This is an optimization exercise on Yosys and OpenROAD, whose aim is small area, a short achievable clock period and few clock cycles per item, not a production implementation.
Only simulation tests tie the RTL to the original design; equivalence was not proved.
Not every run is shown, and edits may drop behaviour that the tests do not exercise.

**Run 1: track usage over the die**

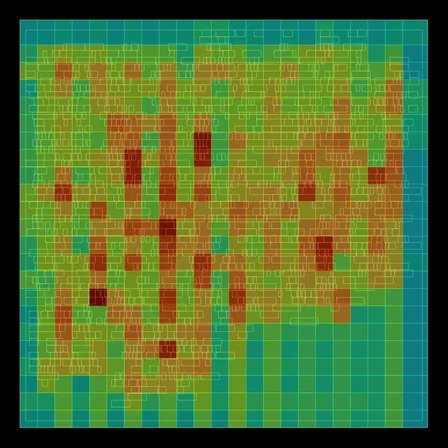
**Run 1: flops by top-level scope**

Scale bar: 50 um. Other sequential cells in the stronger grey, the rest of the logic in the fainter grey.
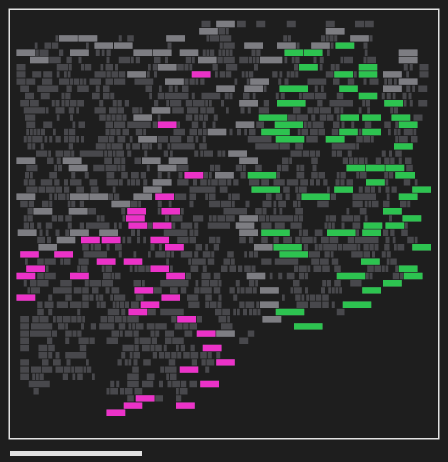
**Run 1: selected gate families**

Scale bar: 50 um.
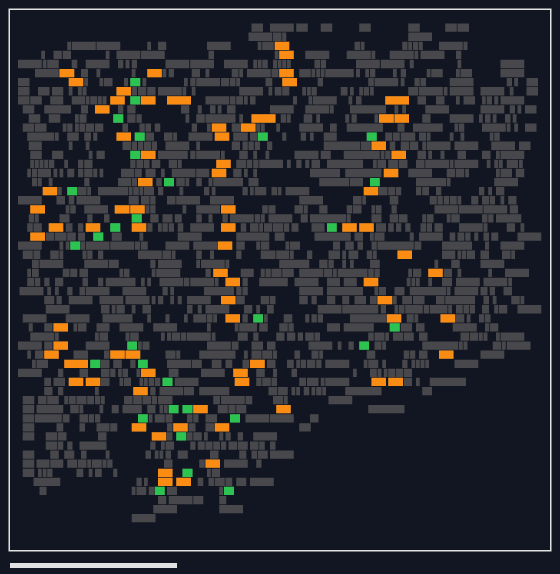
$ cat flow/design.v
`timescale 1ns / 1ps
module mult(
    input clk,
    input rst,
    input start,
    input [7:0] a,
    input [7:0] b,
    output wire ready,
    output wire busy,
    output reg [15:0] y
);
localparam IDLE =      1'b0;
localparam WORK =      1'b1;
reg [2:0] ctr;
wire [2:0] end_step;
wire [7:0] part_sum;
wire [15:0] shifted_part_sum;
reg [15:0] part_res;
reg state;
reg ready_in;
assign part_sum = a & { 8{ b[ctr] }};
assign shifted_part_sum = part_sum << ctr;
assign end_step = (ctr == 3'h7);
assign busy = state;
assign ready = ready_in;
always @(posedge clk)
    if (rst) begin
        ctr <= 0;
        part_res <= 0;
        y <= 0;
        state <= IDLE;
        ready_in <= 1;
    end else begin
        case (state)
            IDLE: 
                if (ready && start) begin
                    state <= WORK;
                    ctr <= 0;
                    part_res <= 0;
                    ready_in <= 0;
                end
            WORK:
                begin
                    if (end_step) begin
                        state <= IDLE;
                        y <= part_res + shifted_part_sum;
                        ready_in <= 1;
                    end
                    part_res <= part_res + shifted_part_sum;
                    ctr <= ctr + 1;
                end
        endcase
    end
endmodule
`timescale 1ns / 1ps
module sqrt(
    input clk,
    input rst,
    input start,
    input [16:0] x_b,
    output wire ready,
    output wire busy,
    output reg [8:0] y_b
);
localparam IDLE = 1'b0;
localparam WORK = 1'b1;
localparam start_m = 1 << 16;
reg state;
reg [16:0] x, b, y;
reg [16:0] m;
reg ready_in;
assign finished = (m == 0);
assign busy = state;
assign ready = ready_in;
always @(posedge clk)
    if (rst) begin
        m <= start_m;
        y <= 0;
        y_b <= 0;
        state <= IDLE;
        ready_in <= 1;
    end else begin
        case (state)
            IDLE:
                if (ready && start) begin
                    state <= WORK;
                    m <= start_m;
                    x <= x_b;
                    y <= 0;
                    ready_in <= 0;
                end
            WORK:
                begin
                    if (finished) begin
                        state <= IDLE;
                        y_b <= y;
                        ready_in <= 1;
                    end 
                    b = y | m;
                    y = y >> 1;
                    if (x >= b) begin
                        x <= x - b;
                        y <= y | m;
                    end
                    m = m >> 2;
                end
        endcase
    end
endmodule
`timescale 1ns / 1ps
module main(
    input clk,
    input rst,
    input start,
    input [7:0] a,
    input [7:0] b,
    output wire ready,
    output wire busy,
    output reg [8:0] y
);
localparam IDLE = 2'b00;
localparam WAIT_MULT = 2'b01;
localparam WAIT_SQRT = 2'b10;
reg [1:0] state;
reg rst_mult;
reg rst_sqrt;
wire [15:0] a_square_wire, b_square_wire;
reg [15:0] a_square, b_square;
wire a_wait, b_wait, sqrt_wait;
wire a_ready, b_ready, sqrt_ready;
reg [16:0] square_sum;
wire [8:0] result_wire;
reg start_multiplying;
reg start_sqrt;
reg ready_in;
assign ready = ready_in;
mult a_square_calc( 
    .clk(clk), .rst(rst_mult), .start(start_multiplying), 
    .a(a), .b(a), .ready(a_ready), .busy(a_wait), .y(a_square_wire)
);
mult b_square_calc( 
    .clk(clk), .rst(rst_mult), .start(start_multiplying), 
    .a(b), .b(b), .ready(b_ready), .busy(b_wait), .y(b_square_wire)
);
sqrt sqrt_calc( 
    .clk(clk), .rst(rst_sqrt), .start(start_sqrt), 
    .x_b(square_sum), .ready(sqrt_ready), .busy(sqrt_wait), .y_b(result_wire)
);
assign busy = (state > 0);
always @(posedge clk)
    if (rst) begin
        state <= IDLE;
        y <= 0;
        start_multiplying <= 0;
        start_sqrt <= 0;
        rst_mult <= 1;
        rst_sqrt <= 1;
        square_sum <= 0;
        ready_in <= 1;
    end else begin
        case (state)
            IDLE:
                if (start && sqrt_ready && b_ready && a_ready) begin
                    rst_mult <= 0;
                    rst_sqrt <= 0;
                    start_multiplying <= 1;
                    state <= WAIT_MULT;
                    ready_in <= 0;
                end
            WAIT_MULT:
                begin
                   if (start_multiplying) begin
                        start_multiplying <= 0;
                   end else if (!a_wait && !b_wait) begin
                        a_square <= a_square_wire;
                        b_square <= b_square_wire;
                        square_sum <= a_square_wire + b_square_wire;
                        start_sqrt <= 1;
                        state <= WAIT_SQRT;
                    end
                end
            WAIT_SQRT:
                begin
                    if (start_sqrt) begin
                        start_sqrt <= 0;
                    end else if (!sqrt_wait) begin
                        y <= result_wire;
                        state <= IDLE;
                        ready_in <= 1;
                    end
                end
        endcase
    end
endmodule
$ cat flow/run.sh
#!/bin/bash
# synth_recipe.tcl (not shown) runs the flow's synth.tcl, then flattens the netlist and writes it again
# the make line also repeats each setting of config.mk as NAME=value (left out here)
make -C /OpenROAD-flow-scripts/flow DESIGN_CONFIG=/design/flow/config.mk WORK_HOME=/design/flow/orfs CLKGATE_MAP_FILE= SYNTH_SCRIPT=/design/flow/synth_recipe.tcl finish
$ cat flow/constraint.sdc
create_clock -name core_clock -period 5.0 [get_ports {clk}]
set_input_delay 1.0000 -clock core_clock [delete_from_list [all_inputs] [get_ports {clk}]]
set_output_delay 1.0000 -clock core_clock [all_outputs]
set_load 0.01 [all_outputs]
$ cat flow/config.mk
export PLATFORM = sky130hd
export DESIGN_NAME = main
export DESIGN_NICKNAME = main
export VERILOG_FILES = /design/flow/design.v
export SDC_FILE = /design/flow/constraint.sdc
export NUM_CORES = 4
export LEC_CHECK = 0
export CAP_MARGIN = 20
export CORE_MARGIN = 2
export CORE_UTILIZATION = 40
export SLEW_MARGIN = 20
==> results by group, run 1 <==
Worst setup path
  • Setup crit end: a_square_calc.y[14]
  • Number of buffers and inverters on the critical path: 1
  • Critical path cell sequence: clkdlybuf4s50_1, mux4_2, mux2i_4, a211oi_1, and2_1, ha_1, a21o_1, a21oi_1, nor3b_1, a221o_1, nor4_1, a211o_1
  • CP startpoint kind: input pin
  • Flop2flop setup slack: 1.32 ns
  • Crit path max fanout: 8

Status
  • Outcome: finished clean

Cells and area
  • Antenna diode count: 0
  • Storage cell area: 0.00338 mm^2

Synthesis
  • Synth Net Count: 1295
  • Post-synthesis mux area share: between 4 and 5%
  • Simple-gate share of the synthesized area: about a fifth
  • Largest family of logic cells by synthesized area: compound AO/OA/AOI/OAI gates
  • Area leader, netlist: dfxtp_1
  • Most used DFF post-synth: dfxtp_1

Timing
  • Final period util: about four fifths
  • FMAX: 256 MHz
  • Skew final: about 0.011 ns
  • Minimum clock period after layout: between 3 and 4 ns

Routing
  • Initial DRT Pass Iterations: 5
  • Metal1 wirelength: approximately 12000 um
  • Routed Antenna Nets: 0

Clocking
  • CTS-repair resized insts: 0
  • Post-CTS setup buffers: 0

Min path
  • Hold_sp: square_sum[2]

Global routing
  • M2 GR Usage: a little under a third
  • Grt met3 use: ~3.1%
Testbench counts for the RTL of run 1, summed over its fixed seeds: cycles 47,104, items 2,048.
## Picture notes: 'track usage over the die'
DR WL/cell: 15.6 um
fin util: 45.4%

## Picture notes: 'flops by top-level scope'
scope	colour	sequential cells
sqrt_calc	green	54
a_square_calc	magenta	37
not coloured	69
Post-Layout Cell Count: 1530
die area: 0.0261 mm^2

## Picture notes: 'selected gate families'
family	colour	cells	most used
XOR/XNOR gates	green	30	xnor2_1
adder and majority cells	orange	77	ha_1
fraction of area in multi-input gates: 55.8%
most common cell after layout, fill and taps aside: nor2_1

**Run 1: local utilization**

Scale bar: 50 um. 16 x 16 tiles, from black (low) to pale yellow (high), 0 to 100% covered.
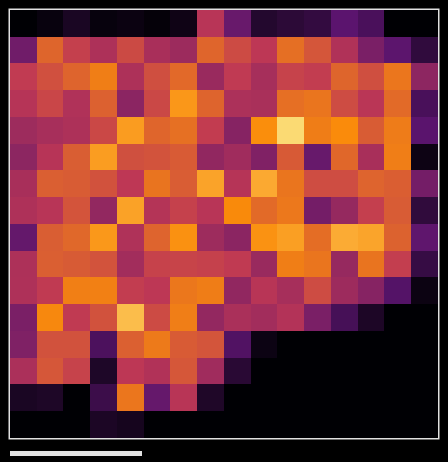

## Run 2: what changed since run 1
==> flow/design.v (replaced) <==
`timescale 1ns / 1ps
module main(
    input clk,
    input rst,
    input start,
    input [7:0] a,
    input [7:0] b,
    output wire ready,
    output wire busy,
    output reg [8:0] y
);
reg ready_r;
reg [7:0] ar, br;      
reg [6:0] m;           
reg [9:0] r;           
assign ready = ready_r;
assign busy = ~ready_r;
wire [2:0] a2 = {1'b0, a[7:6]};
wire [2:0] b2 = {1'b0, b[7:6]};
wire [4:0] s2 = a2 * a2 + b2 * b2;
wire [2:0] q2 = (s2 >= 5'd16) ? 3'd4 : (s2 >= 5'd9) ? 3'd3 : (s2 >= 5'd4) ? 3'd2 : (s2 != 5'd0) ? 3'd1 : 3'd0;
wire [4:0] r2 = s2 - q2 * q2;
wire ak = ar[7];
wire bk = br[7];
wire [6:0] ah = ar[6:0] & m & {7{ak}};
wire [6:0] bh = br[6:0] & m & {7{bk}};
wire [10:0] sum3 = r + ah + bh;
wire [12:0] t  = {sum3, ak & bk, ak ^ bk};
wire [8:0] yinc = y + 9'd1;
wire [12:0] c3 = {y, 3'b100} + {yinc, 2'b01};
wire [13:0] t1 = {1'b0, t} - {3'b0, y, 2'b01};
wire [13:0] t2 = {1'b0, t} - {2'b0, y, 3'b100};
wire [13:0] t3 = {1'b0, t} - {1'b0, c3};
always @(posedge clk) begin
    if (ready_r) begin
        ar <= {a[5:0], a[7:6]};
        br <= {b[5:0], b[7:6]};
        m <= 7'b0000011;
        r <= r2;
    end else begin
        ar <= {ar[6:0], ar[7]};
        br <= {br[6:0], br[7]};
        m <= {m[5:0], 1'b1};
        if (!t3[13]) r <= t3[9:0];
        else if (!t2[13]) r <= t2[9:0];
        else if (!t1[13]) r <= t1[9:0];
        else r <= t[9:0];
    end
    if (ready_r) begin
        if (start) y <= q2;
    end else begin
        if (!t3[13]) y <= {yinc[7:0], 1'b1};
        else if (!t2[13]) y <= {yinc[7:0], 1'b0};
        else if (!t1[13]) y <= {y[7:0], 1'b1};
        else y <= {y[7:0], 1'b0};
    end
end
always @(posedge clk)
    if (rst) ready_r <= 1'b1;
    else if (ready_r) ready_r <= ~start;
    else ready_r <= m[6];
endmodule
--- a/flow/config.mk
+++ b/flow/config.mk
@@ -8,4 +8,5 @@
 export CAP_MARGIN = 20
 export CORE_MARGIN = 2
-export CORE_UTILIZATION = 40
+export CORE_UTILIZATION = 60
+export PLACE_DENSITY = 0.7
 export SLEW_MARGIN = 20
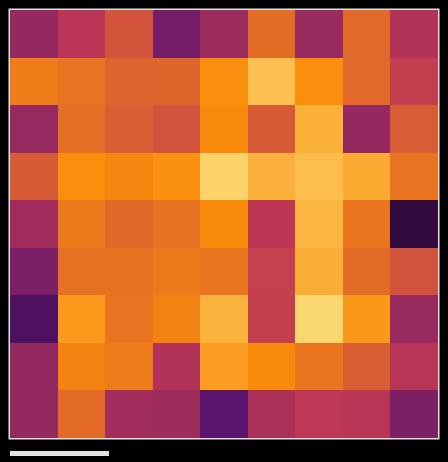
**Above:** run 2 (local utilization).
Scale bar: 20 um. 9 x 9 tiles, from black (low) to pale yellow (high), 0 to 100% covered.
fullest tile	91%
tiles over 75% full	21%
mean over tiles	61%
initial cell density of the core: 61.1%
Core ar.: 0.00668 mm^2
fin util: 69.7%

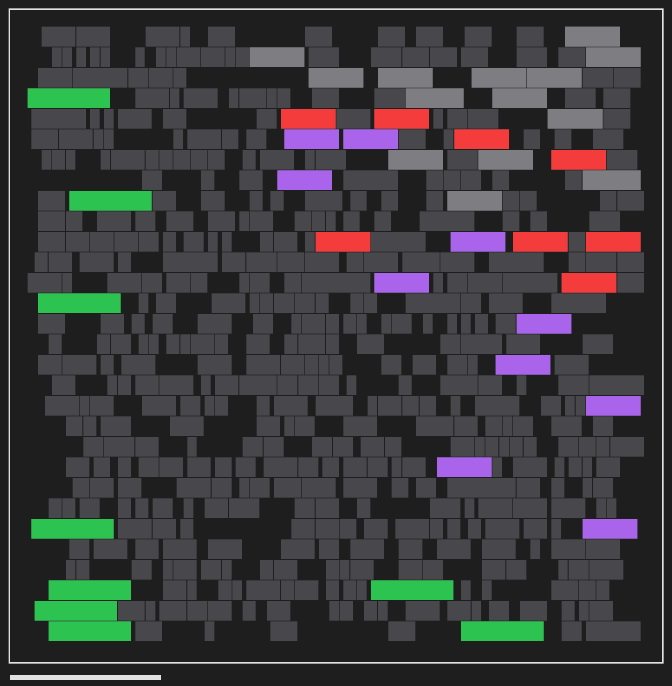
**Above:** run 2 (where the registers sit).
Scale bar: 20 um. Other sequential cells in the stronger grey, the rest of the logic in the fainter grey.
netlist name	colour	sequential cells
r	purple	10
y	green	9
ar	red	8
not coloured	14
Storage cell area: 913 um^2
fraction of area in registers: 19.6%

==> results by group, run 2 <==
Synthesis
  • Synth Net Count: roughly 550
  • FF+latch count, synth: between 40 and 50
  • Area leader, netlist: ha_1
  • Seq/Total Area, Yosys: 22.3%
  • Post-synthesis mux area share: under 10%
  • Largest family of logic cells by synthesized area: adder cells
  • Simple-gate share of the synthesized area: a little over an eighth
  • Most used DFF post-synth: dfxtp_1
  • Post-Syn Area per Cell: between 8 and 9 um^2
  • XOR/XNOR Fraction of Synth Area: 9.65%

Cells and area
  • Max reg flops: 10
  • Largest cell class by area: multi-input gates
  • Non-clock inverter total of the final layout: 32
  • Area of the multi-input gates: ~0.003 mm^2
  • Sequential cells: 41
  • Antenna diode count: 0

Timing
  • Minimum clock period after layout: 4.68 ns
  • Setup ws final: roughly 0.32 ns
  • FMAX: around 210 MHz
  • Final period util: between 90% and 100%
  • Skew final: around 0.011 ns

Worst setup path
  • Setup crit end: y[2]
  • Type of the worst setup path: flop to flop
  • Flop2flop setup slack: roughly 0.32 ns
  • Critical path cell sequence: and3_1, fa_1, ha_1, a211oi_1, nor2_1, or2_2, a21oi_1, xnor2_1, ha_1, o21bai_1, ha_1, a2111o_1, o22a_2, nor2_4, mux2i_1, o21ai_0
  • Number of buffers and inverters on the critical path: 0
  • Arrival time of the worst setup path: about 4.7 ns
  • CP startpoint kind: flop
  • Crit path max fanout: 10

Clocking
  • CTS-repair resized insts: 0
  • H-Tree Depth: 2
  • Clock Root Buffer: clkbuf_8
  • Number of hold buffers added after CTS: 0
  • Post-CTS setup buffers: 0

Routing
  • DR WL/cell: between 15 and 20 um
  • Vias: approximately 3.6k
  • Metal1 wirelength: around 4600 um
  • Routed Antenna Nets: 0
  • Initial DRT Pass Iterations: 5

Min path
  • Hold Path Class: flop to flop
  • WHS Path Cells: 1
  • Hold_sp: m[2]

Global routing
  • Total congestion overflow: 0
  • M2 GR Usage: 45.3%
  • Grt met3 use: 3.81%

Floorplanning
  • Std-Cell Rows: 30
  • Die area: between 0.007 and 0.008 mm^2
  • Die X: ~87 um

Placement
  • Post-DP Area: 0.00452 mm^2

Status
  • Outcome: finished clean
Testbench counts for the RTL of run 2, summed over its fixed seeds: cycles 14,336, items 2,048.
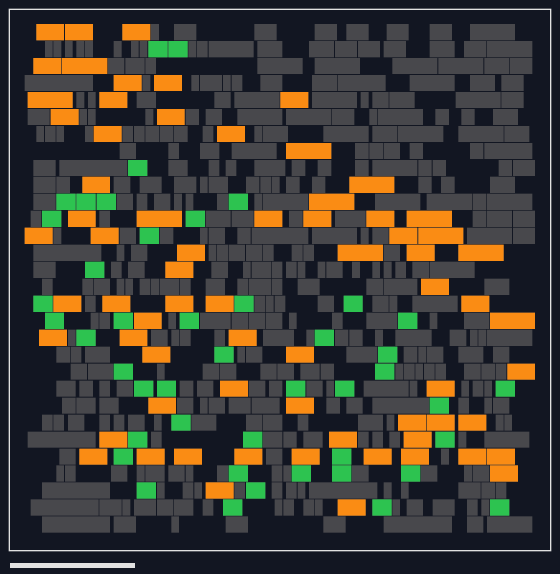
**Above:** run 2 (selected gate families).
Scale bar: 20 um.
family	colour	cells	most used
XOR/XNOR gates	green	45	xnor2_1
adder and majority cells	orange	69	ha_1
Post-Layout Cell Count: 574
most common cell after layout, fill and taps aside: ha_1
fraction of area in multi-input gates: 64.6%

**Run 2: track usage over the die**

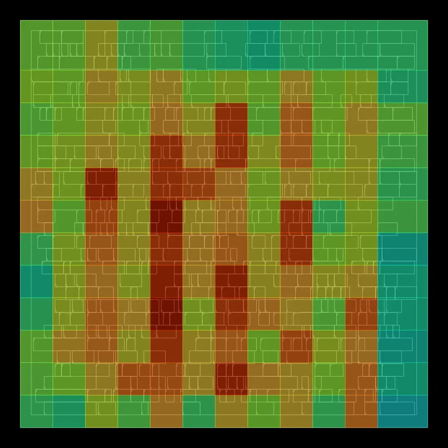

## Run 3: what changed since run 2
--- a/flow/config.mk
+++ b/flow/config.mk
@@ -6,7 +6,7 @@
 export NUM_CORES = 4
 export LEC_CHECK = 0
+export ABC_AREA = 1
 export CAP_MARGIN = 20
 export CORE_MARGIN = 2
-export CORE_UTILIZATION = 60
-export PLACE_DENSITY = 0.7
+export CORE_UTILIZATION = 40
 export SLEW_MARGIN = 20
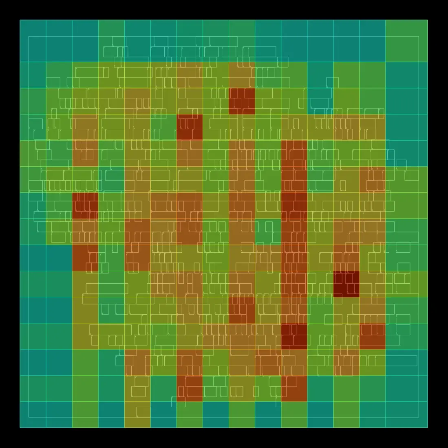
**Above:** run 3 (track usage over the die).
Total GRT Usage: 18.6%
M2 GR Usage: 32.3%

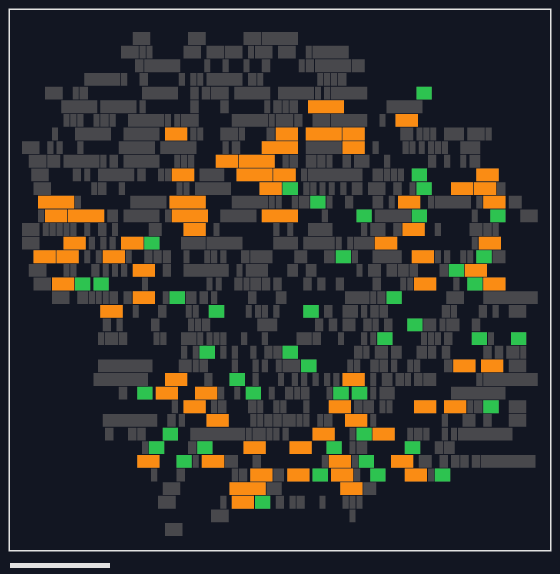
**Above:** run 3 (selected gate families).
Scale bar: 20 um.
family	colour	cells	most used
XOR/XNOR gates	green	44	xor2_1
adder and majority cells	orange	69	ha_1
Post-Layout Cell Count: 749
most common cell after layout, fill and taps aside: nand2_1
fraction of area in multi-input gates: 60.7%

==> results by group, run 3 <==
Routing
  • Initial DRT Pass Iterations: 5
  • Routed Antenna Nets: 0
  • Metal1 wirelength: between 4000 and 5000 um
  • Vias: roughly 3.7k
  • DR WL/cell: about 14 um

Timing
  • Final TNS setup: 0 ns
  • Final period util: 91.0%
  • FMAX: 220 MHz
  • Setup ws final: around 0.45 ns

Synthesis
  • XOR/XNOR Fraction of Synth Area: roughly 9%
  • Largest family of logic cells by synthesized area: simple AND/OR/NAND/NOR gates
  • Yosys warning count: 1
  • FF+latch count, synth: just over 40
  • Simple-gate share of the synthesized area: 22.2%
  • Post-Syn Area per Cell: 7.33 um^2
  • Post-synthesis mux area share: 0%
  • Area leader, netlist: ha_1
  • Synth Net Count: about 680

Cells and area
  • Antenna diode count: 0
  • Largest cell class by area: multi-input gates
  • Share of layout cells above drive strength 1: 7.83%
  • Sequential cells: 41
  • Area of the multi-input gates: 0.00294 mm^2
  • Non-clock inverter total of the final layout: 98
  • Max reg flops: 10
  • Most frequent cells in the layout: 127 x nand2_1, 94 x inv_1, 58 x ha_1, 38 x a21oi_1, 34 x o21ai_0

Floorplanning
  • Die X: 108 um
  • Std-Cell Rows: 37
  • Initial cell density of the core: 41.5%
  • Core ar.: just over 0.01 mm^2

Global routing
  • Grt met3 use: around 2.1%
  • Total congestion overflow: 0

Worst setup path
  • Arrival time of the worst setup path: 4.60 ns
  • Crit path max fanout: 15
  • Flop2flop setup slack: 0.45 ns
  • Type of the worst setup path: flop to flop
  • Number of buffers and inverters on the critical path: 3
  • Critical path cell sequence: inv_1, nor3_1, fa_1, ha_1, nand2_1, nand2_1, nand2_1, nand2_1, a21oi_2, xor2_1, inv_1, ha_1, ha_1, a21oi_1, o21ai_0, nand2_1, nand3_2, inv_6, nand2_4, o21ai_0, a21oi_1
  • Setup crit end: y[6]

Clocking
  • Post-CTS setup buffers: 0
  • CTS-repair resized insts: 0
  • H-Tree Depth: 2
  • Clock Root Buffer: clkbuf_8

Min path
  • WHS Path Cells: 2
  • Hold Path Class: flop to flop
  • Hold_sp: br[1]

Status
  • Outcome: finished clean

Placement
  • Post-DP Area: 0.00468 mm^2
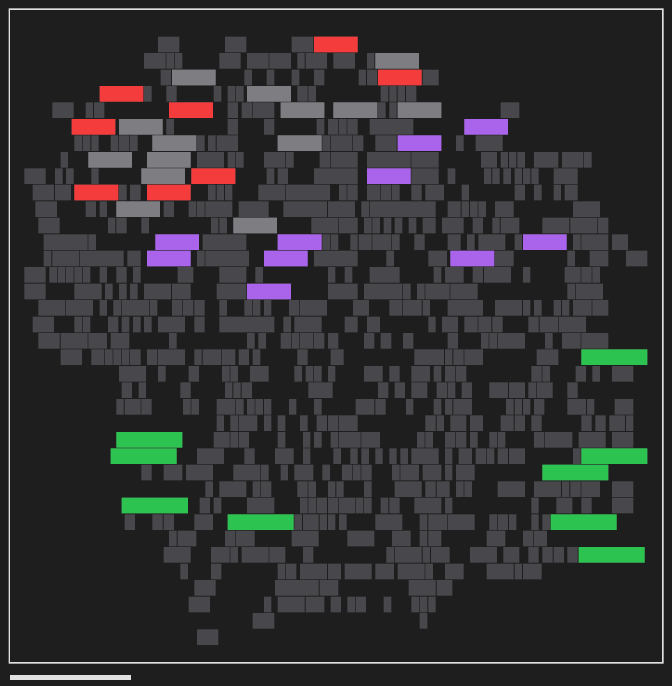
**Above:** run 3 (where the registers sit).
Scale bar: 20 um. Other sequential cells in the stronger grey, the rest of the logic in the fainter grey.
netlist name	colour	sequential cells
y	green	9
ar	red	8
r	purple	10
not coloured	14
fin util: 46.8%
fraction of area in registers: 18.8%
Storage cell area: 911 um^2

**Run 3: clock wires, drivers and flops**

Scale bar: 20 um.
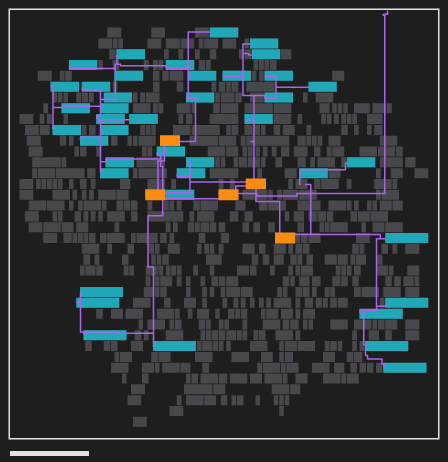

## Run 4: what changed since run 3
--- a/flow/config.mk
+++ b/flow/config.mk
@@ -6,7 +6,7 @@
 export NUM_CORES = 4
 export LEC_CHECK = 0
-export ABC_AREA = 1
 export CAP_MARGIN = 20
 export CORE_MARGIN = 2
 export CORE_UTILIZATION = 40
+export SETUP_SLACK_MARGIN = 1.2
 export SLEW_MARGIN = 20
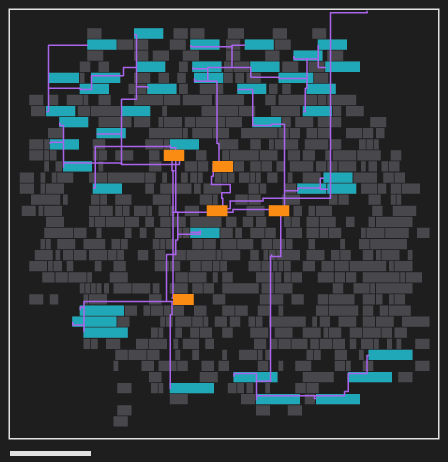
**Above:** run 4 (clock wires, drivers and flops).
Scale bar: 20 um.
[cells driving clock nets] orange | count: 5
[flip-flops] cyan | count: 41
[clock wires] purple | length: 725 um
flops lie	widely spread
clock latency (worst-skew pair): 0.30 ns
skew final: 0.0100 ns

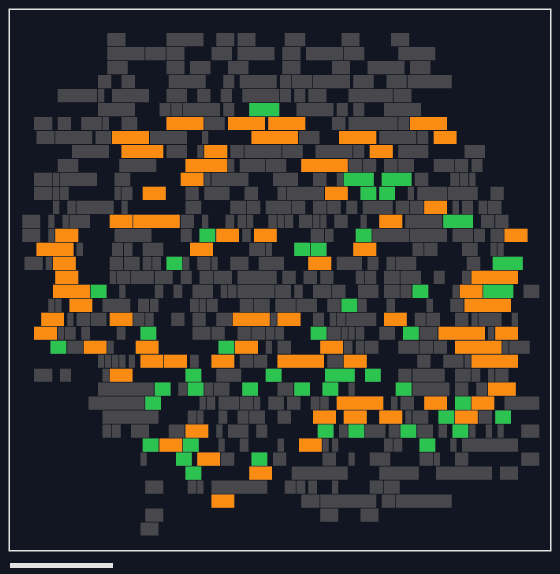
**Above:** run 4 (selected gate families).
Scale bar: 20 um.
family	colour	cells	most used
adder and majority cells	orange	69	ha_1
XOR/XNOR gates	green	45	xnor2_1
most common cell after layout, fill and taps aside: ha_1
fraction of area in multi-input gates: 64.1%
Post-Layout Cell Count: 656

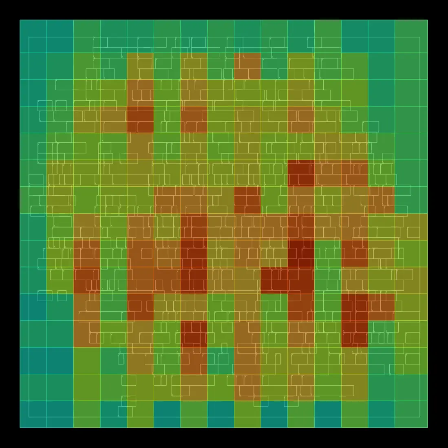
**Above:** run 4 (track usage over the die).
Total GRT Usage: 19.1%
fin util: 54.4%

==> results by group, run 4 <==
Cells and area
  • Most frequent cells in the layout: 47 x ha_1, 31 x buf_4, 29 x inv_1, 29 x dfxtp_1, 29 x clkdlybuf4s50_1
  • Storage cell area: about 920 um^2
  • Max reg flops: 10
  • Fraction of area in registers: between 15 and 20%
  • Sequential cells: 41
  • Largest cell class by area: multi-input gates

Clocking
  • H-Tree Depth: 2
  • CTS-repair resized insts: 30
  • Clock Root Buffer: clkbuf_8

Worst setup path
  • Type of the worst setup path: flop to flop
  • Crit path max fanout: 5
  • Critical path cell sequence: buf_6, buf_6, and2_4, fa_2, ha_4, buf_6, a211oi_4, nor2_4, or2_4, nor2_4, o21ai_4, xor2_2, ha_2, o21bai_4, ha_4, a2111o_1, buf_4, o22ai_4, nand2_1, o22ai_1, a211oi_1
  • Flop2flop setup slack: between 0.5 and 0.6 ns
  • Arrival time of the worst setup path: approximately 4.6 ns

Routing
  • Vias: ~3.6k
  • DR WL/cell: ~16 um

Floorplanning
  • Initial cell density of the core: between 40% and 50%

Min path
  • WHS Path Cells: 1

Timing
  • Final TNS setup: 0 ns
  • Minimum clock period after layout: between 4 and 5 ns
  • Setup ws final: around 0.6 ns

Synthesis
  • Most used DFF post-synth: dfxtp_1
  • Post-Syn Area per Cell: about 8.9 um^2
  • Yosys warning count: 1

Status
  • Outcome: finished clean
**Run 4: where the registers sit**

Scale bar: 20 um. Other sequential cells in the stronger grey, the rest of the logic in the fainter grey.
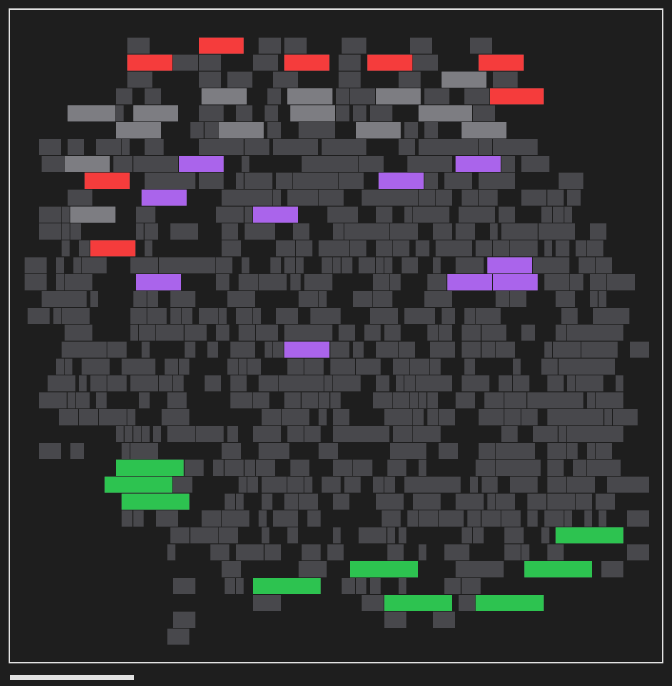

## Run 5: what changed since run 4
--- a/flow/config.mk
+++ b/flow/config.mk
@@ -9,4 +9,4 @@
 export CORE_MARGIN = 2
 export CORE_UTILIZATION = 40
-export SETUP_SLACK_MARGIN = 1.2
+export SETUP_SLACK_MARGIN = 0.5
 export SLEW_MARGIN = 20
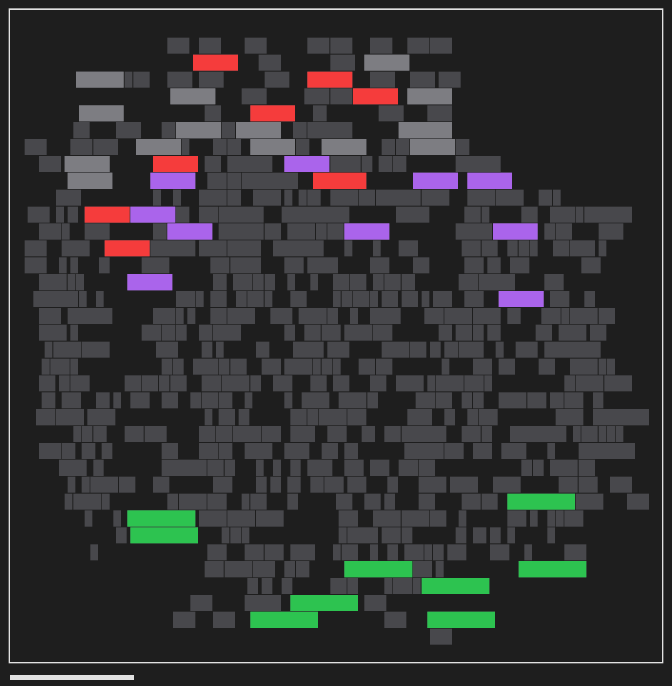
**Above:** run 5 (where the registers sit).
Scale bar: 20 um. Other sequential cells in the stronger grey, the rest of the logic in the fainter grey.
netlist name	colour	sequential cells
ar	red	8
y	green	9
r	purple	10
fin util: 50.2%
Storage cell area: 920 um^2
fraction of area in registers: 18.6%

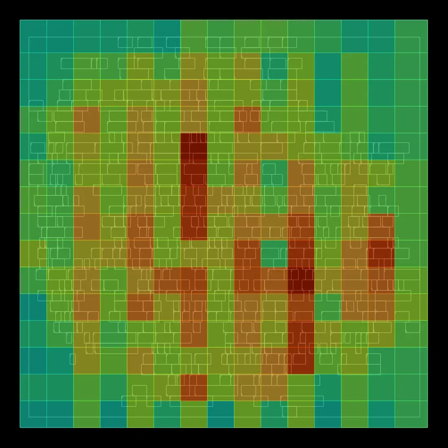
**Above:** run 5 (track usage over the die).
met1 Track Usage GR: 25.7%
M2 GR Usage: 29.8%
Total GRT Usage: 18.4%
gr busiest metal: met2
DR WL/cell: 15.9 um

==> results by group, run 5 <==
Worst setup path
  • Arrival time of the worst setup path: approximately 4.6 ns
  • CP startpoint kind: flop
  • Critical path cell sequence: and2_4, fa_1, ha_2, inv_2, fa_2, nor2b_4, o2111ai_2, and4_4, a31oi_4, nand2_4, ha_4, inv_2, ha_4, a2111o_1, o22a_4, nor2_4, buf_4, nand2_1, o22ai_1
  • Type of the worst setup path: flop to flop
  • Setup crit end: r[9]
  • Flop2flop setup slack: between 0.6 and 0.7 ns

Cells and area
  • Sequential cells: 41
  • Fraction of area in multi-input gates: 64.2%
  • Most frequent cells in the layout: 52 x ha_1, 32 x xnor2_1, 29 x dfxtp_1, 29 x clkdlybuf4s50_1, 28 x inv_1
  • Most common cell after layout, fill and taps aside: ha_1
  • Max reg flops: 10
  • Share of layout cells above drive strength 1: between 10% and 20%
  • Largest cell class by area: multi-input gates
  • Non-clock inverter total of the final layout: 32
  • Antenna diode count: 0

Routing
  • Routed Antenna Nets: 0
  • Initial DRT Pass Iterations: 4
  • Metal1 wirelength: slightly below 5000 um
  • Vias: 3511

Min path
  • Hold_sp: m[4]
  • Hold Path Class: flop to flop
  • WHS Path Cells: 1

Synthesis
  • Most used DFF post-synth: dfxtp_1
  • FF+latch count, synth: between 40 and 50
  • Area leader, netlist: ha_1
  • Yosys warning count: 1
  • Simple-gate share of the synthesized area: around 14%
  • Seq/Total Area, Yosys: 22.3%
  • Synth Net Count: around 550
  • Post-synthesis mux area share: ~5%
  • Post-Syn Area per Cell: roughly 9 um^2
  • Largest family of logic cells by synthesized area: adder cells

Clocking
  • Number of hold buffers added after CTS: 0
  • Clock Root Buffer: clkbuf_8
  • CTS-repair resized insts: 15
  • Post-CTS setup buffers: 1
  • H-Tree Depth: 2

Floorplanning
  • Die area: between 0.01 and 0.015 mm^2
  • Die X: 105 um

Placement
  • Post-DP Area: 0.00455 mm^2

Timing
  • Final period util: 88.0%
  • Setup ws final: roughly 0.6 ns
  • Final TNS setup: 0 ns
  • Skew final: ~0.0077 ns
  • Minimum clock period after layout: 4.40 ns
  • FMAX: between 200 and 250 MHz

Status
  • Outcome: finished clean
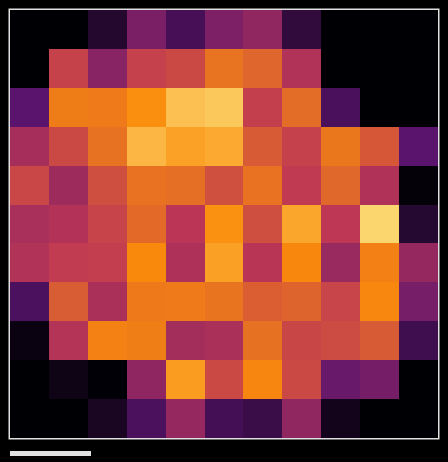
**Above:** run 5 (local utilization).
Scale bar: 20 um. 11 x 11 tiles, from black (low) to pale yellow (high), 0 to 100% covered.
densest ninth of the die	centre
emptiest ninth of the die	north-east
fullest tile	91%
tiles over 75% full	9.1%
nearly empty tiles	16%
initial cell density of the core: 41.4%
Core ar.: 0.00986 mm^2

**Run 5: selected gate families**

Scale bar: 20 um.
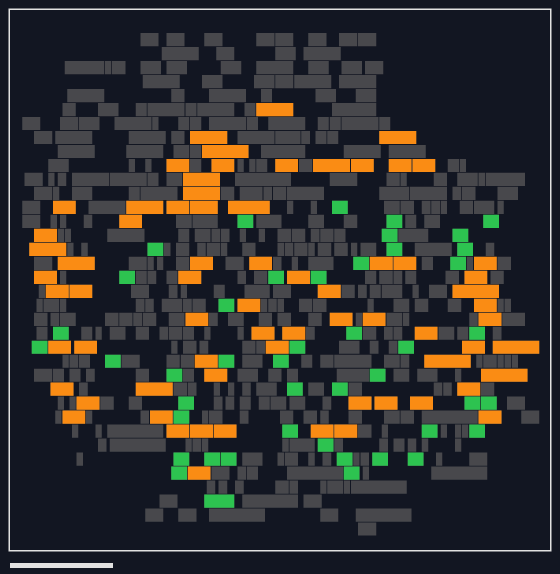

## Run 6: what changed since run 5
--- a/flow/config.mk
+++ b/flow/config.mk
@@ -9,4 +9,3 @@
 export CORE_MARGIN = 2
 export CORE_UTILIZATION = 40
-export SETUP_SLACK_MARGIN = 0.5
 export SLEW_MARGIN = 20
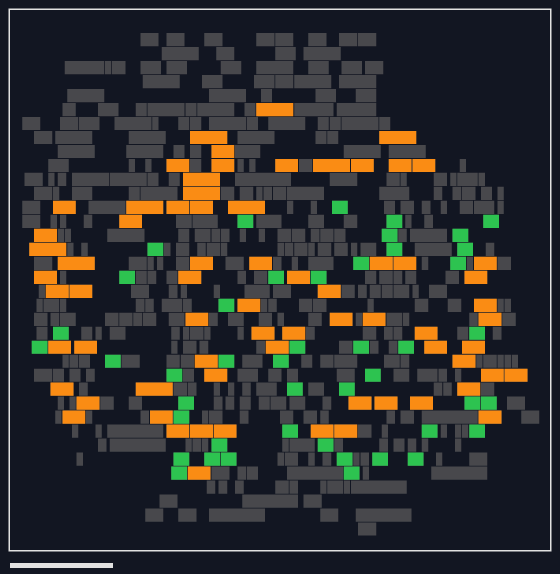
**Above:** run 6 (selected gate families).
Scale bar: 20 um.
family	colour	cells	most used
XOR/XNOR gates	green	45	xnor2_1
adder and majority cells	orange	69	ha_1
Post-Layout Cell Count: 624
fraction of area in multi-input gates: 64.4%

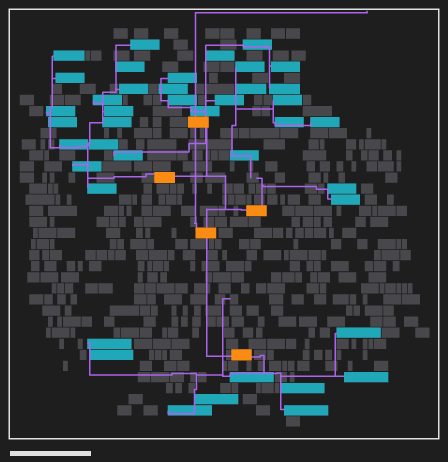
**Above:** run 6 (clock wires, drivers and flops).
Scale bar: 20 um.
[flip-flops] cyan | count: 41
[cells driving clock nets] orange | count: 5
[clock wires] purple | length: 636 um
routed clock nets	6
skew final: 0.0120 ns
clock latency (worst-skew pair): 0.31 ns

==> results by group, run 6 <==
Status
  • Outcome: finished clean

Timing
  • Minimum clock period after layout: ~4.7 ns
  • Setup ws final: roughly 0.34 ns
  • FMAX: roughly 210 MHz

Global routing
  • Total congestion overflow: 0
  • Met1 Track Usage GR: about 26%
  • Grt met3 use: 2.06%
  • M2 GR Usage: 29.7%
  • Gr busiest metal: met2

Routing
  • DR WL/cell: 15.6 um
  • Initial DRT Pass Iterations: 4
  • Metal1 wirelength: ~4800 um
  • Vias: ~3.4k
  • Routed Antenna Nets: 0

Synthesis
  • Synth Net Count: 546
  • XOR/XNOR Fraction of Synth Area: around a tenth
  • Most used DFF post-synth: dfxtp_1
  • Largest family of logic cells by synthesized area: adder cells
  • FF+latch count, synth: 41
  • Post-synthesis mux area share: about 5.1%
  • Area leader, netlist: ha_1

Clocking
  • Clock Root Buffer: clkbuf_8
  • Post-CTS setup buffers: 0

Cells and area
  • Non-clock inverter total of the final layout: 32
  • Antenna diode count: 0
  • Area of the multi-input gates: 0.00301 mm^2
  • Most common cell after layout, fill and taps aside: ha_1

Floorplanning
  • Die area: approximately 0.011 mm^2
  • Core ar.: ~0.01 mm^2
  • Std-Cell Rows: 36

Worst setup path
  • Crit path max fanout: 10
  • Flop2flop setup slack: between 0.3 and 0.4 ns
  • Arrival time of the worst setup path: 4.82 ns
  • CP startpoint kind: flop
  • Setup crit end: r[6]

Min path
  • WHS Path Cells: 1
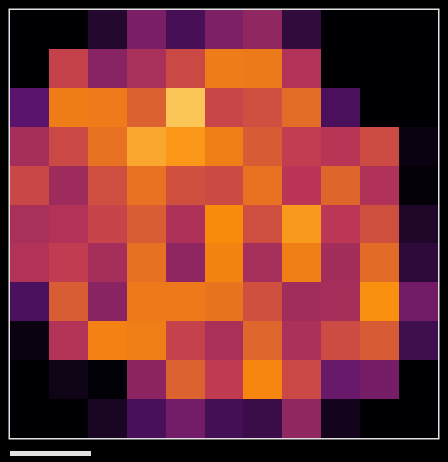
**Above:** run 6 (local utilization).
Scale bar: 20 um. 11 x 11 tiles, from black (low) to pale yellow (high), 0 to 100% covered.
fullest tile	88%
mean over tiles	41%
tiles over 75% full	4.1%
emptiest ninth of the die	north-east
nearly empty tiles	16%
densest ninth of the die	centre
fin util: 47.4%

**Run 6: where the registers sit**

Scale bar: 20 um. Other sequential cells in the stronger grey, the rest of the logic in the fainter grey.
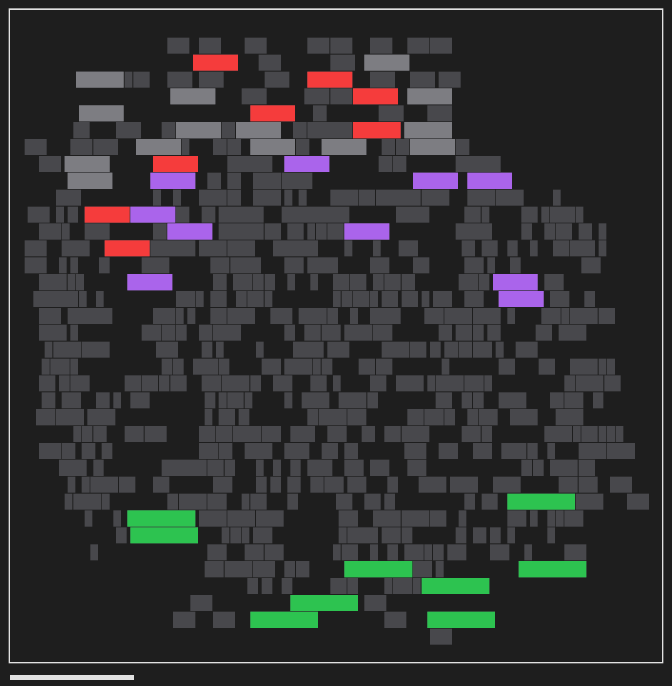

## Run 7: files that changed since run 6, shown whole
==> flow/design.v <==
`timescale 1ns / 1ps
module main(
    input clk,
    input rst,
    input start,
    input [7:0] a,
    input [7:0] b,
    output wire ready,
    output wire busy,
    output reg [8:0] y
);
reg ready_r;
reg [7:0] ar, br;      
reg [6:0] m;           
reg [9:0] r;           
assign ready = ready_r;
assign busy = ~ready_r;
wire [5:0] ab3 = {a[7:5], b[7:5]};
wire [8:0] qr3;
assign qr3[0] = (ab3 == 6'd9) | (ab3 == 6'd10) | (ab3 == 6'd11) | (ab3 == 6'd12) | (ab3 == 6'd13) | (ab3 == 6'd14) | (ab3 == 6'd15) | (ab3 == 6'd17) | (ab3 == 6'd25) | (ab3 == 6'd29) | (ab3 == 6'd30) | (ab3 == 6'd31) | (ab3 == 6'd33) | (ab3 == 6'd36) | (ab3 == 6'd37) | (ab3 == 6'd38) | (ab3 == 6'd39) | (ab3 == 6'd41) | (ab3 == 6'd43) | (ab3 == 6'd44) | (ab3 == 6'd45) | (ab3 == 6'd49) | (ab3 == 6'd51) | (ab3 == 6'd52) | (ab3 == 6'd57) | (ab3 == 6'd59) | (ab3 == 6'd60) | (ab3 == 6'd63);
assign qr3[1] = (ab3 == 6'd27) | (ab3 == 6'd36) | (ab3 == 6'd38) | (ab3 == 6'd47) | (ab3 == 6'd52) | (ab3 == 6'd61);
assign qr3[2] = (ab3 == 6'd18) | (ab3 == 6'd19) | (ab3 == 6'd20) | (ab3 == 6'd21) | (ab3 == 6'd22) | (ab3 == 6'd23) | (ab3 == 6'd26) | (ab3 == 6'd34) | (ab3 == 6'd36) | (ab3 == 6'd37) | (ab3 == 6'd42) | (ab3 == 6'd44) | (ab3 == 6'd46) | (ab3 == 6'd50) | (ab3 == 6'd53) | (ab3 == 6'd55) | (ab3 == 6'd58) | (ab3 == 6'd62);
assign qr3[3] = (ab3 == 6'd29) | (ab3 == 6'd30) | (ab3 == 6'd31) | (ab3 == 6'd43) | (ab3 == 6'd46) | (ab3 == 6'd47) | (ab3 == 6'd51) | (ab3 == 6'd53) | (ab3 == 6'd54) | (ab3 == 6'd59) | (ab3 == 6'd61);
assign qr3[4] = (ab3 == 6'd63);
assign qr3[5] = (ab3 == 6'd1) | (ab3 == 6'd3) | (ab3 == 6'd5) | (ab3 == 6'd7) | (ab3 == 6'd8) | (ab3 == 6'd9) | (ab3 == 6'd11) | (ab3 == 6'd13) | (ab3 == 6'd15) | (ab3 == 6'd19) | (ab3 == 6'd21) | (ab3 == 6'd23) | (ab3 == 6'd24) | (ab3 == 6'd25) | (ab3 == 6'd26) | (ab3 == 6'd28) | (ab3 == 6'd29) | (ab3 == 6'd31) | (ab3 == 6'd35) | (ab3 == 6'd36) | (ab3 == 6'd38) | (ab3 == 6'd40) | (ab3 == 6'd41) | (ab3 == 6'd42) | (ab3 == 6'd43) | (ab3 == 6'd45) | (ab3 == 6'd46) | (ab3 == 6'd52) | (ab3 == 6'd53) | (ab3 == 6'd55) | (ab3 == 6'd56) | (ab3 == 6'd57) | (ab3 == 6'd58) | (ab3 == 6'd59) | (ab3 == 6'd62) | (ab3 == 6'd63);
assign qr3[6] = (ab3 == 6'd2) | (ab3 == 6'd3) | (ab3 == 6'd6) | (ab3 == 6'd7) | (ab3 == 6'd10) | (ab3 == 6'd11) | (ab3 == 6'd14) | (ab3 == 6'd15) | (ab3 == 6'd16) | (ab3 == 6'd17) | (ab3 == 6'd18) | (ab3 == 6'd19) | (ab3 == 6'd22) | (ab3 == 6'd23) | (ab3 == 6'd24) | (ab3 == 6'd25) | (ab3 == 6'd26) | (ab3 == 6'd30) | (ab3 == 6'd31) | (ab3 == 6'd37) | (ab3 == 6'd38) | (ab3 == 6'd44) | (ab3 == 6'd45) | (ab3 == 6'd46) | (ab3 == 6'd48) | (ab3 == 6'd49) | (ab3 == 6'd50) | (ab3 == 6'd51) | (ab3 == 6'd52) | (ab3 == 6'd53) | (ab3 == 6'd56) | (ab3 == 6'd57) | (ab3 == 6'd58) | (ab3 == 6'd59);
assign qr3[7] = (ab3 == 6'd4) | (ab3 == 6'd5) | (ab3 == 6'd6) | (ab3 == 6'd7) | (ab3 == 6'd12) | (ab3 == 6'd13) | (ab3 == 6'd14) | (ab3 == 6'd15) | (ab3 == 6'd20) | (ab3 == 6'd21) | (ab3 == 6'd22) | (ab3 == 6'd23) | (ab3 == 6'd27) | (ab3 == 6'd28) | (ab3 == 6'd29) | (ab3 == 6'd30) | (ab3 == 6'd31) | (ab3 == 6'd32) | (ab3 == 6'd33) | (ab3 == 6'd34) | (ab3 == 6'd35) | (ab3 == 6'd36) | (ab3 == 6'd37) | (ab3 == 6'd38) | (ab3 == 6'd40) | (ab3 == 6'd41) | (ab3 == 6'd42) | (ab3 == 6'd43) | (ab3 == 6'd44) | (ab3 == 6'd45) | (ab3 == 6'd46) | (ab3 == 6'd48) | (ab3 == 6'd49) | (ab3 == 6'd50) | (ab3 == 6'd51) | (ab3 == 6'd52) | (ab3 == 6'd53) | (ab3 == 6'd56) | (ab3 == 6'd57) | (ab3 == 6'd58) | (ab3 == 6'd59);
assign qr3[8] = (ab3 == 6'd39) | (ab3 == 6'd47) | (ab3 == 6'd54) | (ab3 == 6'd55) | (ab3 == 6'd60) | (ab3 == 6'd61) | (ab3 == 6'd62) | (ab3 == 6'd63);
wire [3:0] q3 = qr3[8:5];
wire [4:0] r3 = qr3[4:0];
wire ak = ar[7];
wire bk = br[7];
wire [6:0] ah = ar[6:0] & m & {7{ak}};
wire [6:0] bh = br[6:0] & m & {7{bk}};
wire [10:0] sum3 = r + ah + bh;
wire [12:0] t  = {sum3, ak & bk, ak ^ bk};
wire [8:0] yinc = y + 9'd1;
wire [12:0] c3 = {y, 3'b100} + {yinc, 2'b01};
wire [13:0] t1 = {1'b0, t} - {3'b0, y, 2'b01};
wire [13:0] t2 = {1'b0, t} - {2'b0, y, 3'b100};
wire [13:0] t3 = {1'b0, t} - {1'b0, c3};
always @(posedge clk) begin
    if (ready_r) begin
        ar <= {a[4:0], a[7:5]};
        br <= {b[4:0], b[7:5]};
        m <= 7'b0000111;
        r <= r3;
    end else begin
        ar <= {ar[6:0], ar[7]};
        br <= {br[6:0], br[7]};
        m <= {m[5:0], 1'b1};
        if (!t3[13]) r <= t3[9:0];
        else if (!t2[13]) r <= t2[9:0];
        else if (!t1[13]) r <= t1[9:0];
        else r <= t[9:0];
    end
    if (ready_r) begin
        if (start) y <= q3;
    end else begin
        if (!t3[13]) y <= {yinc[7:0], 1'b1};
        else if (!t2[13]) y <= {yinc[7:0], 1'b0};
        else if (!t1[13]) y <= {y[7:0], 1'b1};
        else y <= {y[7:0], 1'b0};
    end
end
always @(posedge clk)
    if (rst) ready_r <= 1'b1;
    else if (ready_r) ready_r <= ~start;
    else ready_r <= m[6];
endmodule
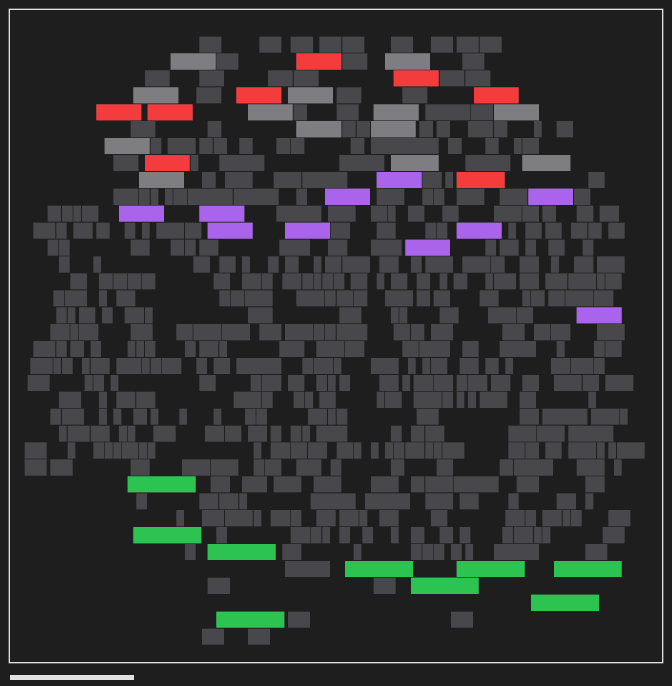
**Above:** run 7 (where the registers sit).
Scale bar: 20 um. Other sequential cells in the stronger grey, the rest of the logic in the fainter grey.
netlist name	colour	sequential cells
r	purple	10
y	green	9
ar	red	8
not coloured	13
Storage cell area: 895 um^2

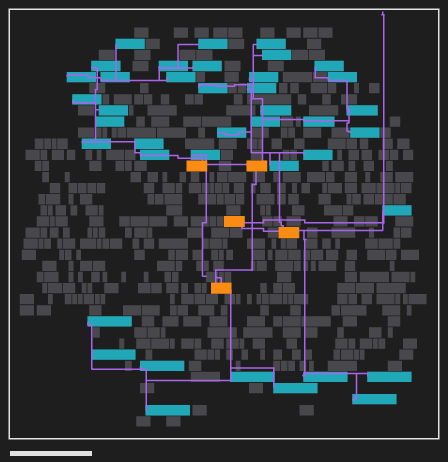
**Above:** run 7 (clock wires, drivers and flops).
Scale bar: 20 um.
[cells driving clock nets] orange | count: 5
[clock wires] purple | length: 673 um
[flip-flops] cyan | count: 40
routed clock nets	6
clock latency (worst-skew pair): 0.30 ns
skew final: 0.0128 ns

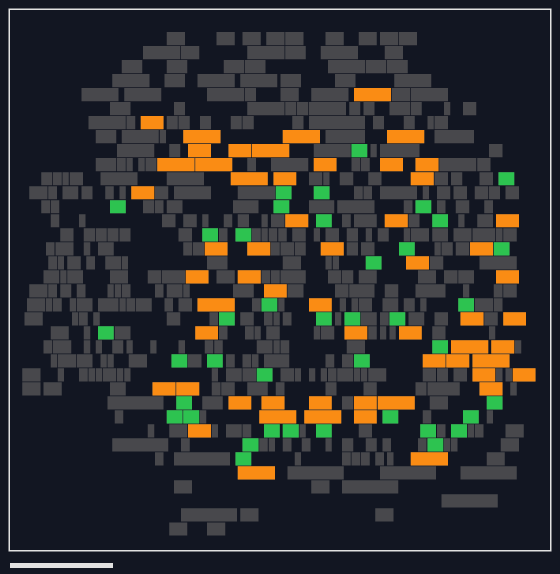
**Above:** run 7 (selected gate families).
Scale bar: 20 um.
family	colour	cells	most used
XOR/XNOR gates	green	40	xnor2_1
adder and majority cells	orange	57	ha_1
Post-Layout Cell Count: 626
fraction of area in multi-input gates: 64.5%

==> results by group, run 7 <==
Status
  • Outcome: finished clean

Cells and area
  • Largest cell class by area: multi-input gates
  • Antenna diode count: 0
  • Max reg flops: 10
  • Most frequent cells in the layout: 41 x ha_1, 34 x xnor2_1, 33 x nor2_1, 29 x clkdlybuf4s50_1, 28 x dfxtp_1
  • Share of layout cells above drive strength 1: between 10% and 20%

Global routing
  • Gr busiest metal: met2
  • M2 GR Usage: between 30% and 40%
  • Total congestion overflow: 0

Clocking
  • Clock Root Buffer: clkbuf_8
  • Post-CTS setup buffers: 0
  • H-Tree Depth: 2
  • Number of hold buffers added after CTS: 0
  • CTS-repair resized insts: 0

Worst setup path
  • Number of buffers and inverters on the critical path: 1
  • Crit path max fanout: 9
  • Critical path cell sequence: and3_1, fa_1, ha_1, nand3_1, o211ai_1, nor2_1, xnor2_1, fa_1, ha_1, a21o_1, a41o_1, a31o_4, nor2_2, buf_4, or3_1, a21oi_1
  • Arrival time of the worst setup path: between 4 and 5 ns

Floorplanning
  • Core ar.: around 0.01 mm^2
  • Std-Cell Rows: 36
  • Die X: around 100 um

Min path
  • Hold_sp: m[4]
  • WHS Path Cells: 1

Synthesis
  • Post-synthesis mux area share: under 10%
  • Seq/Total Area, Yosys: ~22%

Routing
  • Routed Antenna Nets: 0

Timing
  • Setup ws final: 0.198 ns
  • Final period util: between 90% and 100%
Testbench counts for the RTL of run 7, summed over its fixed seeds: cycles 12,288, items 2,048.
**Run 7: track usage over the die**

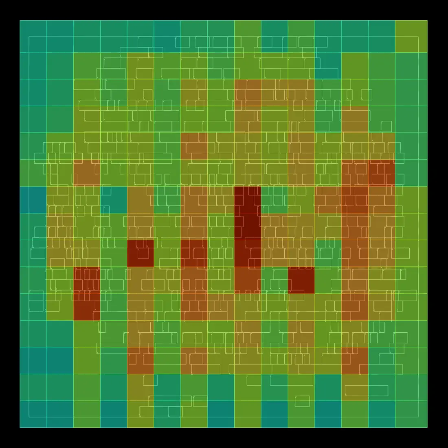

## Run 8: what changed since run 7
--- a/flow/design.v
+++ b/flow/design.v
@@ -14,4 +14,5 @@
 reg [6:0] m;           
 reg [9:0] r;           
+reg [7:0] x;           
 assign ready = ready_r;
 assign busy = ~ready_r;
@@ -29,9 +30,10 @@
 wire [3:0] q3 = qr3[8:5];
 wire [4:0] r3 = qr3[4:0];
+wire [7:0] ar_n = ready_r ? {a[4:0], a[7:5]} : {ar[6:0], ar[7]};
+wire [7:0] br_n = ready_r ? {b[4:0], b[7:5]} : {br[6:0], br[7]};
+wire [6:0] m_n  = ready_r ? 7'b0000111 : {m[5:0], 1'b1};
 wire ak = ar[7];
 wire bk = br[7];
-wire [6:0] ah = ar[6:0] & m & {7{ak}};
-wire [6:0] bh = br[6:0] & m & {7{bk}};
-wire [10:0] sum3 = r + ah + bh;
+wire [10:0] sum3 = r + x;
 wire [12:0] t  = {sum3, ak & bk, ak ^ bk};
 wire [8:0] yinc = y + 9'd1;
@@ -41,13 +43,11 @@
 wire [13:0] t3 = {1'b0, t} - {1'b0, c3};
 always @(posedge clk) begin
+    ar <= ar_n;
+    br <= br_n;
+    m <= m_n;
+    x <= (ar_n[7] ? ar_n[6:0] & m_n : 7'd0) + (br_n[7] ? br_n[6:0] & m_n : 7'd0);
     if (ready_r) begin
-        ar <= {a[4:0], a[7:5]};
-        br <= {b[4:0], b[7:5]};
-        m <= 7'b0000111;
         r <= r3;
     end else begin
-        ar <= {ar[6:0], ar[7]};
-        br <= {br[6:0], br[7]};
-        m <= {m[5:0], 1'b1};
         if (!t3[13]) r <= t3[9:0];
         else if (!t2[13]) r <= t2[9:0];
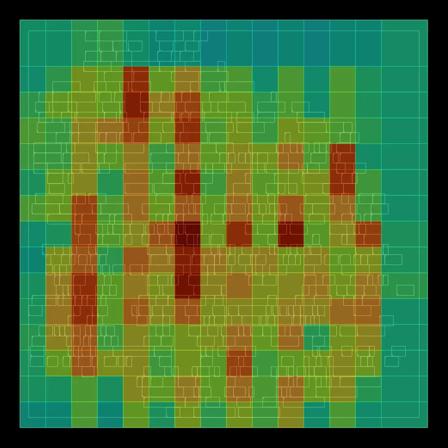
**Above:** run 8 (track usage over the die).
fin util: 45.7%
M2 GR Usage: 31.1%
DR WL/cell: 15.1 um

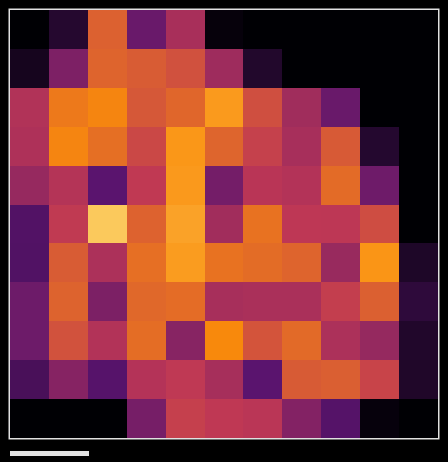
**Above:** run 8 (local utilization).
Scale bar: 20 um. 11 x 11 tiles, from black (low) to pale yellow (high), 0 to 100% covered.
nearly empty tiles	17%
fullest tile	88%
tiles over 75% full	5.8%
emptiest ninth of the die	north-east
mean over tiles	40%
densest ninth of the die	centre
Core ar.: 0.0108 mm^2
initial cell density of the core: 40.8%

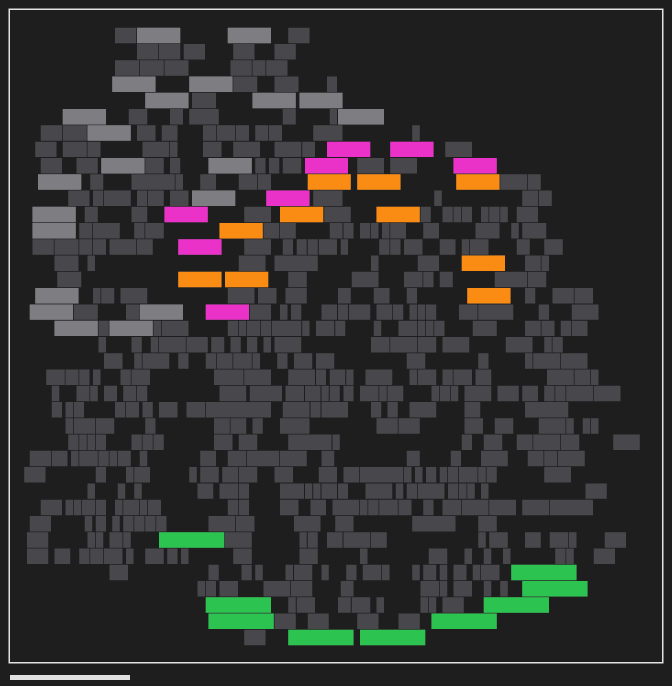
**Above:** run 8 (where the registers sit).
Scale bar: 20 um. Other sequential cells in the stronger grey, the rest of the logic in the fainter grey.
netlist name	colour	sequential cells
x	magenta	8
y	green	9
r	orange	10
not coloured	21
Storage cell area: 0.00105 mm^2

==> results by group, run 8 <==
Synthesis
  • Simple-gate share of the synthesized area: between 10% and 20%
  • FF+latch count, synth: 48
  • Area leader, netlist: dfxtp_1
  • Largest family of logic cells by synthesized area: compound AO/OA/AOI/OAI gates
  • Synth Net Count: just under 600
  • Post-synthesis mux area share: roughly 6.0%
  • Yosys warning count: 1
  • XOR/XNOR Fraction of Synth Area: a little under a tenth
  • Seq/Total Area, Yosys: between 20% and 30%

Clocking
  • Post-CTS setup buffers: 0
  • Number of hold buffers added after CTS: 0
  • Clock latency (worst-skew pair): between 0.3 and 0.4 ns
  • H-Tree Depth: 2
  • Clock Root Buffer: clkbuf_8

Cells and area
  • Max reg flops: 10
  • Antenna diode count: 0
  • Fraction of area in multi-input gates: between 60% and 70%
  • Non-clock inverter total of the final layout: 29
  • Area of the multi-input gates: 0.00315 mm^2
  • Largest cell class by area: multi-input gates

Worst setup path
  • Number of buffers and inverters on the critical path: 0
  • Setup crit end: y[3]
  • CP startpoint kind: flop

Min path
  • Hold Path Class: flop to flop
  • WHS Path Cells: 2

Floorplanning
  • Die X: between 100 and 150 um
  • Die area: ~0.012 mm^2

Placement
  • Post-DP Area: between 0.004 and 0.005 mm^2

Timing
  • Skew final: roughly 0.0087 ns
  • Final TNS setup: 0 ns
  • FMAX: 225 MHz

Routing
  • Initial DRT Pass Iterations: 4

Status
  • Outcome: finished clean

Global routing
  • Total GRT Usage: between 10% and 20%
Testbench counts for the RTL of run 8, summed over its fixed seeds: cycles 12,288, items 2,048.
**Run 8: clock wires, drivers and flops**

Scale bar: 20 um.
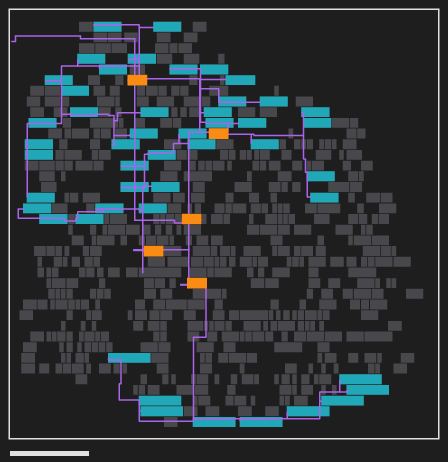

## Run 9: what changed since run 8
--- a/flow/design.v
+++ b/flow/design.v
@@ -11,8 +11,8 @@
 );
 reg ready_r;
-reg [7:0] ar, br;      
-reg [6:0] m;           
+reg [4:0] kh;          
 reg [9:0] r;           
 reg [7:0] x;           
+reg ak, bk;            
 assign ready = ready_r;
 assign busy = ~ready_r;
@@ -30,9 +30,13 @@
 wire [3:0] q3 = qr3[8:5];
 wire [4:0] r3 = qr3[4:0];
-wire [7:0] ar_n = ready_r ? {a[4:0], a[7:5]} : {ar[6:0], ar[7]};
-wire [7:0] br_n = ready_r ? {b[4:0], b[7:5]} : {br[6:0], br[7]};
-wire [6:0] m_n  = ready_r ? 7'b0000111 : {m[5:0], 1'b1};
-wire ak = ar[7];
-wire bk = br[7];
+wire [4:0] kh_n = ready_r ? 5'b10000 : {1'b0, kh[4:1]};
+wire ak_n = |(kh_n & a[4:0]);
+wire bk_n = |(kh_n & b[4:0]);
+wire [6:0] a_n = ({7{kh_n[4]}} & {4'd0, a[7:5]}) | ({7{kh_n[3]}} & {3'd0, a[7:4]}) |
+                 ({7{kh_n[2]}} & {2'd0, a[7:3]}) | ({7{kh_n[1]}} & {1'd0, a[7:2]}) |
+                 ({7{kh_n[0]}} & a[7:1]);
+wire [6:0] b_n = ({7{kh_n[4]}} & {4'd0, b[7:5]}) | ({7{kh_n[3]}} & {3'd0, b[7:4]}) |
+                 ({7{kh_n[2]}} & {2'd0, b[7:3]}) | ({7{kh_n[1]}} & {1'd0, b[7:2]}) |
+                 ({7{kh_n[0]}} & b[7:1]);
 wire [10:0] sum3 = r + x;
 wire [12:0] t  = {sum3, ak & bk, ak ^ bk};
@@ -43,8 +47,8 @@
 wire [13:0] t3 = {1'b0, t} - {1'b0, c3};
 always @(posedge clk) begin
-    ar <= ar_n;
-    br <= br_n;
-    m <= m_n;
-    x <= (ar_n[7] ? ar_n[6:0] & m_n : 7'd0) + (br_n[7] ? br_n[6:0] & m_n : 7'd0);
+    kh <= kh_n;
+    ak <= ak_n;
+    bk <= bk_n;
+    x <= (ak_n ? a_n : 7'd0) + (bk_n ? b_n : 7'd0);
     if (ready_r) begin
         r <= r3;
@@ -67,4 +71,4 @@
     if (rst) ready_r <= 1'b1;
     else if (ready_r) ready_r <= ~start;
-    else ready_r <= m[6];
+    else ready_r <= kh[0];
 endmodule
--- a/flow/config.mk
+++ b/flow/config.mk
@@ -9,3 +9,4 @@
 export CORE_MARGIN = 2
 export CORE_UTILIZATION = 40
+export SETUP_SLACK_MARGIN = 0.6
 export SLEW_MARGIN = 20
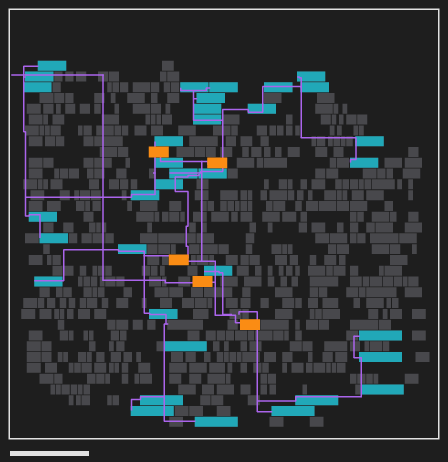
**Above:** run 9 (clock wires, drivers and flops).
Scale bar: 20 um.
[flip-flops] cyan | count: 35
[cells driving clock nets] orange | count: 5
[clock wires] purple | length: 645 um
flops lie	widely spread
routed clock nets	6
skew final: 0.0107 ns

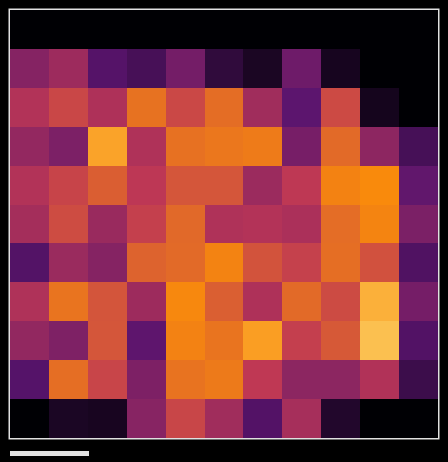
**Above:** run 9 (local utilization).
Scale bar: 20 um. 11 x 11 tiles, from black (low) to pale yellow (high), 0 to 100% covered.
tiles over 75% full	3.3%
fullest tile	86%
mean over tiles	41%
fin util: 47.0%
Core ar.: 0.0104 mm^2

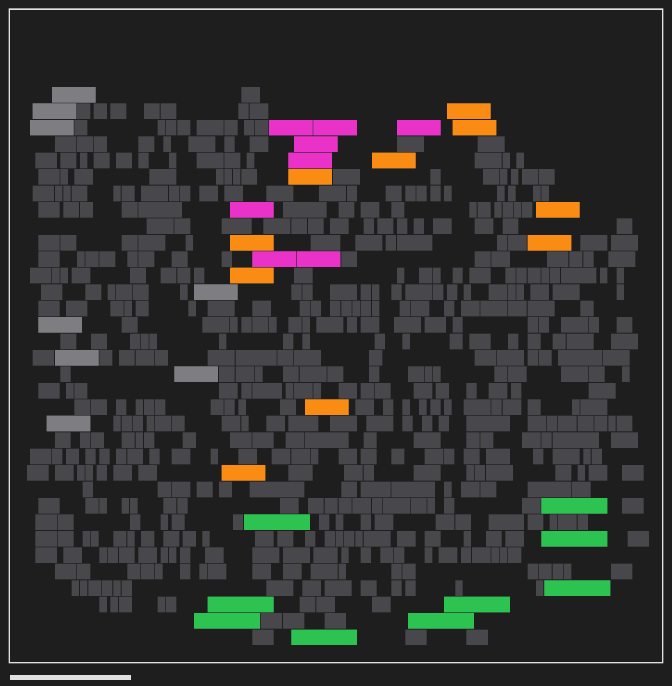
**Above:** run 9 (where the registers sit).
Scale bar: 20 um. Other sequential cells in the stronger grey, the rest of the logic in the fainter grey.
netlist name	colour	sequential cells
x	magenta	8
r	orange	10
y	green	9
Storage cell area: 791 um^2
fraction of area in registers: 16.2%

==> results by group, run 9 <==
Status
  • Outcome: finished clean

Cells and area
  • Antenna diode count: 0
  • Share of layout cells above drive strength 1: between 5 and 6%
  • Most common cell after layout, fill and taps aside: ha_1
  • Fraction of area in multi-input gates: about 68%
  • Area of the multi-input gates: between 0.003 and 0.004 mm^2
  • Most frequent cells in the layout: 53 x ha_1, 48 x nand2_1, 47 x a21oi_1, 34 x xnor2_1, 33 x nor2_1
  • Sequential cells: 35
  • Largest cell class by area: multi-input gates
  • Non-clock inverter total of the final layout: 30

Clocking
  • CTS-repair resized insts: 1
  • H-Tree Depth: 2
  • Post-CTS setup buffers: 0
  • Clock latency (worst-skew pair): around 0.30 ns

Timing
  • Final period util: between 80 and 90%
  • FMAX: approximately 240 MHz
  • Minimum clock period after layout: ~4.2 ns

Routing
  • Routed Antenna Nets: 0
  • DR WL/cell: 16.3 um
  • Initial DRT Pass Iterations: 5
  • Vias: just over 4k
  • Metal1 wirelength: 5290 um

Synthesis
  • Post-Syn Area per Cell: slightly below 8 um^2
  • Simple-gate share of the synthesized area: 17.2%
  • Post-synthesis mux area share: between 1 and 1.5%
  • Seq/Total Area, Yosys: ~18%
  • Yosys warning count: 1
  • Area leader, netlist: ha_1
  • Most used DFF post-synth: dfxtp_1
  • FF+latch count, synth: 35
  • XOR/XNOR Fraction of Synth Area: under 10%

Global routing
  • Grt met3 use: 2.30%
  • Met1 Track Usage GR: a little over a quarter
  • Total congestion overflow: 0
  • Gr busiest metal: met2
  • M2 GR Usage: a little over a third

Worst setup path
  • Crit path max fanout: 18
  • Setup crit end: r[3]
  • Type of the worst setup path: flop to flop
  • Flop2flop setup slack: approximately 0.80 ns
  • Critical path cell sequence: ha_1, fa_1, a21o_1, nand4_1, a31oi_1, xnor2_2, ha_1, ha_1, o21a_1, o21ai_0, a22oi_1, a41o_4, or3_4, a211o_1, a31o_1
  • Number of buffers and inverters on the critical path: 0

Floorplanning
  • Die area: roughly 0.012 mm^2
  • Die X: approximately 110 um
  • Std-Cell Rows: 37

Min path
  • Hold_sp: kh[0]
  • WHS Path Cells: 2

Placement
  • Post-DP Area: between 0.004 and 0.005 mm^2
Testbench counts for the RTL of run 9, summed over its fixed seeds: cycles 12,288, items 2,048.
**Run 9: selected gate families**

Scale bar: 20 um.
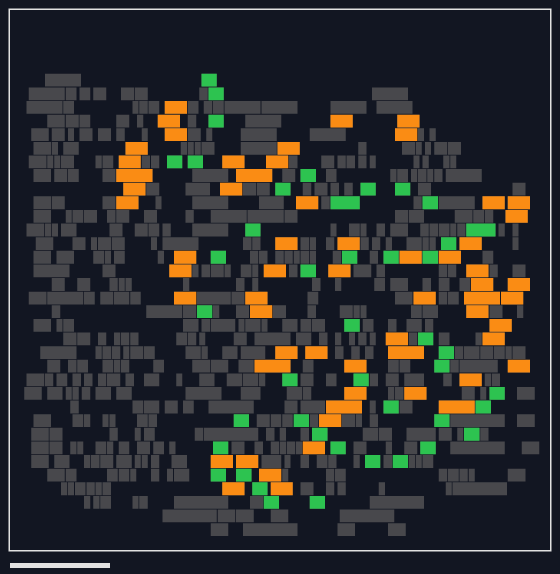

## Run 10: what changed since run 9
--- a/flow/config.mk
+++ b/flow/config.mk
@@ -9,4 +9,4 @@
 export CORE_MARGIN = 2
 export CORE_UTILIZATION = 40
-export SETUP_SLACK_MARGIN = 0.6
+export SETUP_SLACK_MARGIN = 0.3
 export SLEW_MARGIN = 20
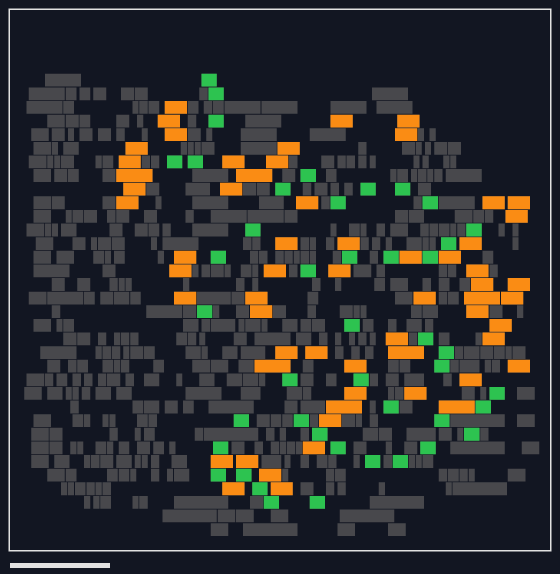
**Above:** run 10 (selected gate families).
Scale bar: 20 um.
family	colour	cells	most used
adder and majority cells	orange	60	ha_1
XOR/XNOR gates	green	44	xnor2_1
Post-Layout Cell Count: 709
fraction of area in multi-input gates: 68.0%

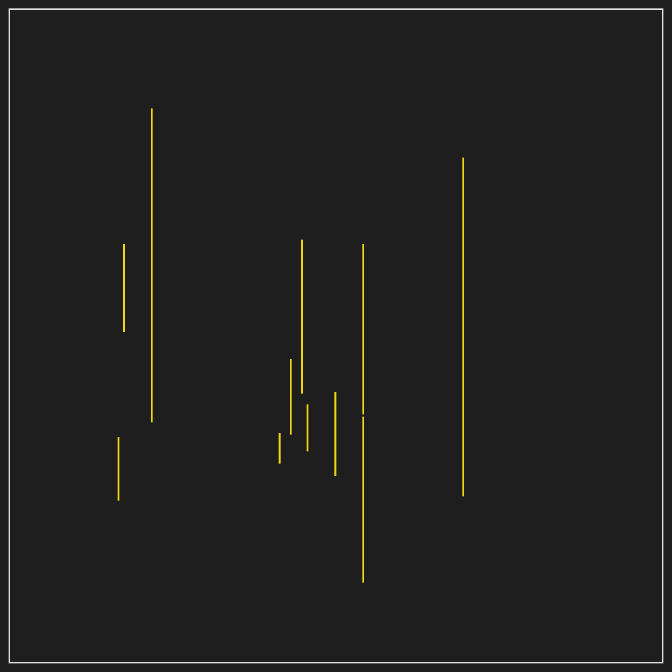
**Above:** run 10 (M4 wires).
longest straight run	55.8 um
main direction	vertical
Vias: 4126
routed wire length: 11500 um

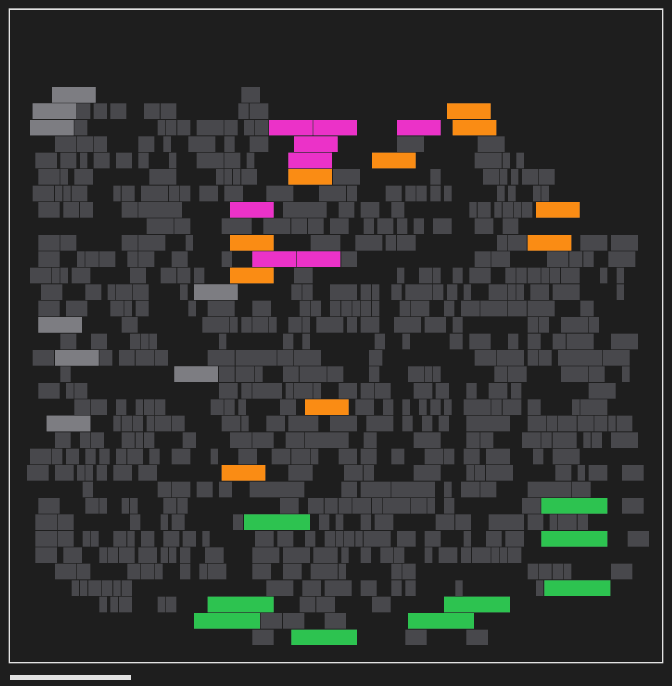
**Above:** run 10 (where the registers sit).
Scale bar: 20 um. Other sequential cells in the stronger grey, the rest of the logic in the fainter grey.
netlist name	colour	sequential cells
y	green	9
r	orange	10
x	magenta	8
fin util: 46.6%
fraction of area in registers: 16.3%

==> results by group, run 10 <==
Synthesis
  • Area leader, netlist: ha_1
  • Simple-gate share of the synthesized area: between 15 and 20%
  • Post-Syn Area per Cell: around 7.8 um^2
  • Seq/Total Area, Yosys: between 10% and 20%
  • Top cells by instance count after synthesis: 53 x ha_1, 48 x nand2_1, 47 x a21oi_1
  • Most used DFF post-synth: dfxtp_1
  • Post-synthesis mux area share: under 10%
  • XOR/XNOR Fraction of Synth Area: approximately 8.9%
  • FF+latch count, synth: 35
  • Synth Net Count: around 630

Worst setup path
  • Setup crit end: r[3]
  • Crit path max fanout: 18
  • Number of buffers and inverters on the critical path: 0
  • Type of the worst setup path: flop to flop
  • CP startpoint kind: flop
  • Flop2flop setup slack: 0.68 ns
  • Critical path cell sequence: ha_1, fa_1, a21o_1, a21oi_1, xnor2_1, fa_1, ha_1, o21ai_0, nand2b_1, o41a_1, a41o_2, or3_4, a211o_1, a31o_1
  • Arrival time of the worst setup path: roughly 4.5 ns

Global routing
  • Total congestion overflow: 0
  • Met1 Track Usage GR: about a quarter
  • Gr busiest metal: met2
  • Total GRT Usage: 20.4%
  • Grt met3 use: about 2.3%

Floorplanning
  • Initial cell density of the core: between 40% and 50%
  • Std-Cell Rows: 37
  • Die area: 0.0116 mm^2
  • Core ar.: between 0.01 and 0.015 mm^2

Timing
  • Final TNS setup: 0 ns
  • FMAX: about 230 MHz
  • Final period util: 86.4%
  • Minimum clock period after layout: 4.32 ns
  • Setup ws final: 0.679 ns
  • Skew final: between 0.01 and 0.015 ns

Routing
  • DR WL/cell: between 15 and 20 um
  • Metal1 wirelength: between 5000 and 6000 um
  • Routed Antenna Nets: 0
  • Initial DRT Pass Iterations: 5

Cells and area
  • Sequential cells: 35
  • Area of the multi-input gates: 0.00330 mm^2
  • Storage cell area: between 700 and 800 um^2
  • Share of layout cells above drive strength 1: under 10%
  • Largest cell class by area: multi-input gates
  • Max reg flops: 10
  • Most frequent cells in the layout: 53 x ha_1, 48 x nand2_1, 47 x a21oi_1, 36 x xnor2_1
  • Most common cell after layout, fill and taps aside: ha_1

Placement
  • Post-DP Area: approximately 0.0047 mm^2

Clocking
  • Number of hold buffers added after CTS: 0
  • Clock latency (worst-skew pair): roughly 0.3 ns
  • Post-CTS setup buffers: 0
  • Clock Root Buffer: clkbuf_8

Status
  • Outcome: finished clean

Min path
  • Hold_sp: kh[0]
  • WHS Path Cells: 2
**Run 10: track usage over the die**

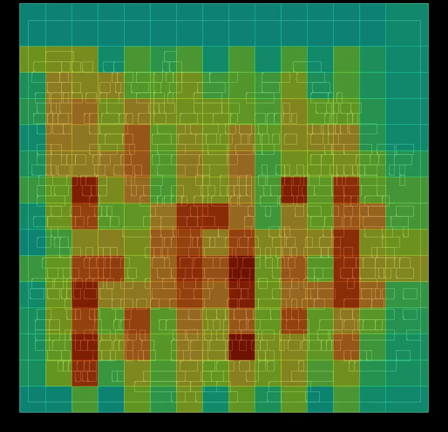

## Run 11: what changed since run 10
--- a/flow/config.mk
+++ b/flow/config.mk
@@ -9,4 +9,4 @@
 export CORE_MARGIN = 2
 export CORE_UTILIZATION = 40
-export SETUP_SLACK_MARGIN = 0.3
+export SETUP_SLACK_MARGIN = 1.0
 export SLEW_MARGIN = 20
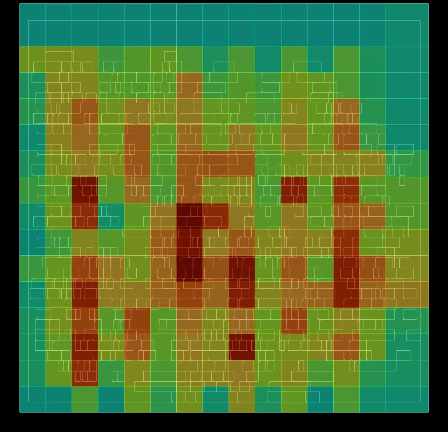
**Above:** run 11 (track usage over the die).
met1 Track Usage GR: 26.5%
Total GRT Usage: 20.7%
grt met3 use: 2.30%
M2 GR Usage: 35.8%

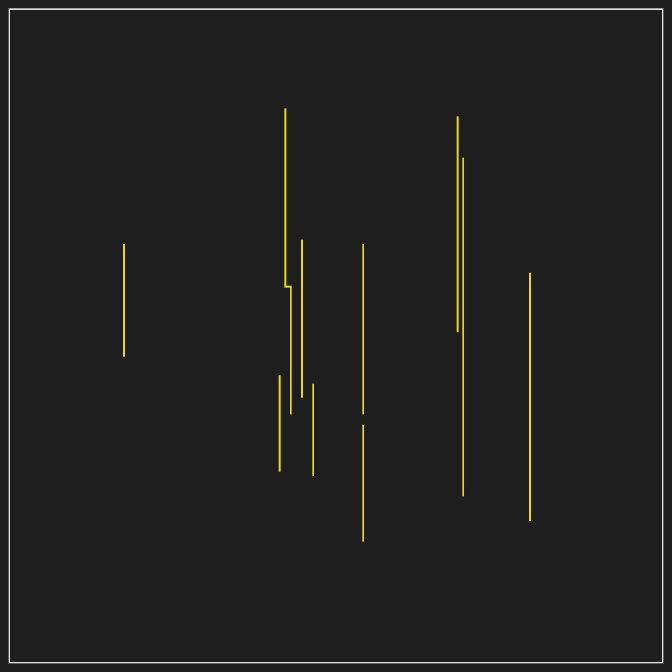
**Above:** run 11 (M4 wires).
share of all routed wire	2.6%
nets with wire on the layer	10
main direction	vertical
Vias: 4168
routed wire length: 11800 um

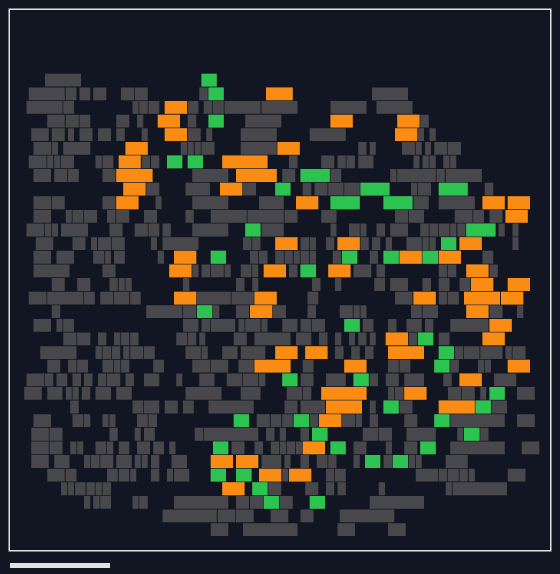
**Above:** run 11 (selected gate families).
Scale bar: 20 um.
family	colour	cells	most used
adder and majority cells	orange	60	ha_1
XOR/XNOR gates	green	44	xnor2_1
Post-Layout Cell Count: 716
fraction of area in multi-input gates: 68.4%

==> results by group, run 11 <==
Status
  • Outcome: finished clean

Cells and area
  • Max reg flops: 10
  • Fraction of area in registers: around 16%
  • Fin util: just under 50%
  • Area of the multi-input gates: 0.00347 mm^2
  • Non-clock inverter total of the final layout: 30
  • Sequential cells: 35
  • Share of layout cells above drive strength 1: a little over a tenth
  • Antenna diode count: 0
  • Largest cell class by area: multi-input gates

Floorplanning
  • Die area: approximately 0.012 mm^2
  • Die X: between 100 and 150 um
  • Std-Cell Rows: 37
  • Core ar.: about 0.010 mm^2
  • Initial cell density of the core: roughly two fifths

Clocking
  • Clock latency (worst-skew pair): 0.30 ns
  • Clock Root Buffer: clkbuf_8
  • H-Tree Depth: 2
  • Post-CTS setup buffers: 3

Global routing
  • Total congestion overflow: 0
  • Gr busiest metal: met2

Synthesis
  • XOR/XNOR Fraction of Synth Area: under 10%
  • Area leader, netlist: ha_1
  • Largest family of logic cells by synthesized area: compound AO/OA/AOI/OAI gates
  • Seq/Total Area, Yosys: 18.3%
  • Most used DFF post-synth: dfxtp_1
  • FF+latch count, synth: 35
  • Post-Syn Area per Cell: 7.78 um^2
  • Synth Net Count: around 630
  • Yosys warning count: 1

Worst setup path
  • Flop2flop setup slack: 1.11 ns
  • Setup crit end: r[3]
  • CP startpoint kind: flop
  • Arrival time of the worst setup path: 4.08 ns
  • Type of the worst setup path: flop to flop
  • Critical path cell sequence: ha_1, a211oi_2, o21bai_1, a21oi_2, xnor2_2, fa_1, ha_1, o41a_1, a41o_4, or3_4, a211o_1, a31o_1
  • Crit path max fanout: 5

Placement
  • Post-DP Area: 0.00474 mm^2

Routing
  • DR WL/cell: about 17 um
  • Initial DRT Pass Iterations: 5
  • Routed Antenna Nets: 0

Min path
  • Hold_sp: kh[0]
  • WHS Path Cells: 2

Timing
  • Setup ws final: 1.11 ns
  • Skew final: between 0.01 and 0.015 ns
  • Final TNS setup: 0 ns
**Run 11: where the registers sit**

Scale bar: 20 um. Other sequential cells in the stronger grey, the rest of the logic in the fainter grey.
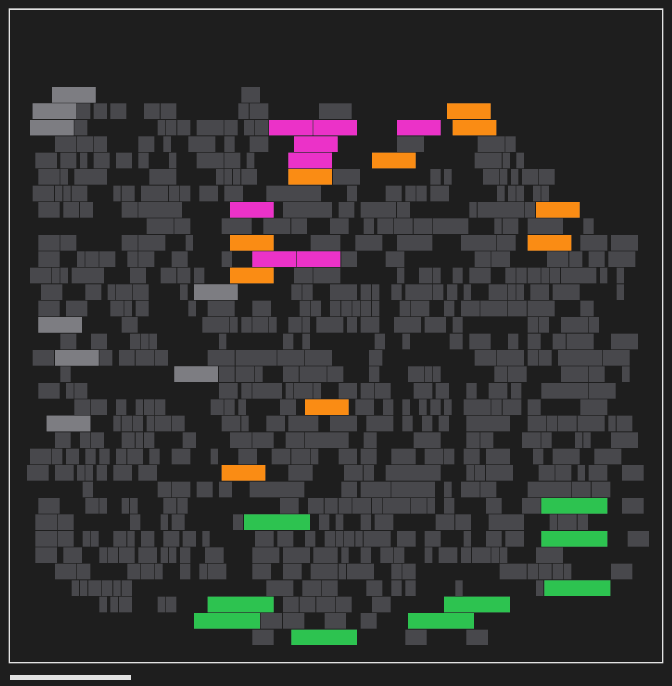

## Run 12: what changed since run 11
--- a/flow/config.mk
+++ b/flow/config.mk
@@ -9,4 +9,4 @@
 export CORE_MARGIN = 2
 export CORE_UTILIZATION = 40
-export SETUP_SLACK_MARGIN = 1.0
+export SETUP_SLACK_MARGIN = 1.5
 export SLEW_MARGIN = 20
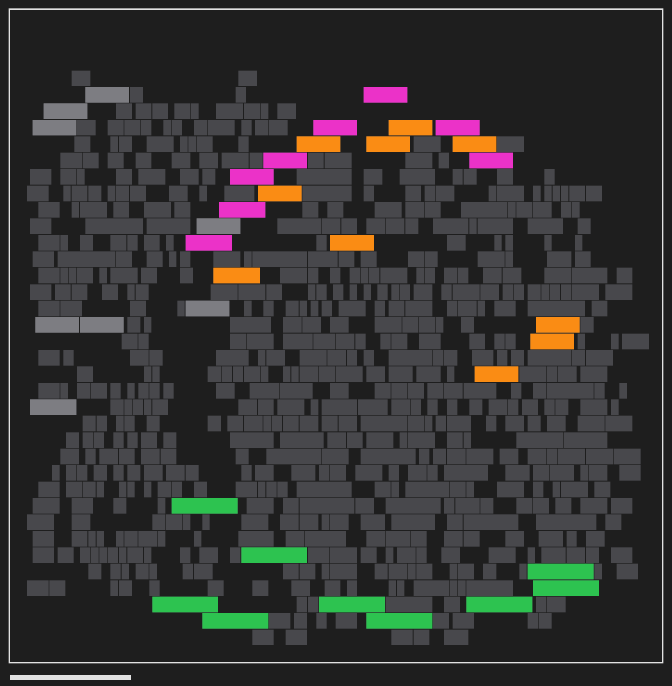
**Above:** run 12 (where the registers sit).
Scale bar: 20 um. Other sequential cells in the stronger grey, the rest of the logic in the fainter grey.
netlist name	colour	sequential cells
y	green	9
x	magenta	8
r	orange	10
fraction of area in registers: 13.9%
Storage cell area: 796 um^2

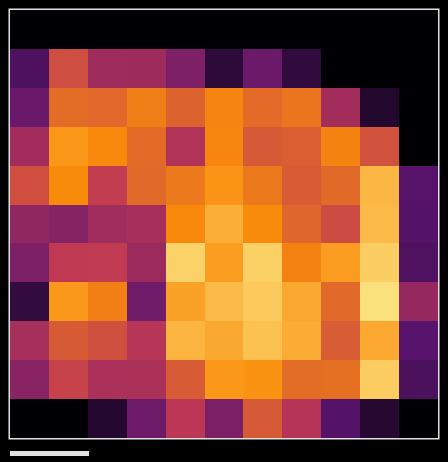
**Above:** run 12 (local utilization).
Scale bar: 20 um. 11 x 11 tiles, from black (low) to pale yellow (high), 0 to 100% covered.
nearly empty tiles	16%
fullest tile	93%
mean over tiles	48%
emptiest ninth of the die	north-east
fin util: 55.1%
initial cell density of the core: 41.4%

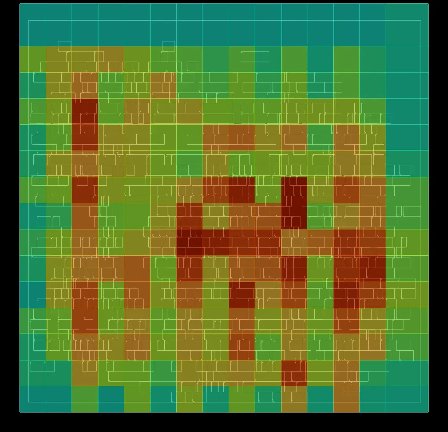
**Above:** run 12 (track usage over the die).
grt met3 use: 2.54%
Total GRT Usage: 21.3%
M2 GR Usage: 36.2%
DR WL/cell: 16.9 um
met1 Track Usage GR: 28.2%

==> results by group, run 12 <==
Status
  • Outcome: finished clean

Worst setup path
  • Type of the worst setup path: flop to flop
  • Critical path cell sequence: ha_4, fa_2, a21o_1, nand4_1, a31oi_4, xnor2_2, ha_1, ha_1, o21a_1, o21ai_2, a22oi_2, a41o_4, or3_4, a211o_1, a31o_1
  • Flop2flop setup slack: ~1.2 ns
  • Arrival time of the worst setup path: approximately 4.1 ns
  • CP startpoint kind: flop
  • Crit path max fanout: 5

Placement
  • Post-DP Area: roughly 0.0048 mm^2

Min path
  • Hold Path Class: flop to flop
  • WHS Path Cells: 2

Clocking
  • H-Tree Depth: 2
  • Post-CTS setup buffers: 21

Floorplanning
  • Core ar.: about 0.010 mm^2
  • Die X: 108 um

Cells and area
  • Share of layout cells above drive strength 1: around 23%
  • Largest cell class by area: multi-input gates
  • Most frequent cells in the layout: 48 x buf_4, 46 x nand2_1, 46 x ha_1, 40 x a21oi_1, 32 x xnor2_1
  • Antenna diode count: 0
  • Fraction of area in multi-input gates: 66.1%
  • Max reg flops: 10
  • Post-Layout Cell Count: between 700 and 800
  • Area of the multi-input gates: ~0.0038 mm^2

Routing
  • Metal1 wirelength: between 5000 and 6000 um
  • Routed Antenna Nets: 0
  • Routed wire length: 12700 um

Synthesis
  • Seq/Total Area, Yosys: a little under a fifth
  • FF+latch count, synth: 35
  • Largest family of logic cells by synthesized area: compound AO/OA/AOI/OAI gates
  • Simple-gate share of the synthesized area: approximately 17%
  • Area leader, netlist: ha_1
  • Post-Syn Area per Cell: roughly 7.8 um^2
  • XOR/XNOR Fraction of Synth Area: under 10%

Timing
  • Final period util: ~77%
  • Setup ws final: approximately 1.2 ns
**Run 12: selected gate families**

Scale bar: 20 um.
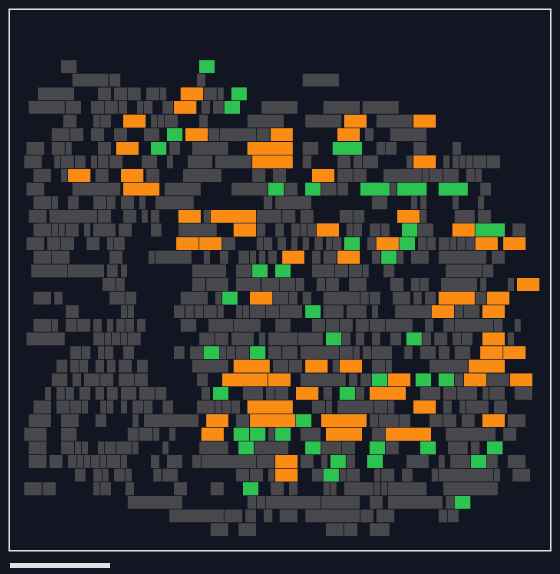

## Run 13: what changed since run 12
--- a/flow/config.mk
+++ b/flow/config.mk
@@ -9,4 +9,4 @@
 export CORE_MARGIN = 2
 export CORE_UTILIZATION = 40
-export SETUP_SLACK_MARGIN = 1.5
+export SETUP_SLACK_MARGIN = 1.2
 export SLEW_MARGIN = 20
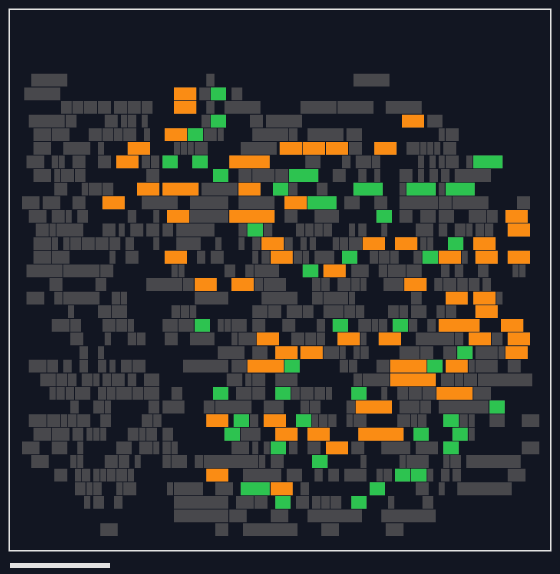
**Above:** run 13 (selected gate families).
Scale bar: 20 um.
family	colour	cells	most used
XOR/XNOR gates	green	44	xnor2_1
adder and majority cells	orange	60	ha_1
fraction of area in multi-input gates: 67.9%
Post-Layout Cell Count: 726

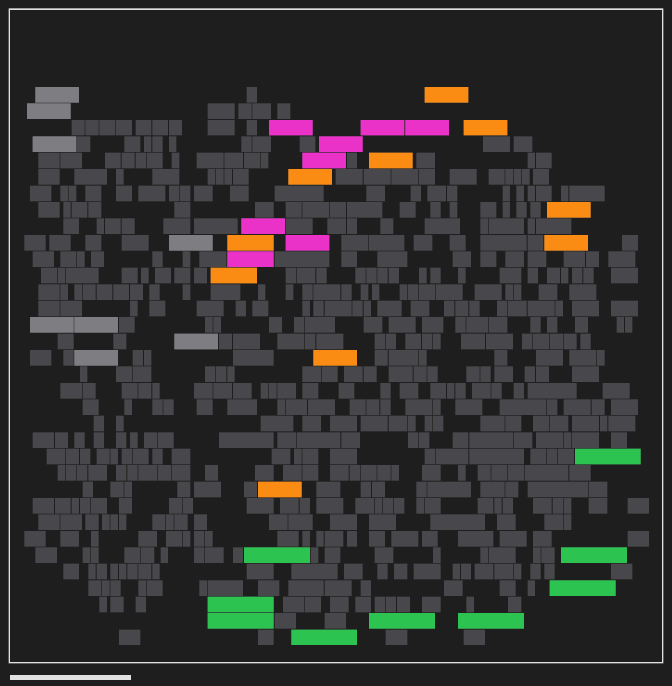
**Above:** run 13 (where the registers sit).
Scale bar: 20 um. Other sequential cells in the stronger grey, the rest of the logic in the fainter grey.
netlist name	colour	sequential cells
r	orange	10
x	magenta	8
y	green	9
fraction of area in registers: 15.1%
fin util: 50.6%
Storage cell area: 795 um^2

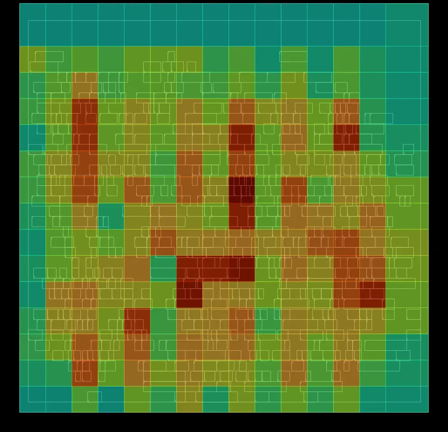
**Above:** run 13 (track usage over the die).
grt met3 use: 2.78%
Total GRT Usage: 20.6%
met1 Track Usage GR: 27.2%

==> results by group, run 13 <==
Cells and area
  • Most frequent cells in the layout: 50 x ha_1, 47 x nand2_1, 42 x a21oi_1, 31 x nor2_1
  • Area of the multi-input gates: ~0.0036 mm^2
  • Antenna diode count: 0
  • # clk buffers: 6
  • Max reg flops: 10
  • Sequential cells: 35
  • Non-clock inverter total of the final layout: 30
  • Most common cell after layout, fill and taps aside: ha_1

Global routing
  • M2 GR Usage: between 30% and 40%
  • Total congestion overflow: 0

Synthesis
  • Simple-gate share of the synthesized area: 17.2%
  • Yosys warning count: 1
  • Top cells by instance count after synthesis: 53 x ha_1, 48 x nand2_1, 47 x a21oi_1
  • XOR/XNOR Fraction of Synth Area: under 10%
  • FF+latch count, synth: 35
  • Post-synthesis mux area share: under 10%
  • Area leader, netlist: ha_1
  • Seq/Total Area, Yosys: roughly 18%
  • Post-Syn Area per Cell: 7.78 um^2
  • Largest family of logic cells by synthesized area: compound AO/OA/AOI/OAI gates

Clocking
  • Clock latency (worst-skew pair): 0.30 ns
  • Clock Root Buffer: clkbuf_8
  • Number of hold buffers added after CTS: 0
  • CTS-repair resized insts: 25
  • H-Tree Depth: 2

Min path
  • Hold_sp: kh[0]
  • WHS Path Cells: 2
  • Hold Path Class: flop to flop

Worst setup path
  • Critical path cell sequence: ha_4, fa_2, a21o_1, nand4_1, a31oi_4, xnor2_2, ha_1, ha_1, o21a_1, o21ai_2, a22oi_2, a41o_4, or3_4, a211o_1, a31o_1
  • Arrival time of the worst setup path: slightly above 4 ns
  • Crit path max fanout: 6
  • Setup crit end: r[3]
  • Flop2flop setup slack: between 1 and 1.5 ns
  • Number of buffers and inverters on the critical path: 0
  • CP max-delay cell: fa_2

Timing
  • FMAX: roughly 260 MHz
  • Final period util: 76.7%
  • Setup ws final: approximately 1.2 ns
  • Minimum clock period after layout: roughly 3.8 ns
  • Skew final: ~0.0090 ns
  • Final TNS setup: 0 ns

Routing
  • Metal1 wirelength: approximately 5400 um
  • Routed Antenna Nets: 0
  • Initial DRT Pass Iterations: 5
  • DR WL/cell: about 17 um

Status
  • Outcome: finished clean

Placement
  • Post-DP Area: 0.00476 mm^2

Floorplanning
  • Core ar.: 0.0104 mm^2
**Run 13: local utilization**

Scale bar: 20 um. 11 x 11 tiles, from black (low) to pale yellow (high), 0 to 100% covered.
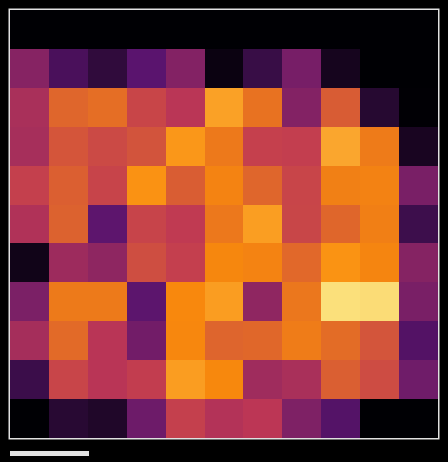

## Run 14: what changed since run 13
--- a/flow/config.mk
+++ b/flow/config.mk
@@ -9,4 +9,4 @@
 export CORE_MARGIN = 2
 export CORE_UTILIZATION = 40
-export SETUP_SLACK_MARGIN = 1.2
+export SETUP_SLACK_MARGIN = 0.8
 export SLEW_MARGIN = 20
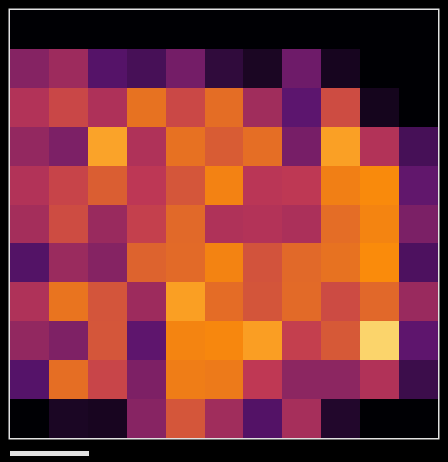
**Above:** run 14 (local utilization).
Scale bar: 20 um. 11 x 11 tiles, from black (low) to pale yellow (high), 0 to 100% covered.
emptiest ninth of the die	north-east
nearly empty tiles	14%
mean over tiles	41%
fullest tile	91%
tiles over 75% full	4.1%
fin util: 47.9%

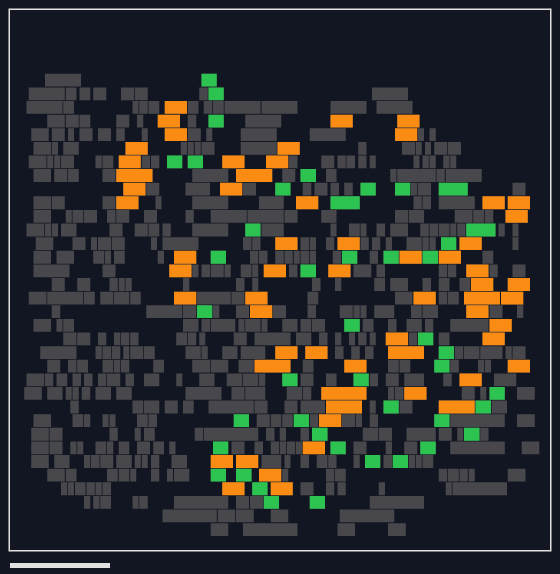
**Above:** run 14 (selected gate families).
Scale bar: 20 um.
family	colour	cells	most used
adder and majority cells	orange	60	ha_1
XOR/XNOR gates	green	44	xnor2_1
fraction of area in multi-input gates: 68.1%
Post-Layout Cell Count: 715

==> results by group, run 14 <==
Cells and area
  • Largest cell class by area: multi-input gates
  • Sequential cells: 35
  • Area of the multi-input gates: around 0.0034 mm^2

Min path
  • Hold_sp: kh[0]
  • Hold Path Class: flop to flop

Clocking
  • Post-CTS setup buffers: 0
  • Clock Root Buffer: clkbuf_8
  • Number of hold buffers added after CTS: 0

Floorplanning
  • Die X: between 100 and 150 um
  • Initial cell density of the core: 41.4%
  • Std-Cell Rows: 37

Timing
  • Final period util: between 80% and 90%
  • Skew final: 0.0113 ns
  • FMAX: approximately 250 MHz
  • Minimum clock period after layout: about 4.1 ns

Global routing
  • M2 GR Usage: 35.2%
  • Met1 Track Usage GR: approximately a quarter

Synthesis
  • Post-synthesis mux area share: 1.19%
  • XOR/XNOR Fraction of Synth Area: under 10%
  • Seq/Total Area, Yosys: 18.3%
  • Post-Syn Area per Cell: 7.78 um^2
  • Synth Net Count: 634

Routing
  • Metal1 wirelength: ~5400 um
  • DR WL/cell: around 17 um
  • Routed wire length: around 12000 um

Worst setup path
  • Flop2flop setup slack: approximately 0.93 ns
  • Crit path max fanout: 6

Status
  • Outcome: finished clean
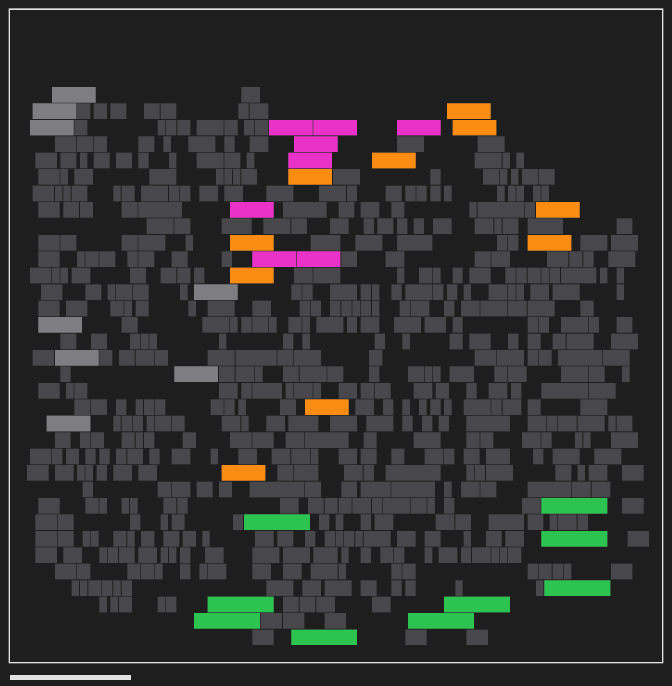
**Above:** run 14 (where the registers sit).
Scale bar: 20 um. Other sequential cells in the stronger grey, the rest of the logic in the fainter grey.
netlist name	colour	sequential cells
r	orange	10
x	magenta	8
y	green	9
fraction of area in registers: 15.9%
Storage cell area: 791 um^2

**Run 14: track usage over the die**

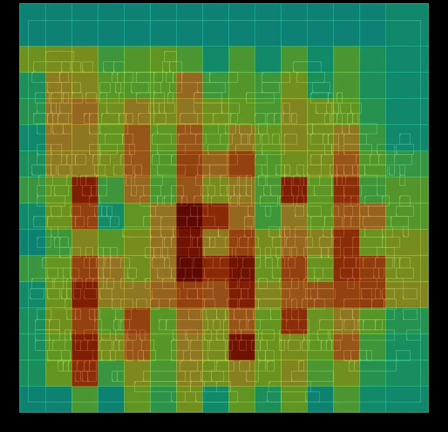

## Run 15: what changed since run 14
--- a/flow/config.mk
+++ b/flow/config.mk
@@ -9,4 +9,3 @@
 export CORE_MARGIN = 2
 export CORE_UTILIZATION = 40
-export SETUP_SLACK_MARGIN = 0.8
 export SLEW_MARGIN = 20
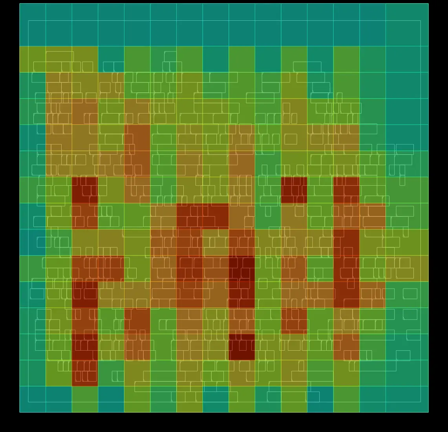
**Above:** run 15 (track usage over the die).
grt met3 use: 2.30%
met1 Track Usage GR: 26.3%
M2 GR Usage: 35.3%

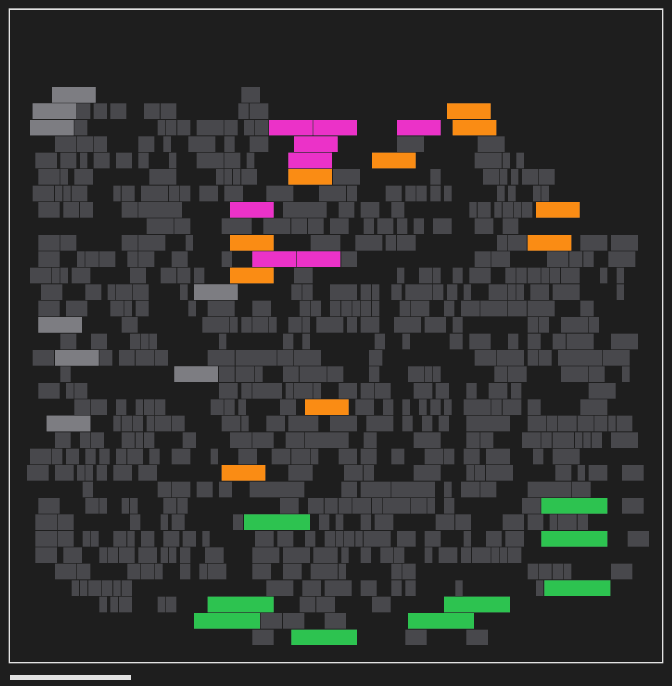
**Above:** run 15 (where the registers sit).
Scale bar: 20 um. Other sequential cells in the stronger grey, the rest of the logic in the fainter grey.
netlist name	colour	sequential cells
r	orange	10
x	magenta	8
y	green	9
fin util: 46.5%
fraction of area in registers: 16.3%

==> results by group, run 15 <==
Status
  • Outcome: finished clean

Cells and area
  • Non-clock inverter total of the final layout: 30
  • Max reg flops: 10
  • Sequential cells: 35
  • Antenna diode count: 0
  • Most frequent cells in the layout: 53 x ha_1, 48 x nand2_1, 47 x a21oi_1, 36 x xnor2_1
  • Area of the multi-input gates: 0.00329 mm^2
  • Share of layout cells above drive strength 1: ~5.1%
  • Largest cell class by area: multi-input gates
  • # clk buffers: 6

Timing
  • Final period util: approximately nine tenths
  • Final TNS setup: 0 ns

Floorplanning
  • Core ar.: 0.0104 mm^2
  • Std-Cell Rows: 37
  • Die area: approximately 0.012 mm^2
  • Die X: around 110 um
  • Initial cell density of the core: approximately two fifths

Worst setup path
  • Setup crit end: r[3]
  • Flop2flop setup slack: ~0.58 ns
  • Number of buffers and inverters on the critical path: 0
  • Arrival time of the worst setup path: approximately 4.6 ns
  • CP startpoint kind: flop
  • Crit path max fanout: 18
  • Type of the worst setup path: flop to flop
  • CP max-delay cell: or3_4

Routing
  • Routed Antenna Nets: 0
  • Metal1 wirelength: roughly 5300 um
  • Vias: between 4k and 5k
  • Routed wire length: 11500 um

Clocking
  • Number of hold buffers added after CTS: 0
  • Post-CTS setup buffers: 0
  • CTS-repair resized insts: 0
  • Clock latency (worst-skew pair): ~0.30 ns

Synthesis
  • Post-Syn Area per Cell: about 8 um^2
  • Simple-gate share of the synthesized area: about 17%
  • Post-synthesis mux area share: ~1.2%
  • Area leader, netlist: ha_1
  • Yosys warning count: 1
  • Synth Net Count: 634
  • FF+latch count, synth: 35

Global routing
  • Total GRT Usage: 20.4%
  • Gr busiest metal: met2
  • Total congestion overflow: 0

Min path
  • WHS Path Cells: 2
  • Hold Path Class: flop to flop
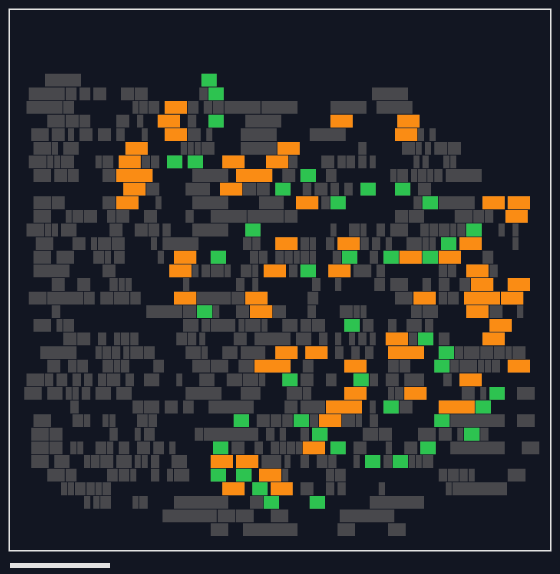
**Above:** run 15 (selected gate families).
Scale bar: 20 um.
family	colour	cells	most used
XOR/XNOR gates	green	44	xnor2_1
adder and majority cells	orange	60	ha_1
fraction of area in multi-input gates: 67.9%
Post-Layout Cell Count: 709

**Run 15: local utilization**

Scale bar: 20 um. 11 x 11 tiles, from black (low) to pale yellow (high), 0 to 100% covered.
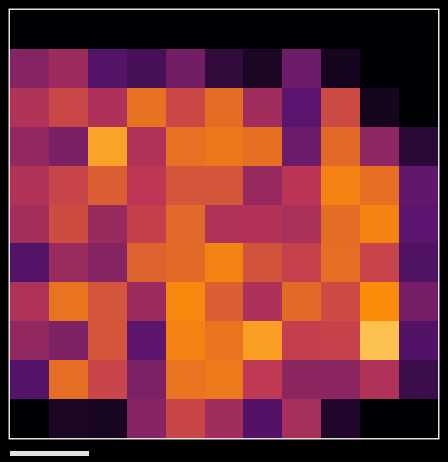

## Run 16: what changed since run 15
==> flow/flow/run.sh (new file) <==
#!/bin/bash
# The standard layout (standard.sh: the standard synthesis, then ORFS to
# the routed layout), with the input and output ports buffered by the smallest
# buffer, sky130_fd_sc_hd__buf_1, instead of the one buffer_ports picks itself.
# make's full output goes to standard.log in the work folder; ORFS's own logs
# stay under orfs/logs.
set -euo pipefail
export BUFFER_PORTS_ARGS="-buffer_cell sky130_fd_sc_hd__buf_1"
export RECOVER_POWER=100
bash standard.sh finish > standard.log 2>&1
==> flow/standard.sh (new file) <==
#!/bin/bash
# synth_recipe.tcl (not shown) runs the flow's synth.tcl, then flattens the netlist and writes it again
# the make line also repeats each setting of config.mk as NAME=value (left out here)
make -C /OpenROAD-flow-scripts/flow DESIGN_CONFIG=/design/flow/config.mk WORK_HOME=/design/flow/orfs CLKGATE_MAP_FILE= SYNTH_SCRIPT=/design/flow/synth_recipe.tcl "${@:-finish}"
--- a/flow/config.mk
+++ b/flow/config.mk
@@ -9,3 +9,4 @@
 export CORE_MARGIN = 2
 export CORE_UTILIZATION = 40
+export SETUP_SLACK_MARGIN = 1.0
 export SLEW_MARGIN = 20
removed: flow/run.sh
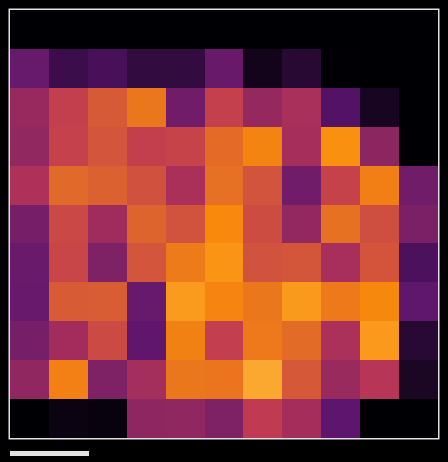
**Above:** run 16 (local utilization).
Scale bar: 20 um. 11 x 11 tiles, from black (low) to pale yellow (high), 0 to 100% covered.
fullest tile	81%
nearly empty tiles	16%
tiles over 75% full	5.0%
mean over tiles	40%
emptiest ninth of the die	north-east
fin util: 46.2%

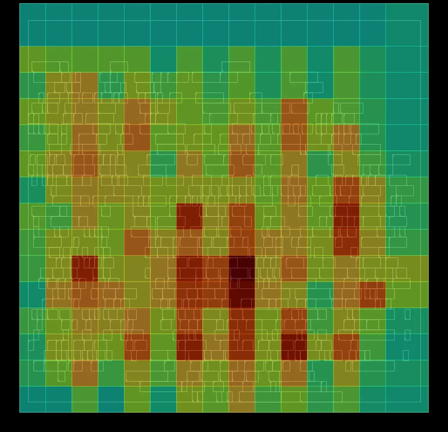
**Above:** run 16 (track usage over the die).
M2 GR Usage: 34.2%
Total GRT Usage: 20.1%

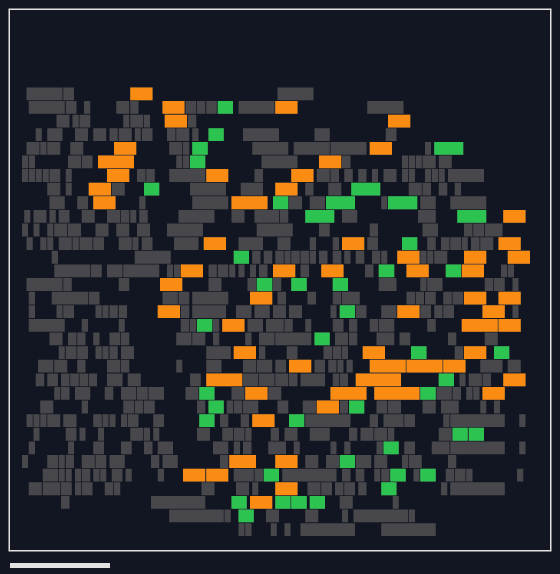
**Above:** run 16 (selected gate families).
Scale bar: 20 um.
family	colour	cells	most used
XOR/XNOR gates	green	44	xnor2_1
adder and majority cells	orange	60	ha_1
fraction of area in multi-input gates: 70.5%
Post-Layout Cell Count: 717

==> results by group, run 16 <==
Status
  • Outcome: finished clean

Routing
  • Metal1 wirelength: 5200 um
  • DR WL/cell: ~16 um
  • Routed Antenna Nets: 0

Cells and area
  • Storage cell area: 791 um^2
  • Largest cell class by area: multi-input gates
  • # clk buffers: 6
  • Area of the multi-input gates: around 0.0034 mm^2
  • Max reg flops: 10
  • Fraction of area in registers: between 10% and 20%
  • Share of layout cells above drive strength 1: roughly 8.4%
  • Sequential cells: 35

Worst setup path
  • CP max-delay cell: fa_1
  • Flop2flop setup slack: just under 0.8 ns
  • Number of buffers and inverters on the critical path: 0
  • Crit path max fanout: 8
  • CP startpoint kind: flop
  • Type of the worst setup path: flop to flop

Synthesis
  • Synth Net Count: 634
  • Seq/Total Area, Yosys: 18.3%
  • FF+latch count, synth: 35
  • Most used DFF post-synth: dfxtp_1
  • Post-synthesis mux area share: ~1.2%
  • Post-Syn Area per Cell: 7.78 um^2
  • Top cells by instance count after synthesis: 53 x ha_1, 48 x nand2_1, 47 x a21oi_1

Timing
  • FMAX: approximately 240 MHz
  • Final period util: a little over four fifths
  • Minimum clock period after layout: about 4.2 ns
  • Skew final: 0.0161 ns

Global routing
  • Gr busiest metal: met2
  • Grt met3 use: ~2.5%

Min path
  • WHS Path Cells: 2
  • Hold Path Class: flop to flop
  • Hold_sp: kh[0]

Clocking
  • Clock Root Buffer: clkbuf_8
  • Number of hold buffers added after CTS: 0
  • H-Tree Depth: 2

Floorplanning
  • Core ar.: 0.0104 mm^2
  • Die area: about 0.012 mm^2
  • Initial cell density of the core: between 40% and 50%

==> screenshots <==
Local utilization.
(a)
Scale bar: 20 um. 10 x 10 tiles, from black (low) to pale yellow (high), 0 to 100% covered.
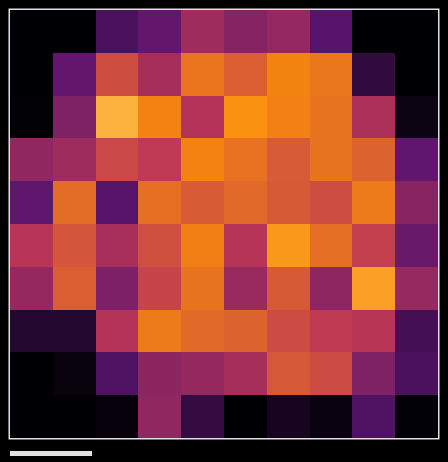
(b)
Scale bar: 20 um. 11 x 11 tiles, from black (low) to pale yellow (high), 0 to 100% covered.
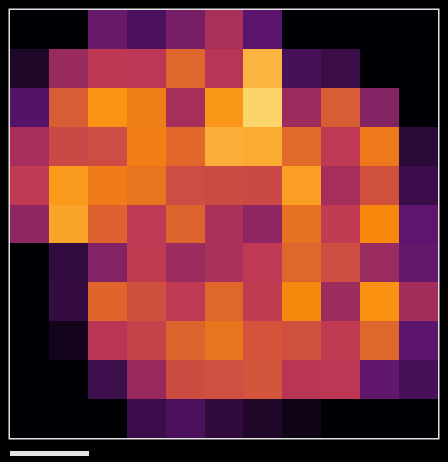
(c)
Scale bar: 20 um. 11 x 11 tiles, from black (low) to pale yellow (high), 0 to 100% covered.
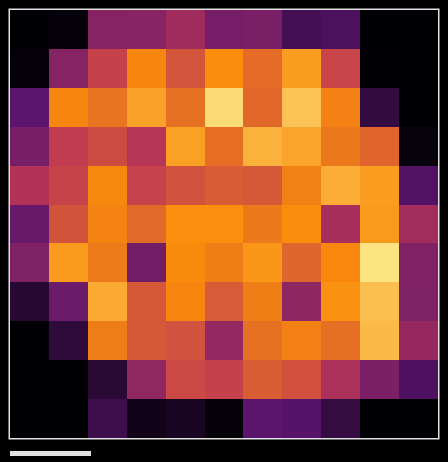
(d)
Scale bar: 20 um. 11 x 11 tiles, from black (low) to pale yellow (high), 0 to 100% covered.
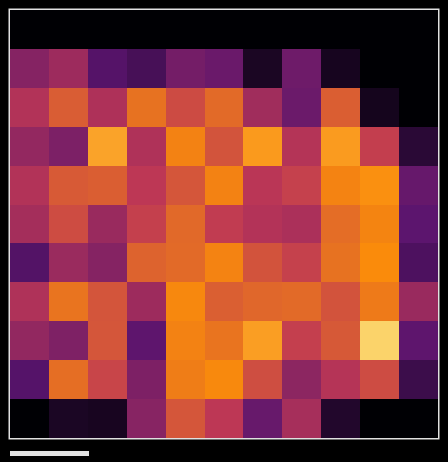
For run 11, see (d).
For run 4, see (c).
For run 3, see (b).
For run 7, see (a).

Key to (c):
nearly empty tiles	13%
fullest tile	94%
emptiest ninth of the die	south-west
mean over tiles	47%
densest ninth of the die	centre

## what the ideal ports hide
How much do the figures lean on ideal ports? The routed layouts below were timed once more, with nothing changed but the port constraints.
Step 1 (the two cells are an assumption about what drives the block):
set clk [get_ports {clk}]
set_driving_cell -lib_cell sky130_fd_sc_hd__clkbuf_16 $clk
set_driving_cell -lib_cell sky130_fd_sc_hd__buf_2 [delete_from_list [all_inputs] $clk]
Step 2, shift: input delay + t, output delay - t, t = (earliest + latest rising clock arrival at the registers) / 2. This alone moves slack from input paths to output paths.
Three values: no drivers, after step 1, after step 2; two values: the first two.
| run | t, ns | slack for setup (ns) | worst register clock-pin slew, ns | worst data-port slew with drivers (ns) |
|---|---|---|---|---|
| run 1 | 0.476 | 1.098 / 1.125 / 0.649 | 0.07 / 0.07 | 0.04 |
| run 2 | 0.337 | 0.316 / 0.316 / 0.316 | 0.10 / 0.10 | 0.03 |
| run 3 | 0.326 | 0.448 / 0.448 / 0.448 | 0.09 / 0.09 | 0.03 |
| run 4 | 0.332 | 0.591 / 0.591 / 0.481 | 0.10 / 0.10 | 0.04 |
| run 5 | 0.333 | 0.602 / 0.602 / 0.382 | 0.09 / 0.09 | 0.03 |
| run 6 | 0.335 | 0.339 / 0.339 / 0.339 | 0.09 / 0.09 | 0.03 |
| run 7 | 0.333 | 0.198 / 0.198 / 0.198 | 0.10 / 0.10 | 0.04 |
| run 8 | 0.342 | 0.564 / 0.564 / 0.564 | 0.10 / 0.10 | 0.03 |
| run 9 | 0.329 | 0.804 / 0.804 / 0.804 | 0.09 / 0.09 | 0.03 |
| run 10 | 0.333 | 0.679 / 0.679 / 0.679 | 0.09 / 0.09 | 0.03 |
| run 11 | 0.327 | 1.107 / 1.107 / 1.107 | 0.09 / 0.09 | 0.03 |
| run 12 | 0.331 | 1.162 / 1.162 / 1.162 | 0.10 / 0.10 | 0.03 |
| run 13 | 0.325 | 1.164 / 1.164 / 1.164 | 0.08 / 0.08 | 0.03 |
| run 14 | 0.330 | 0.931 / 0.931 / 0.931 | 0.09 / 0.09 | 0.03 |
| run 15 | 0.331 | 0.582 / 0.582 / 0.582 | 0.08 / 0.08 | 0.03 |
| run 16 | 0.326 | 0.791 / 0.791 / 0.791 | 0.09 / 0.09 | 0.03 |
After both steps setup and hold are still met in every run listed. The setup slack of run 1, which loses most, moves by +0.027 ns with the drivers and by -0.449 ns with both steps.
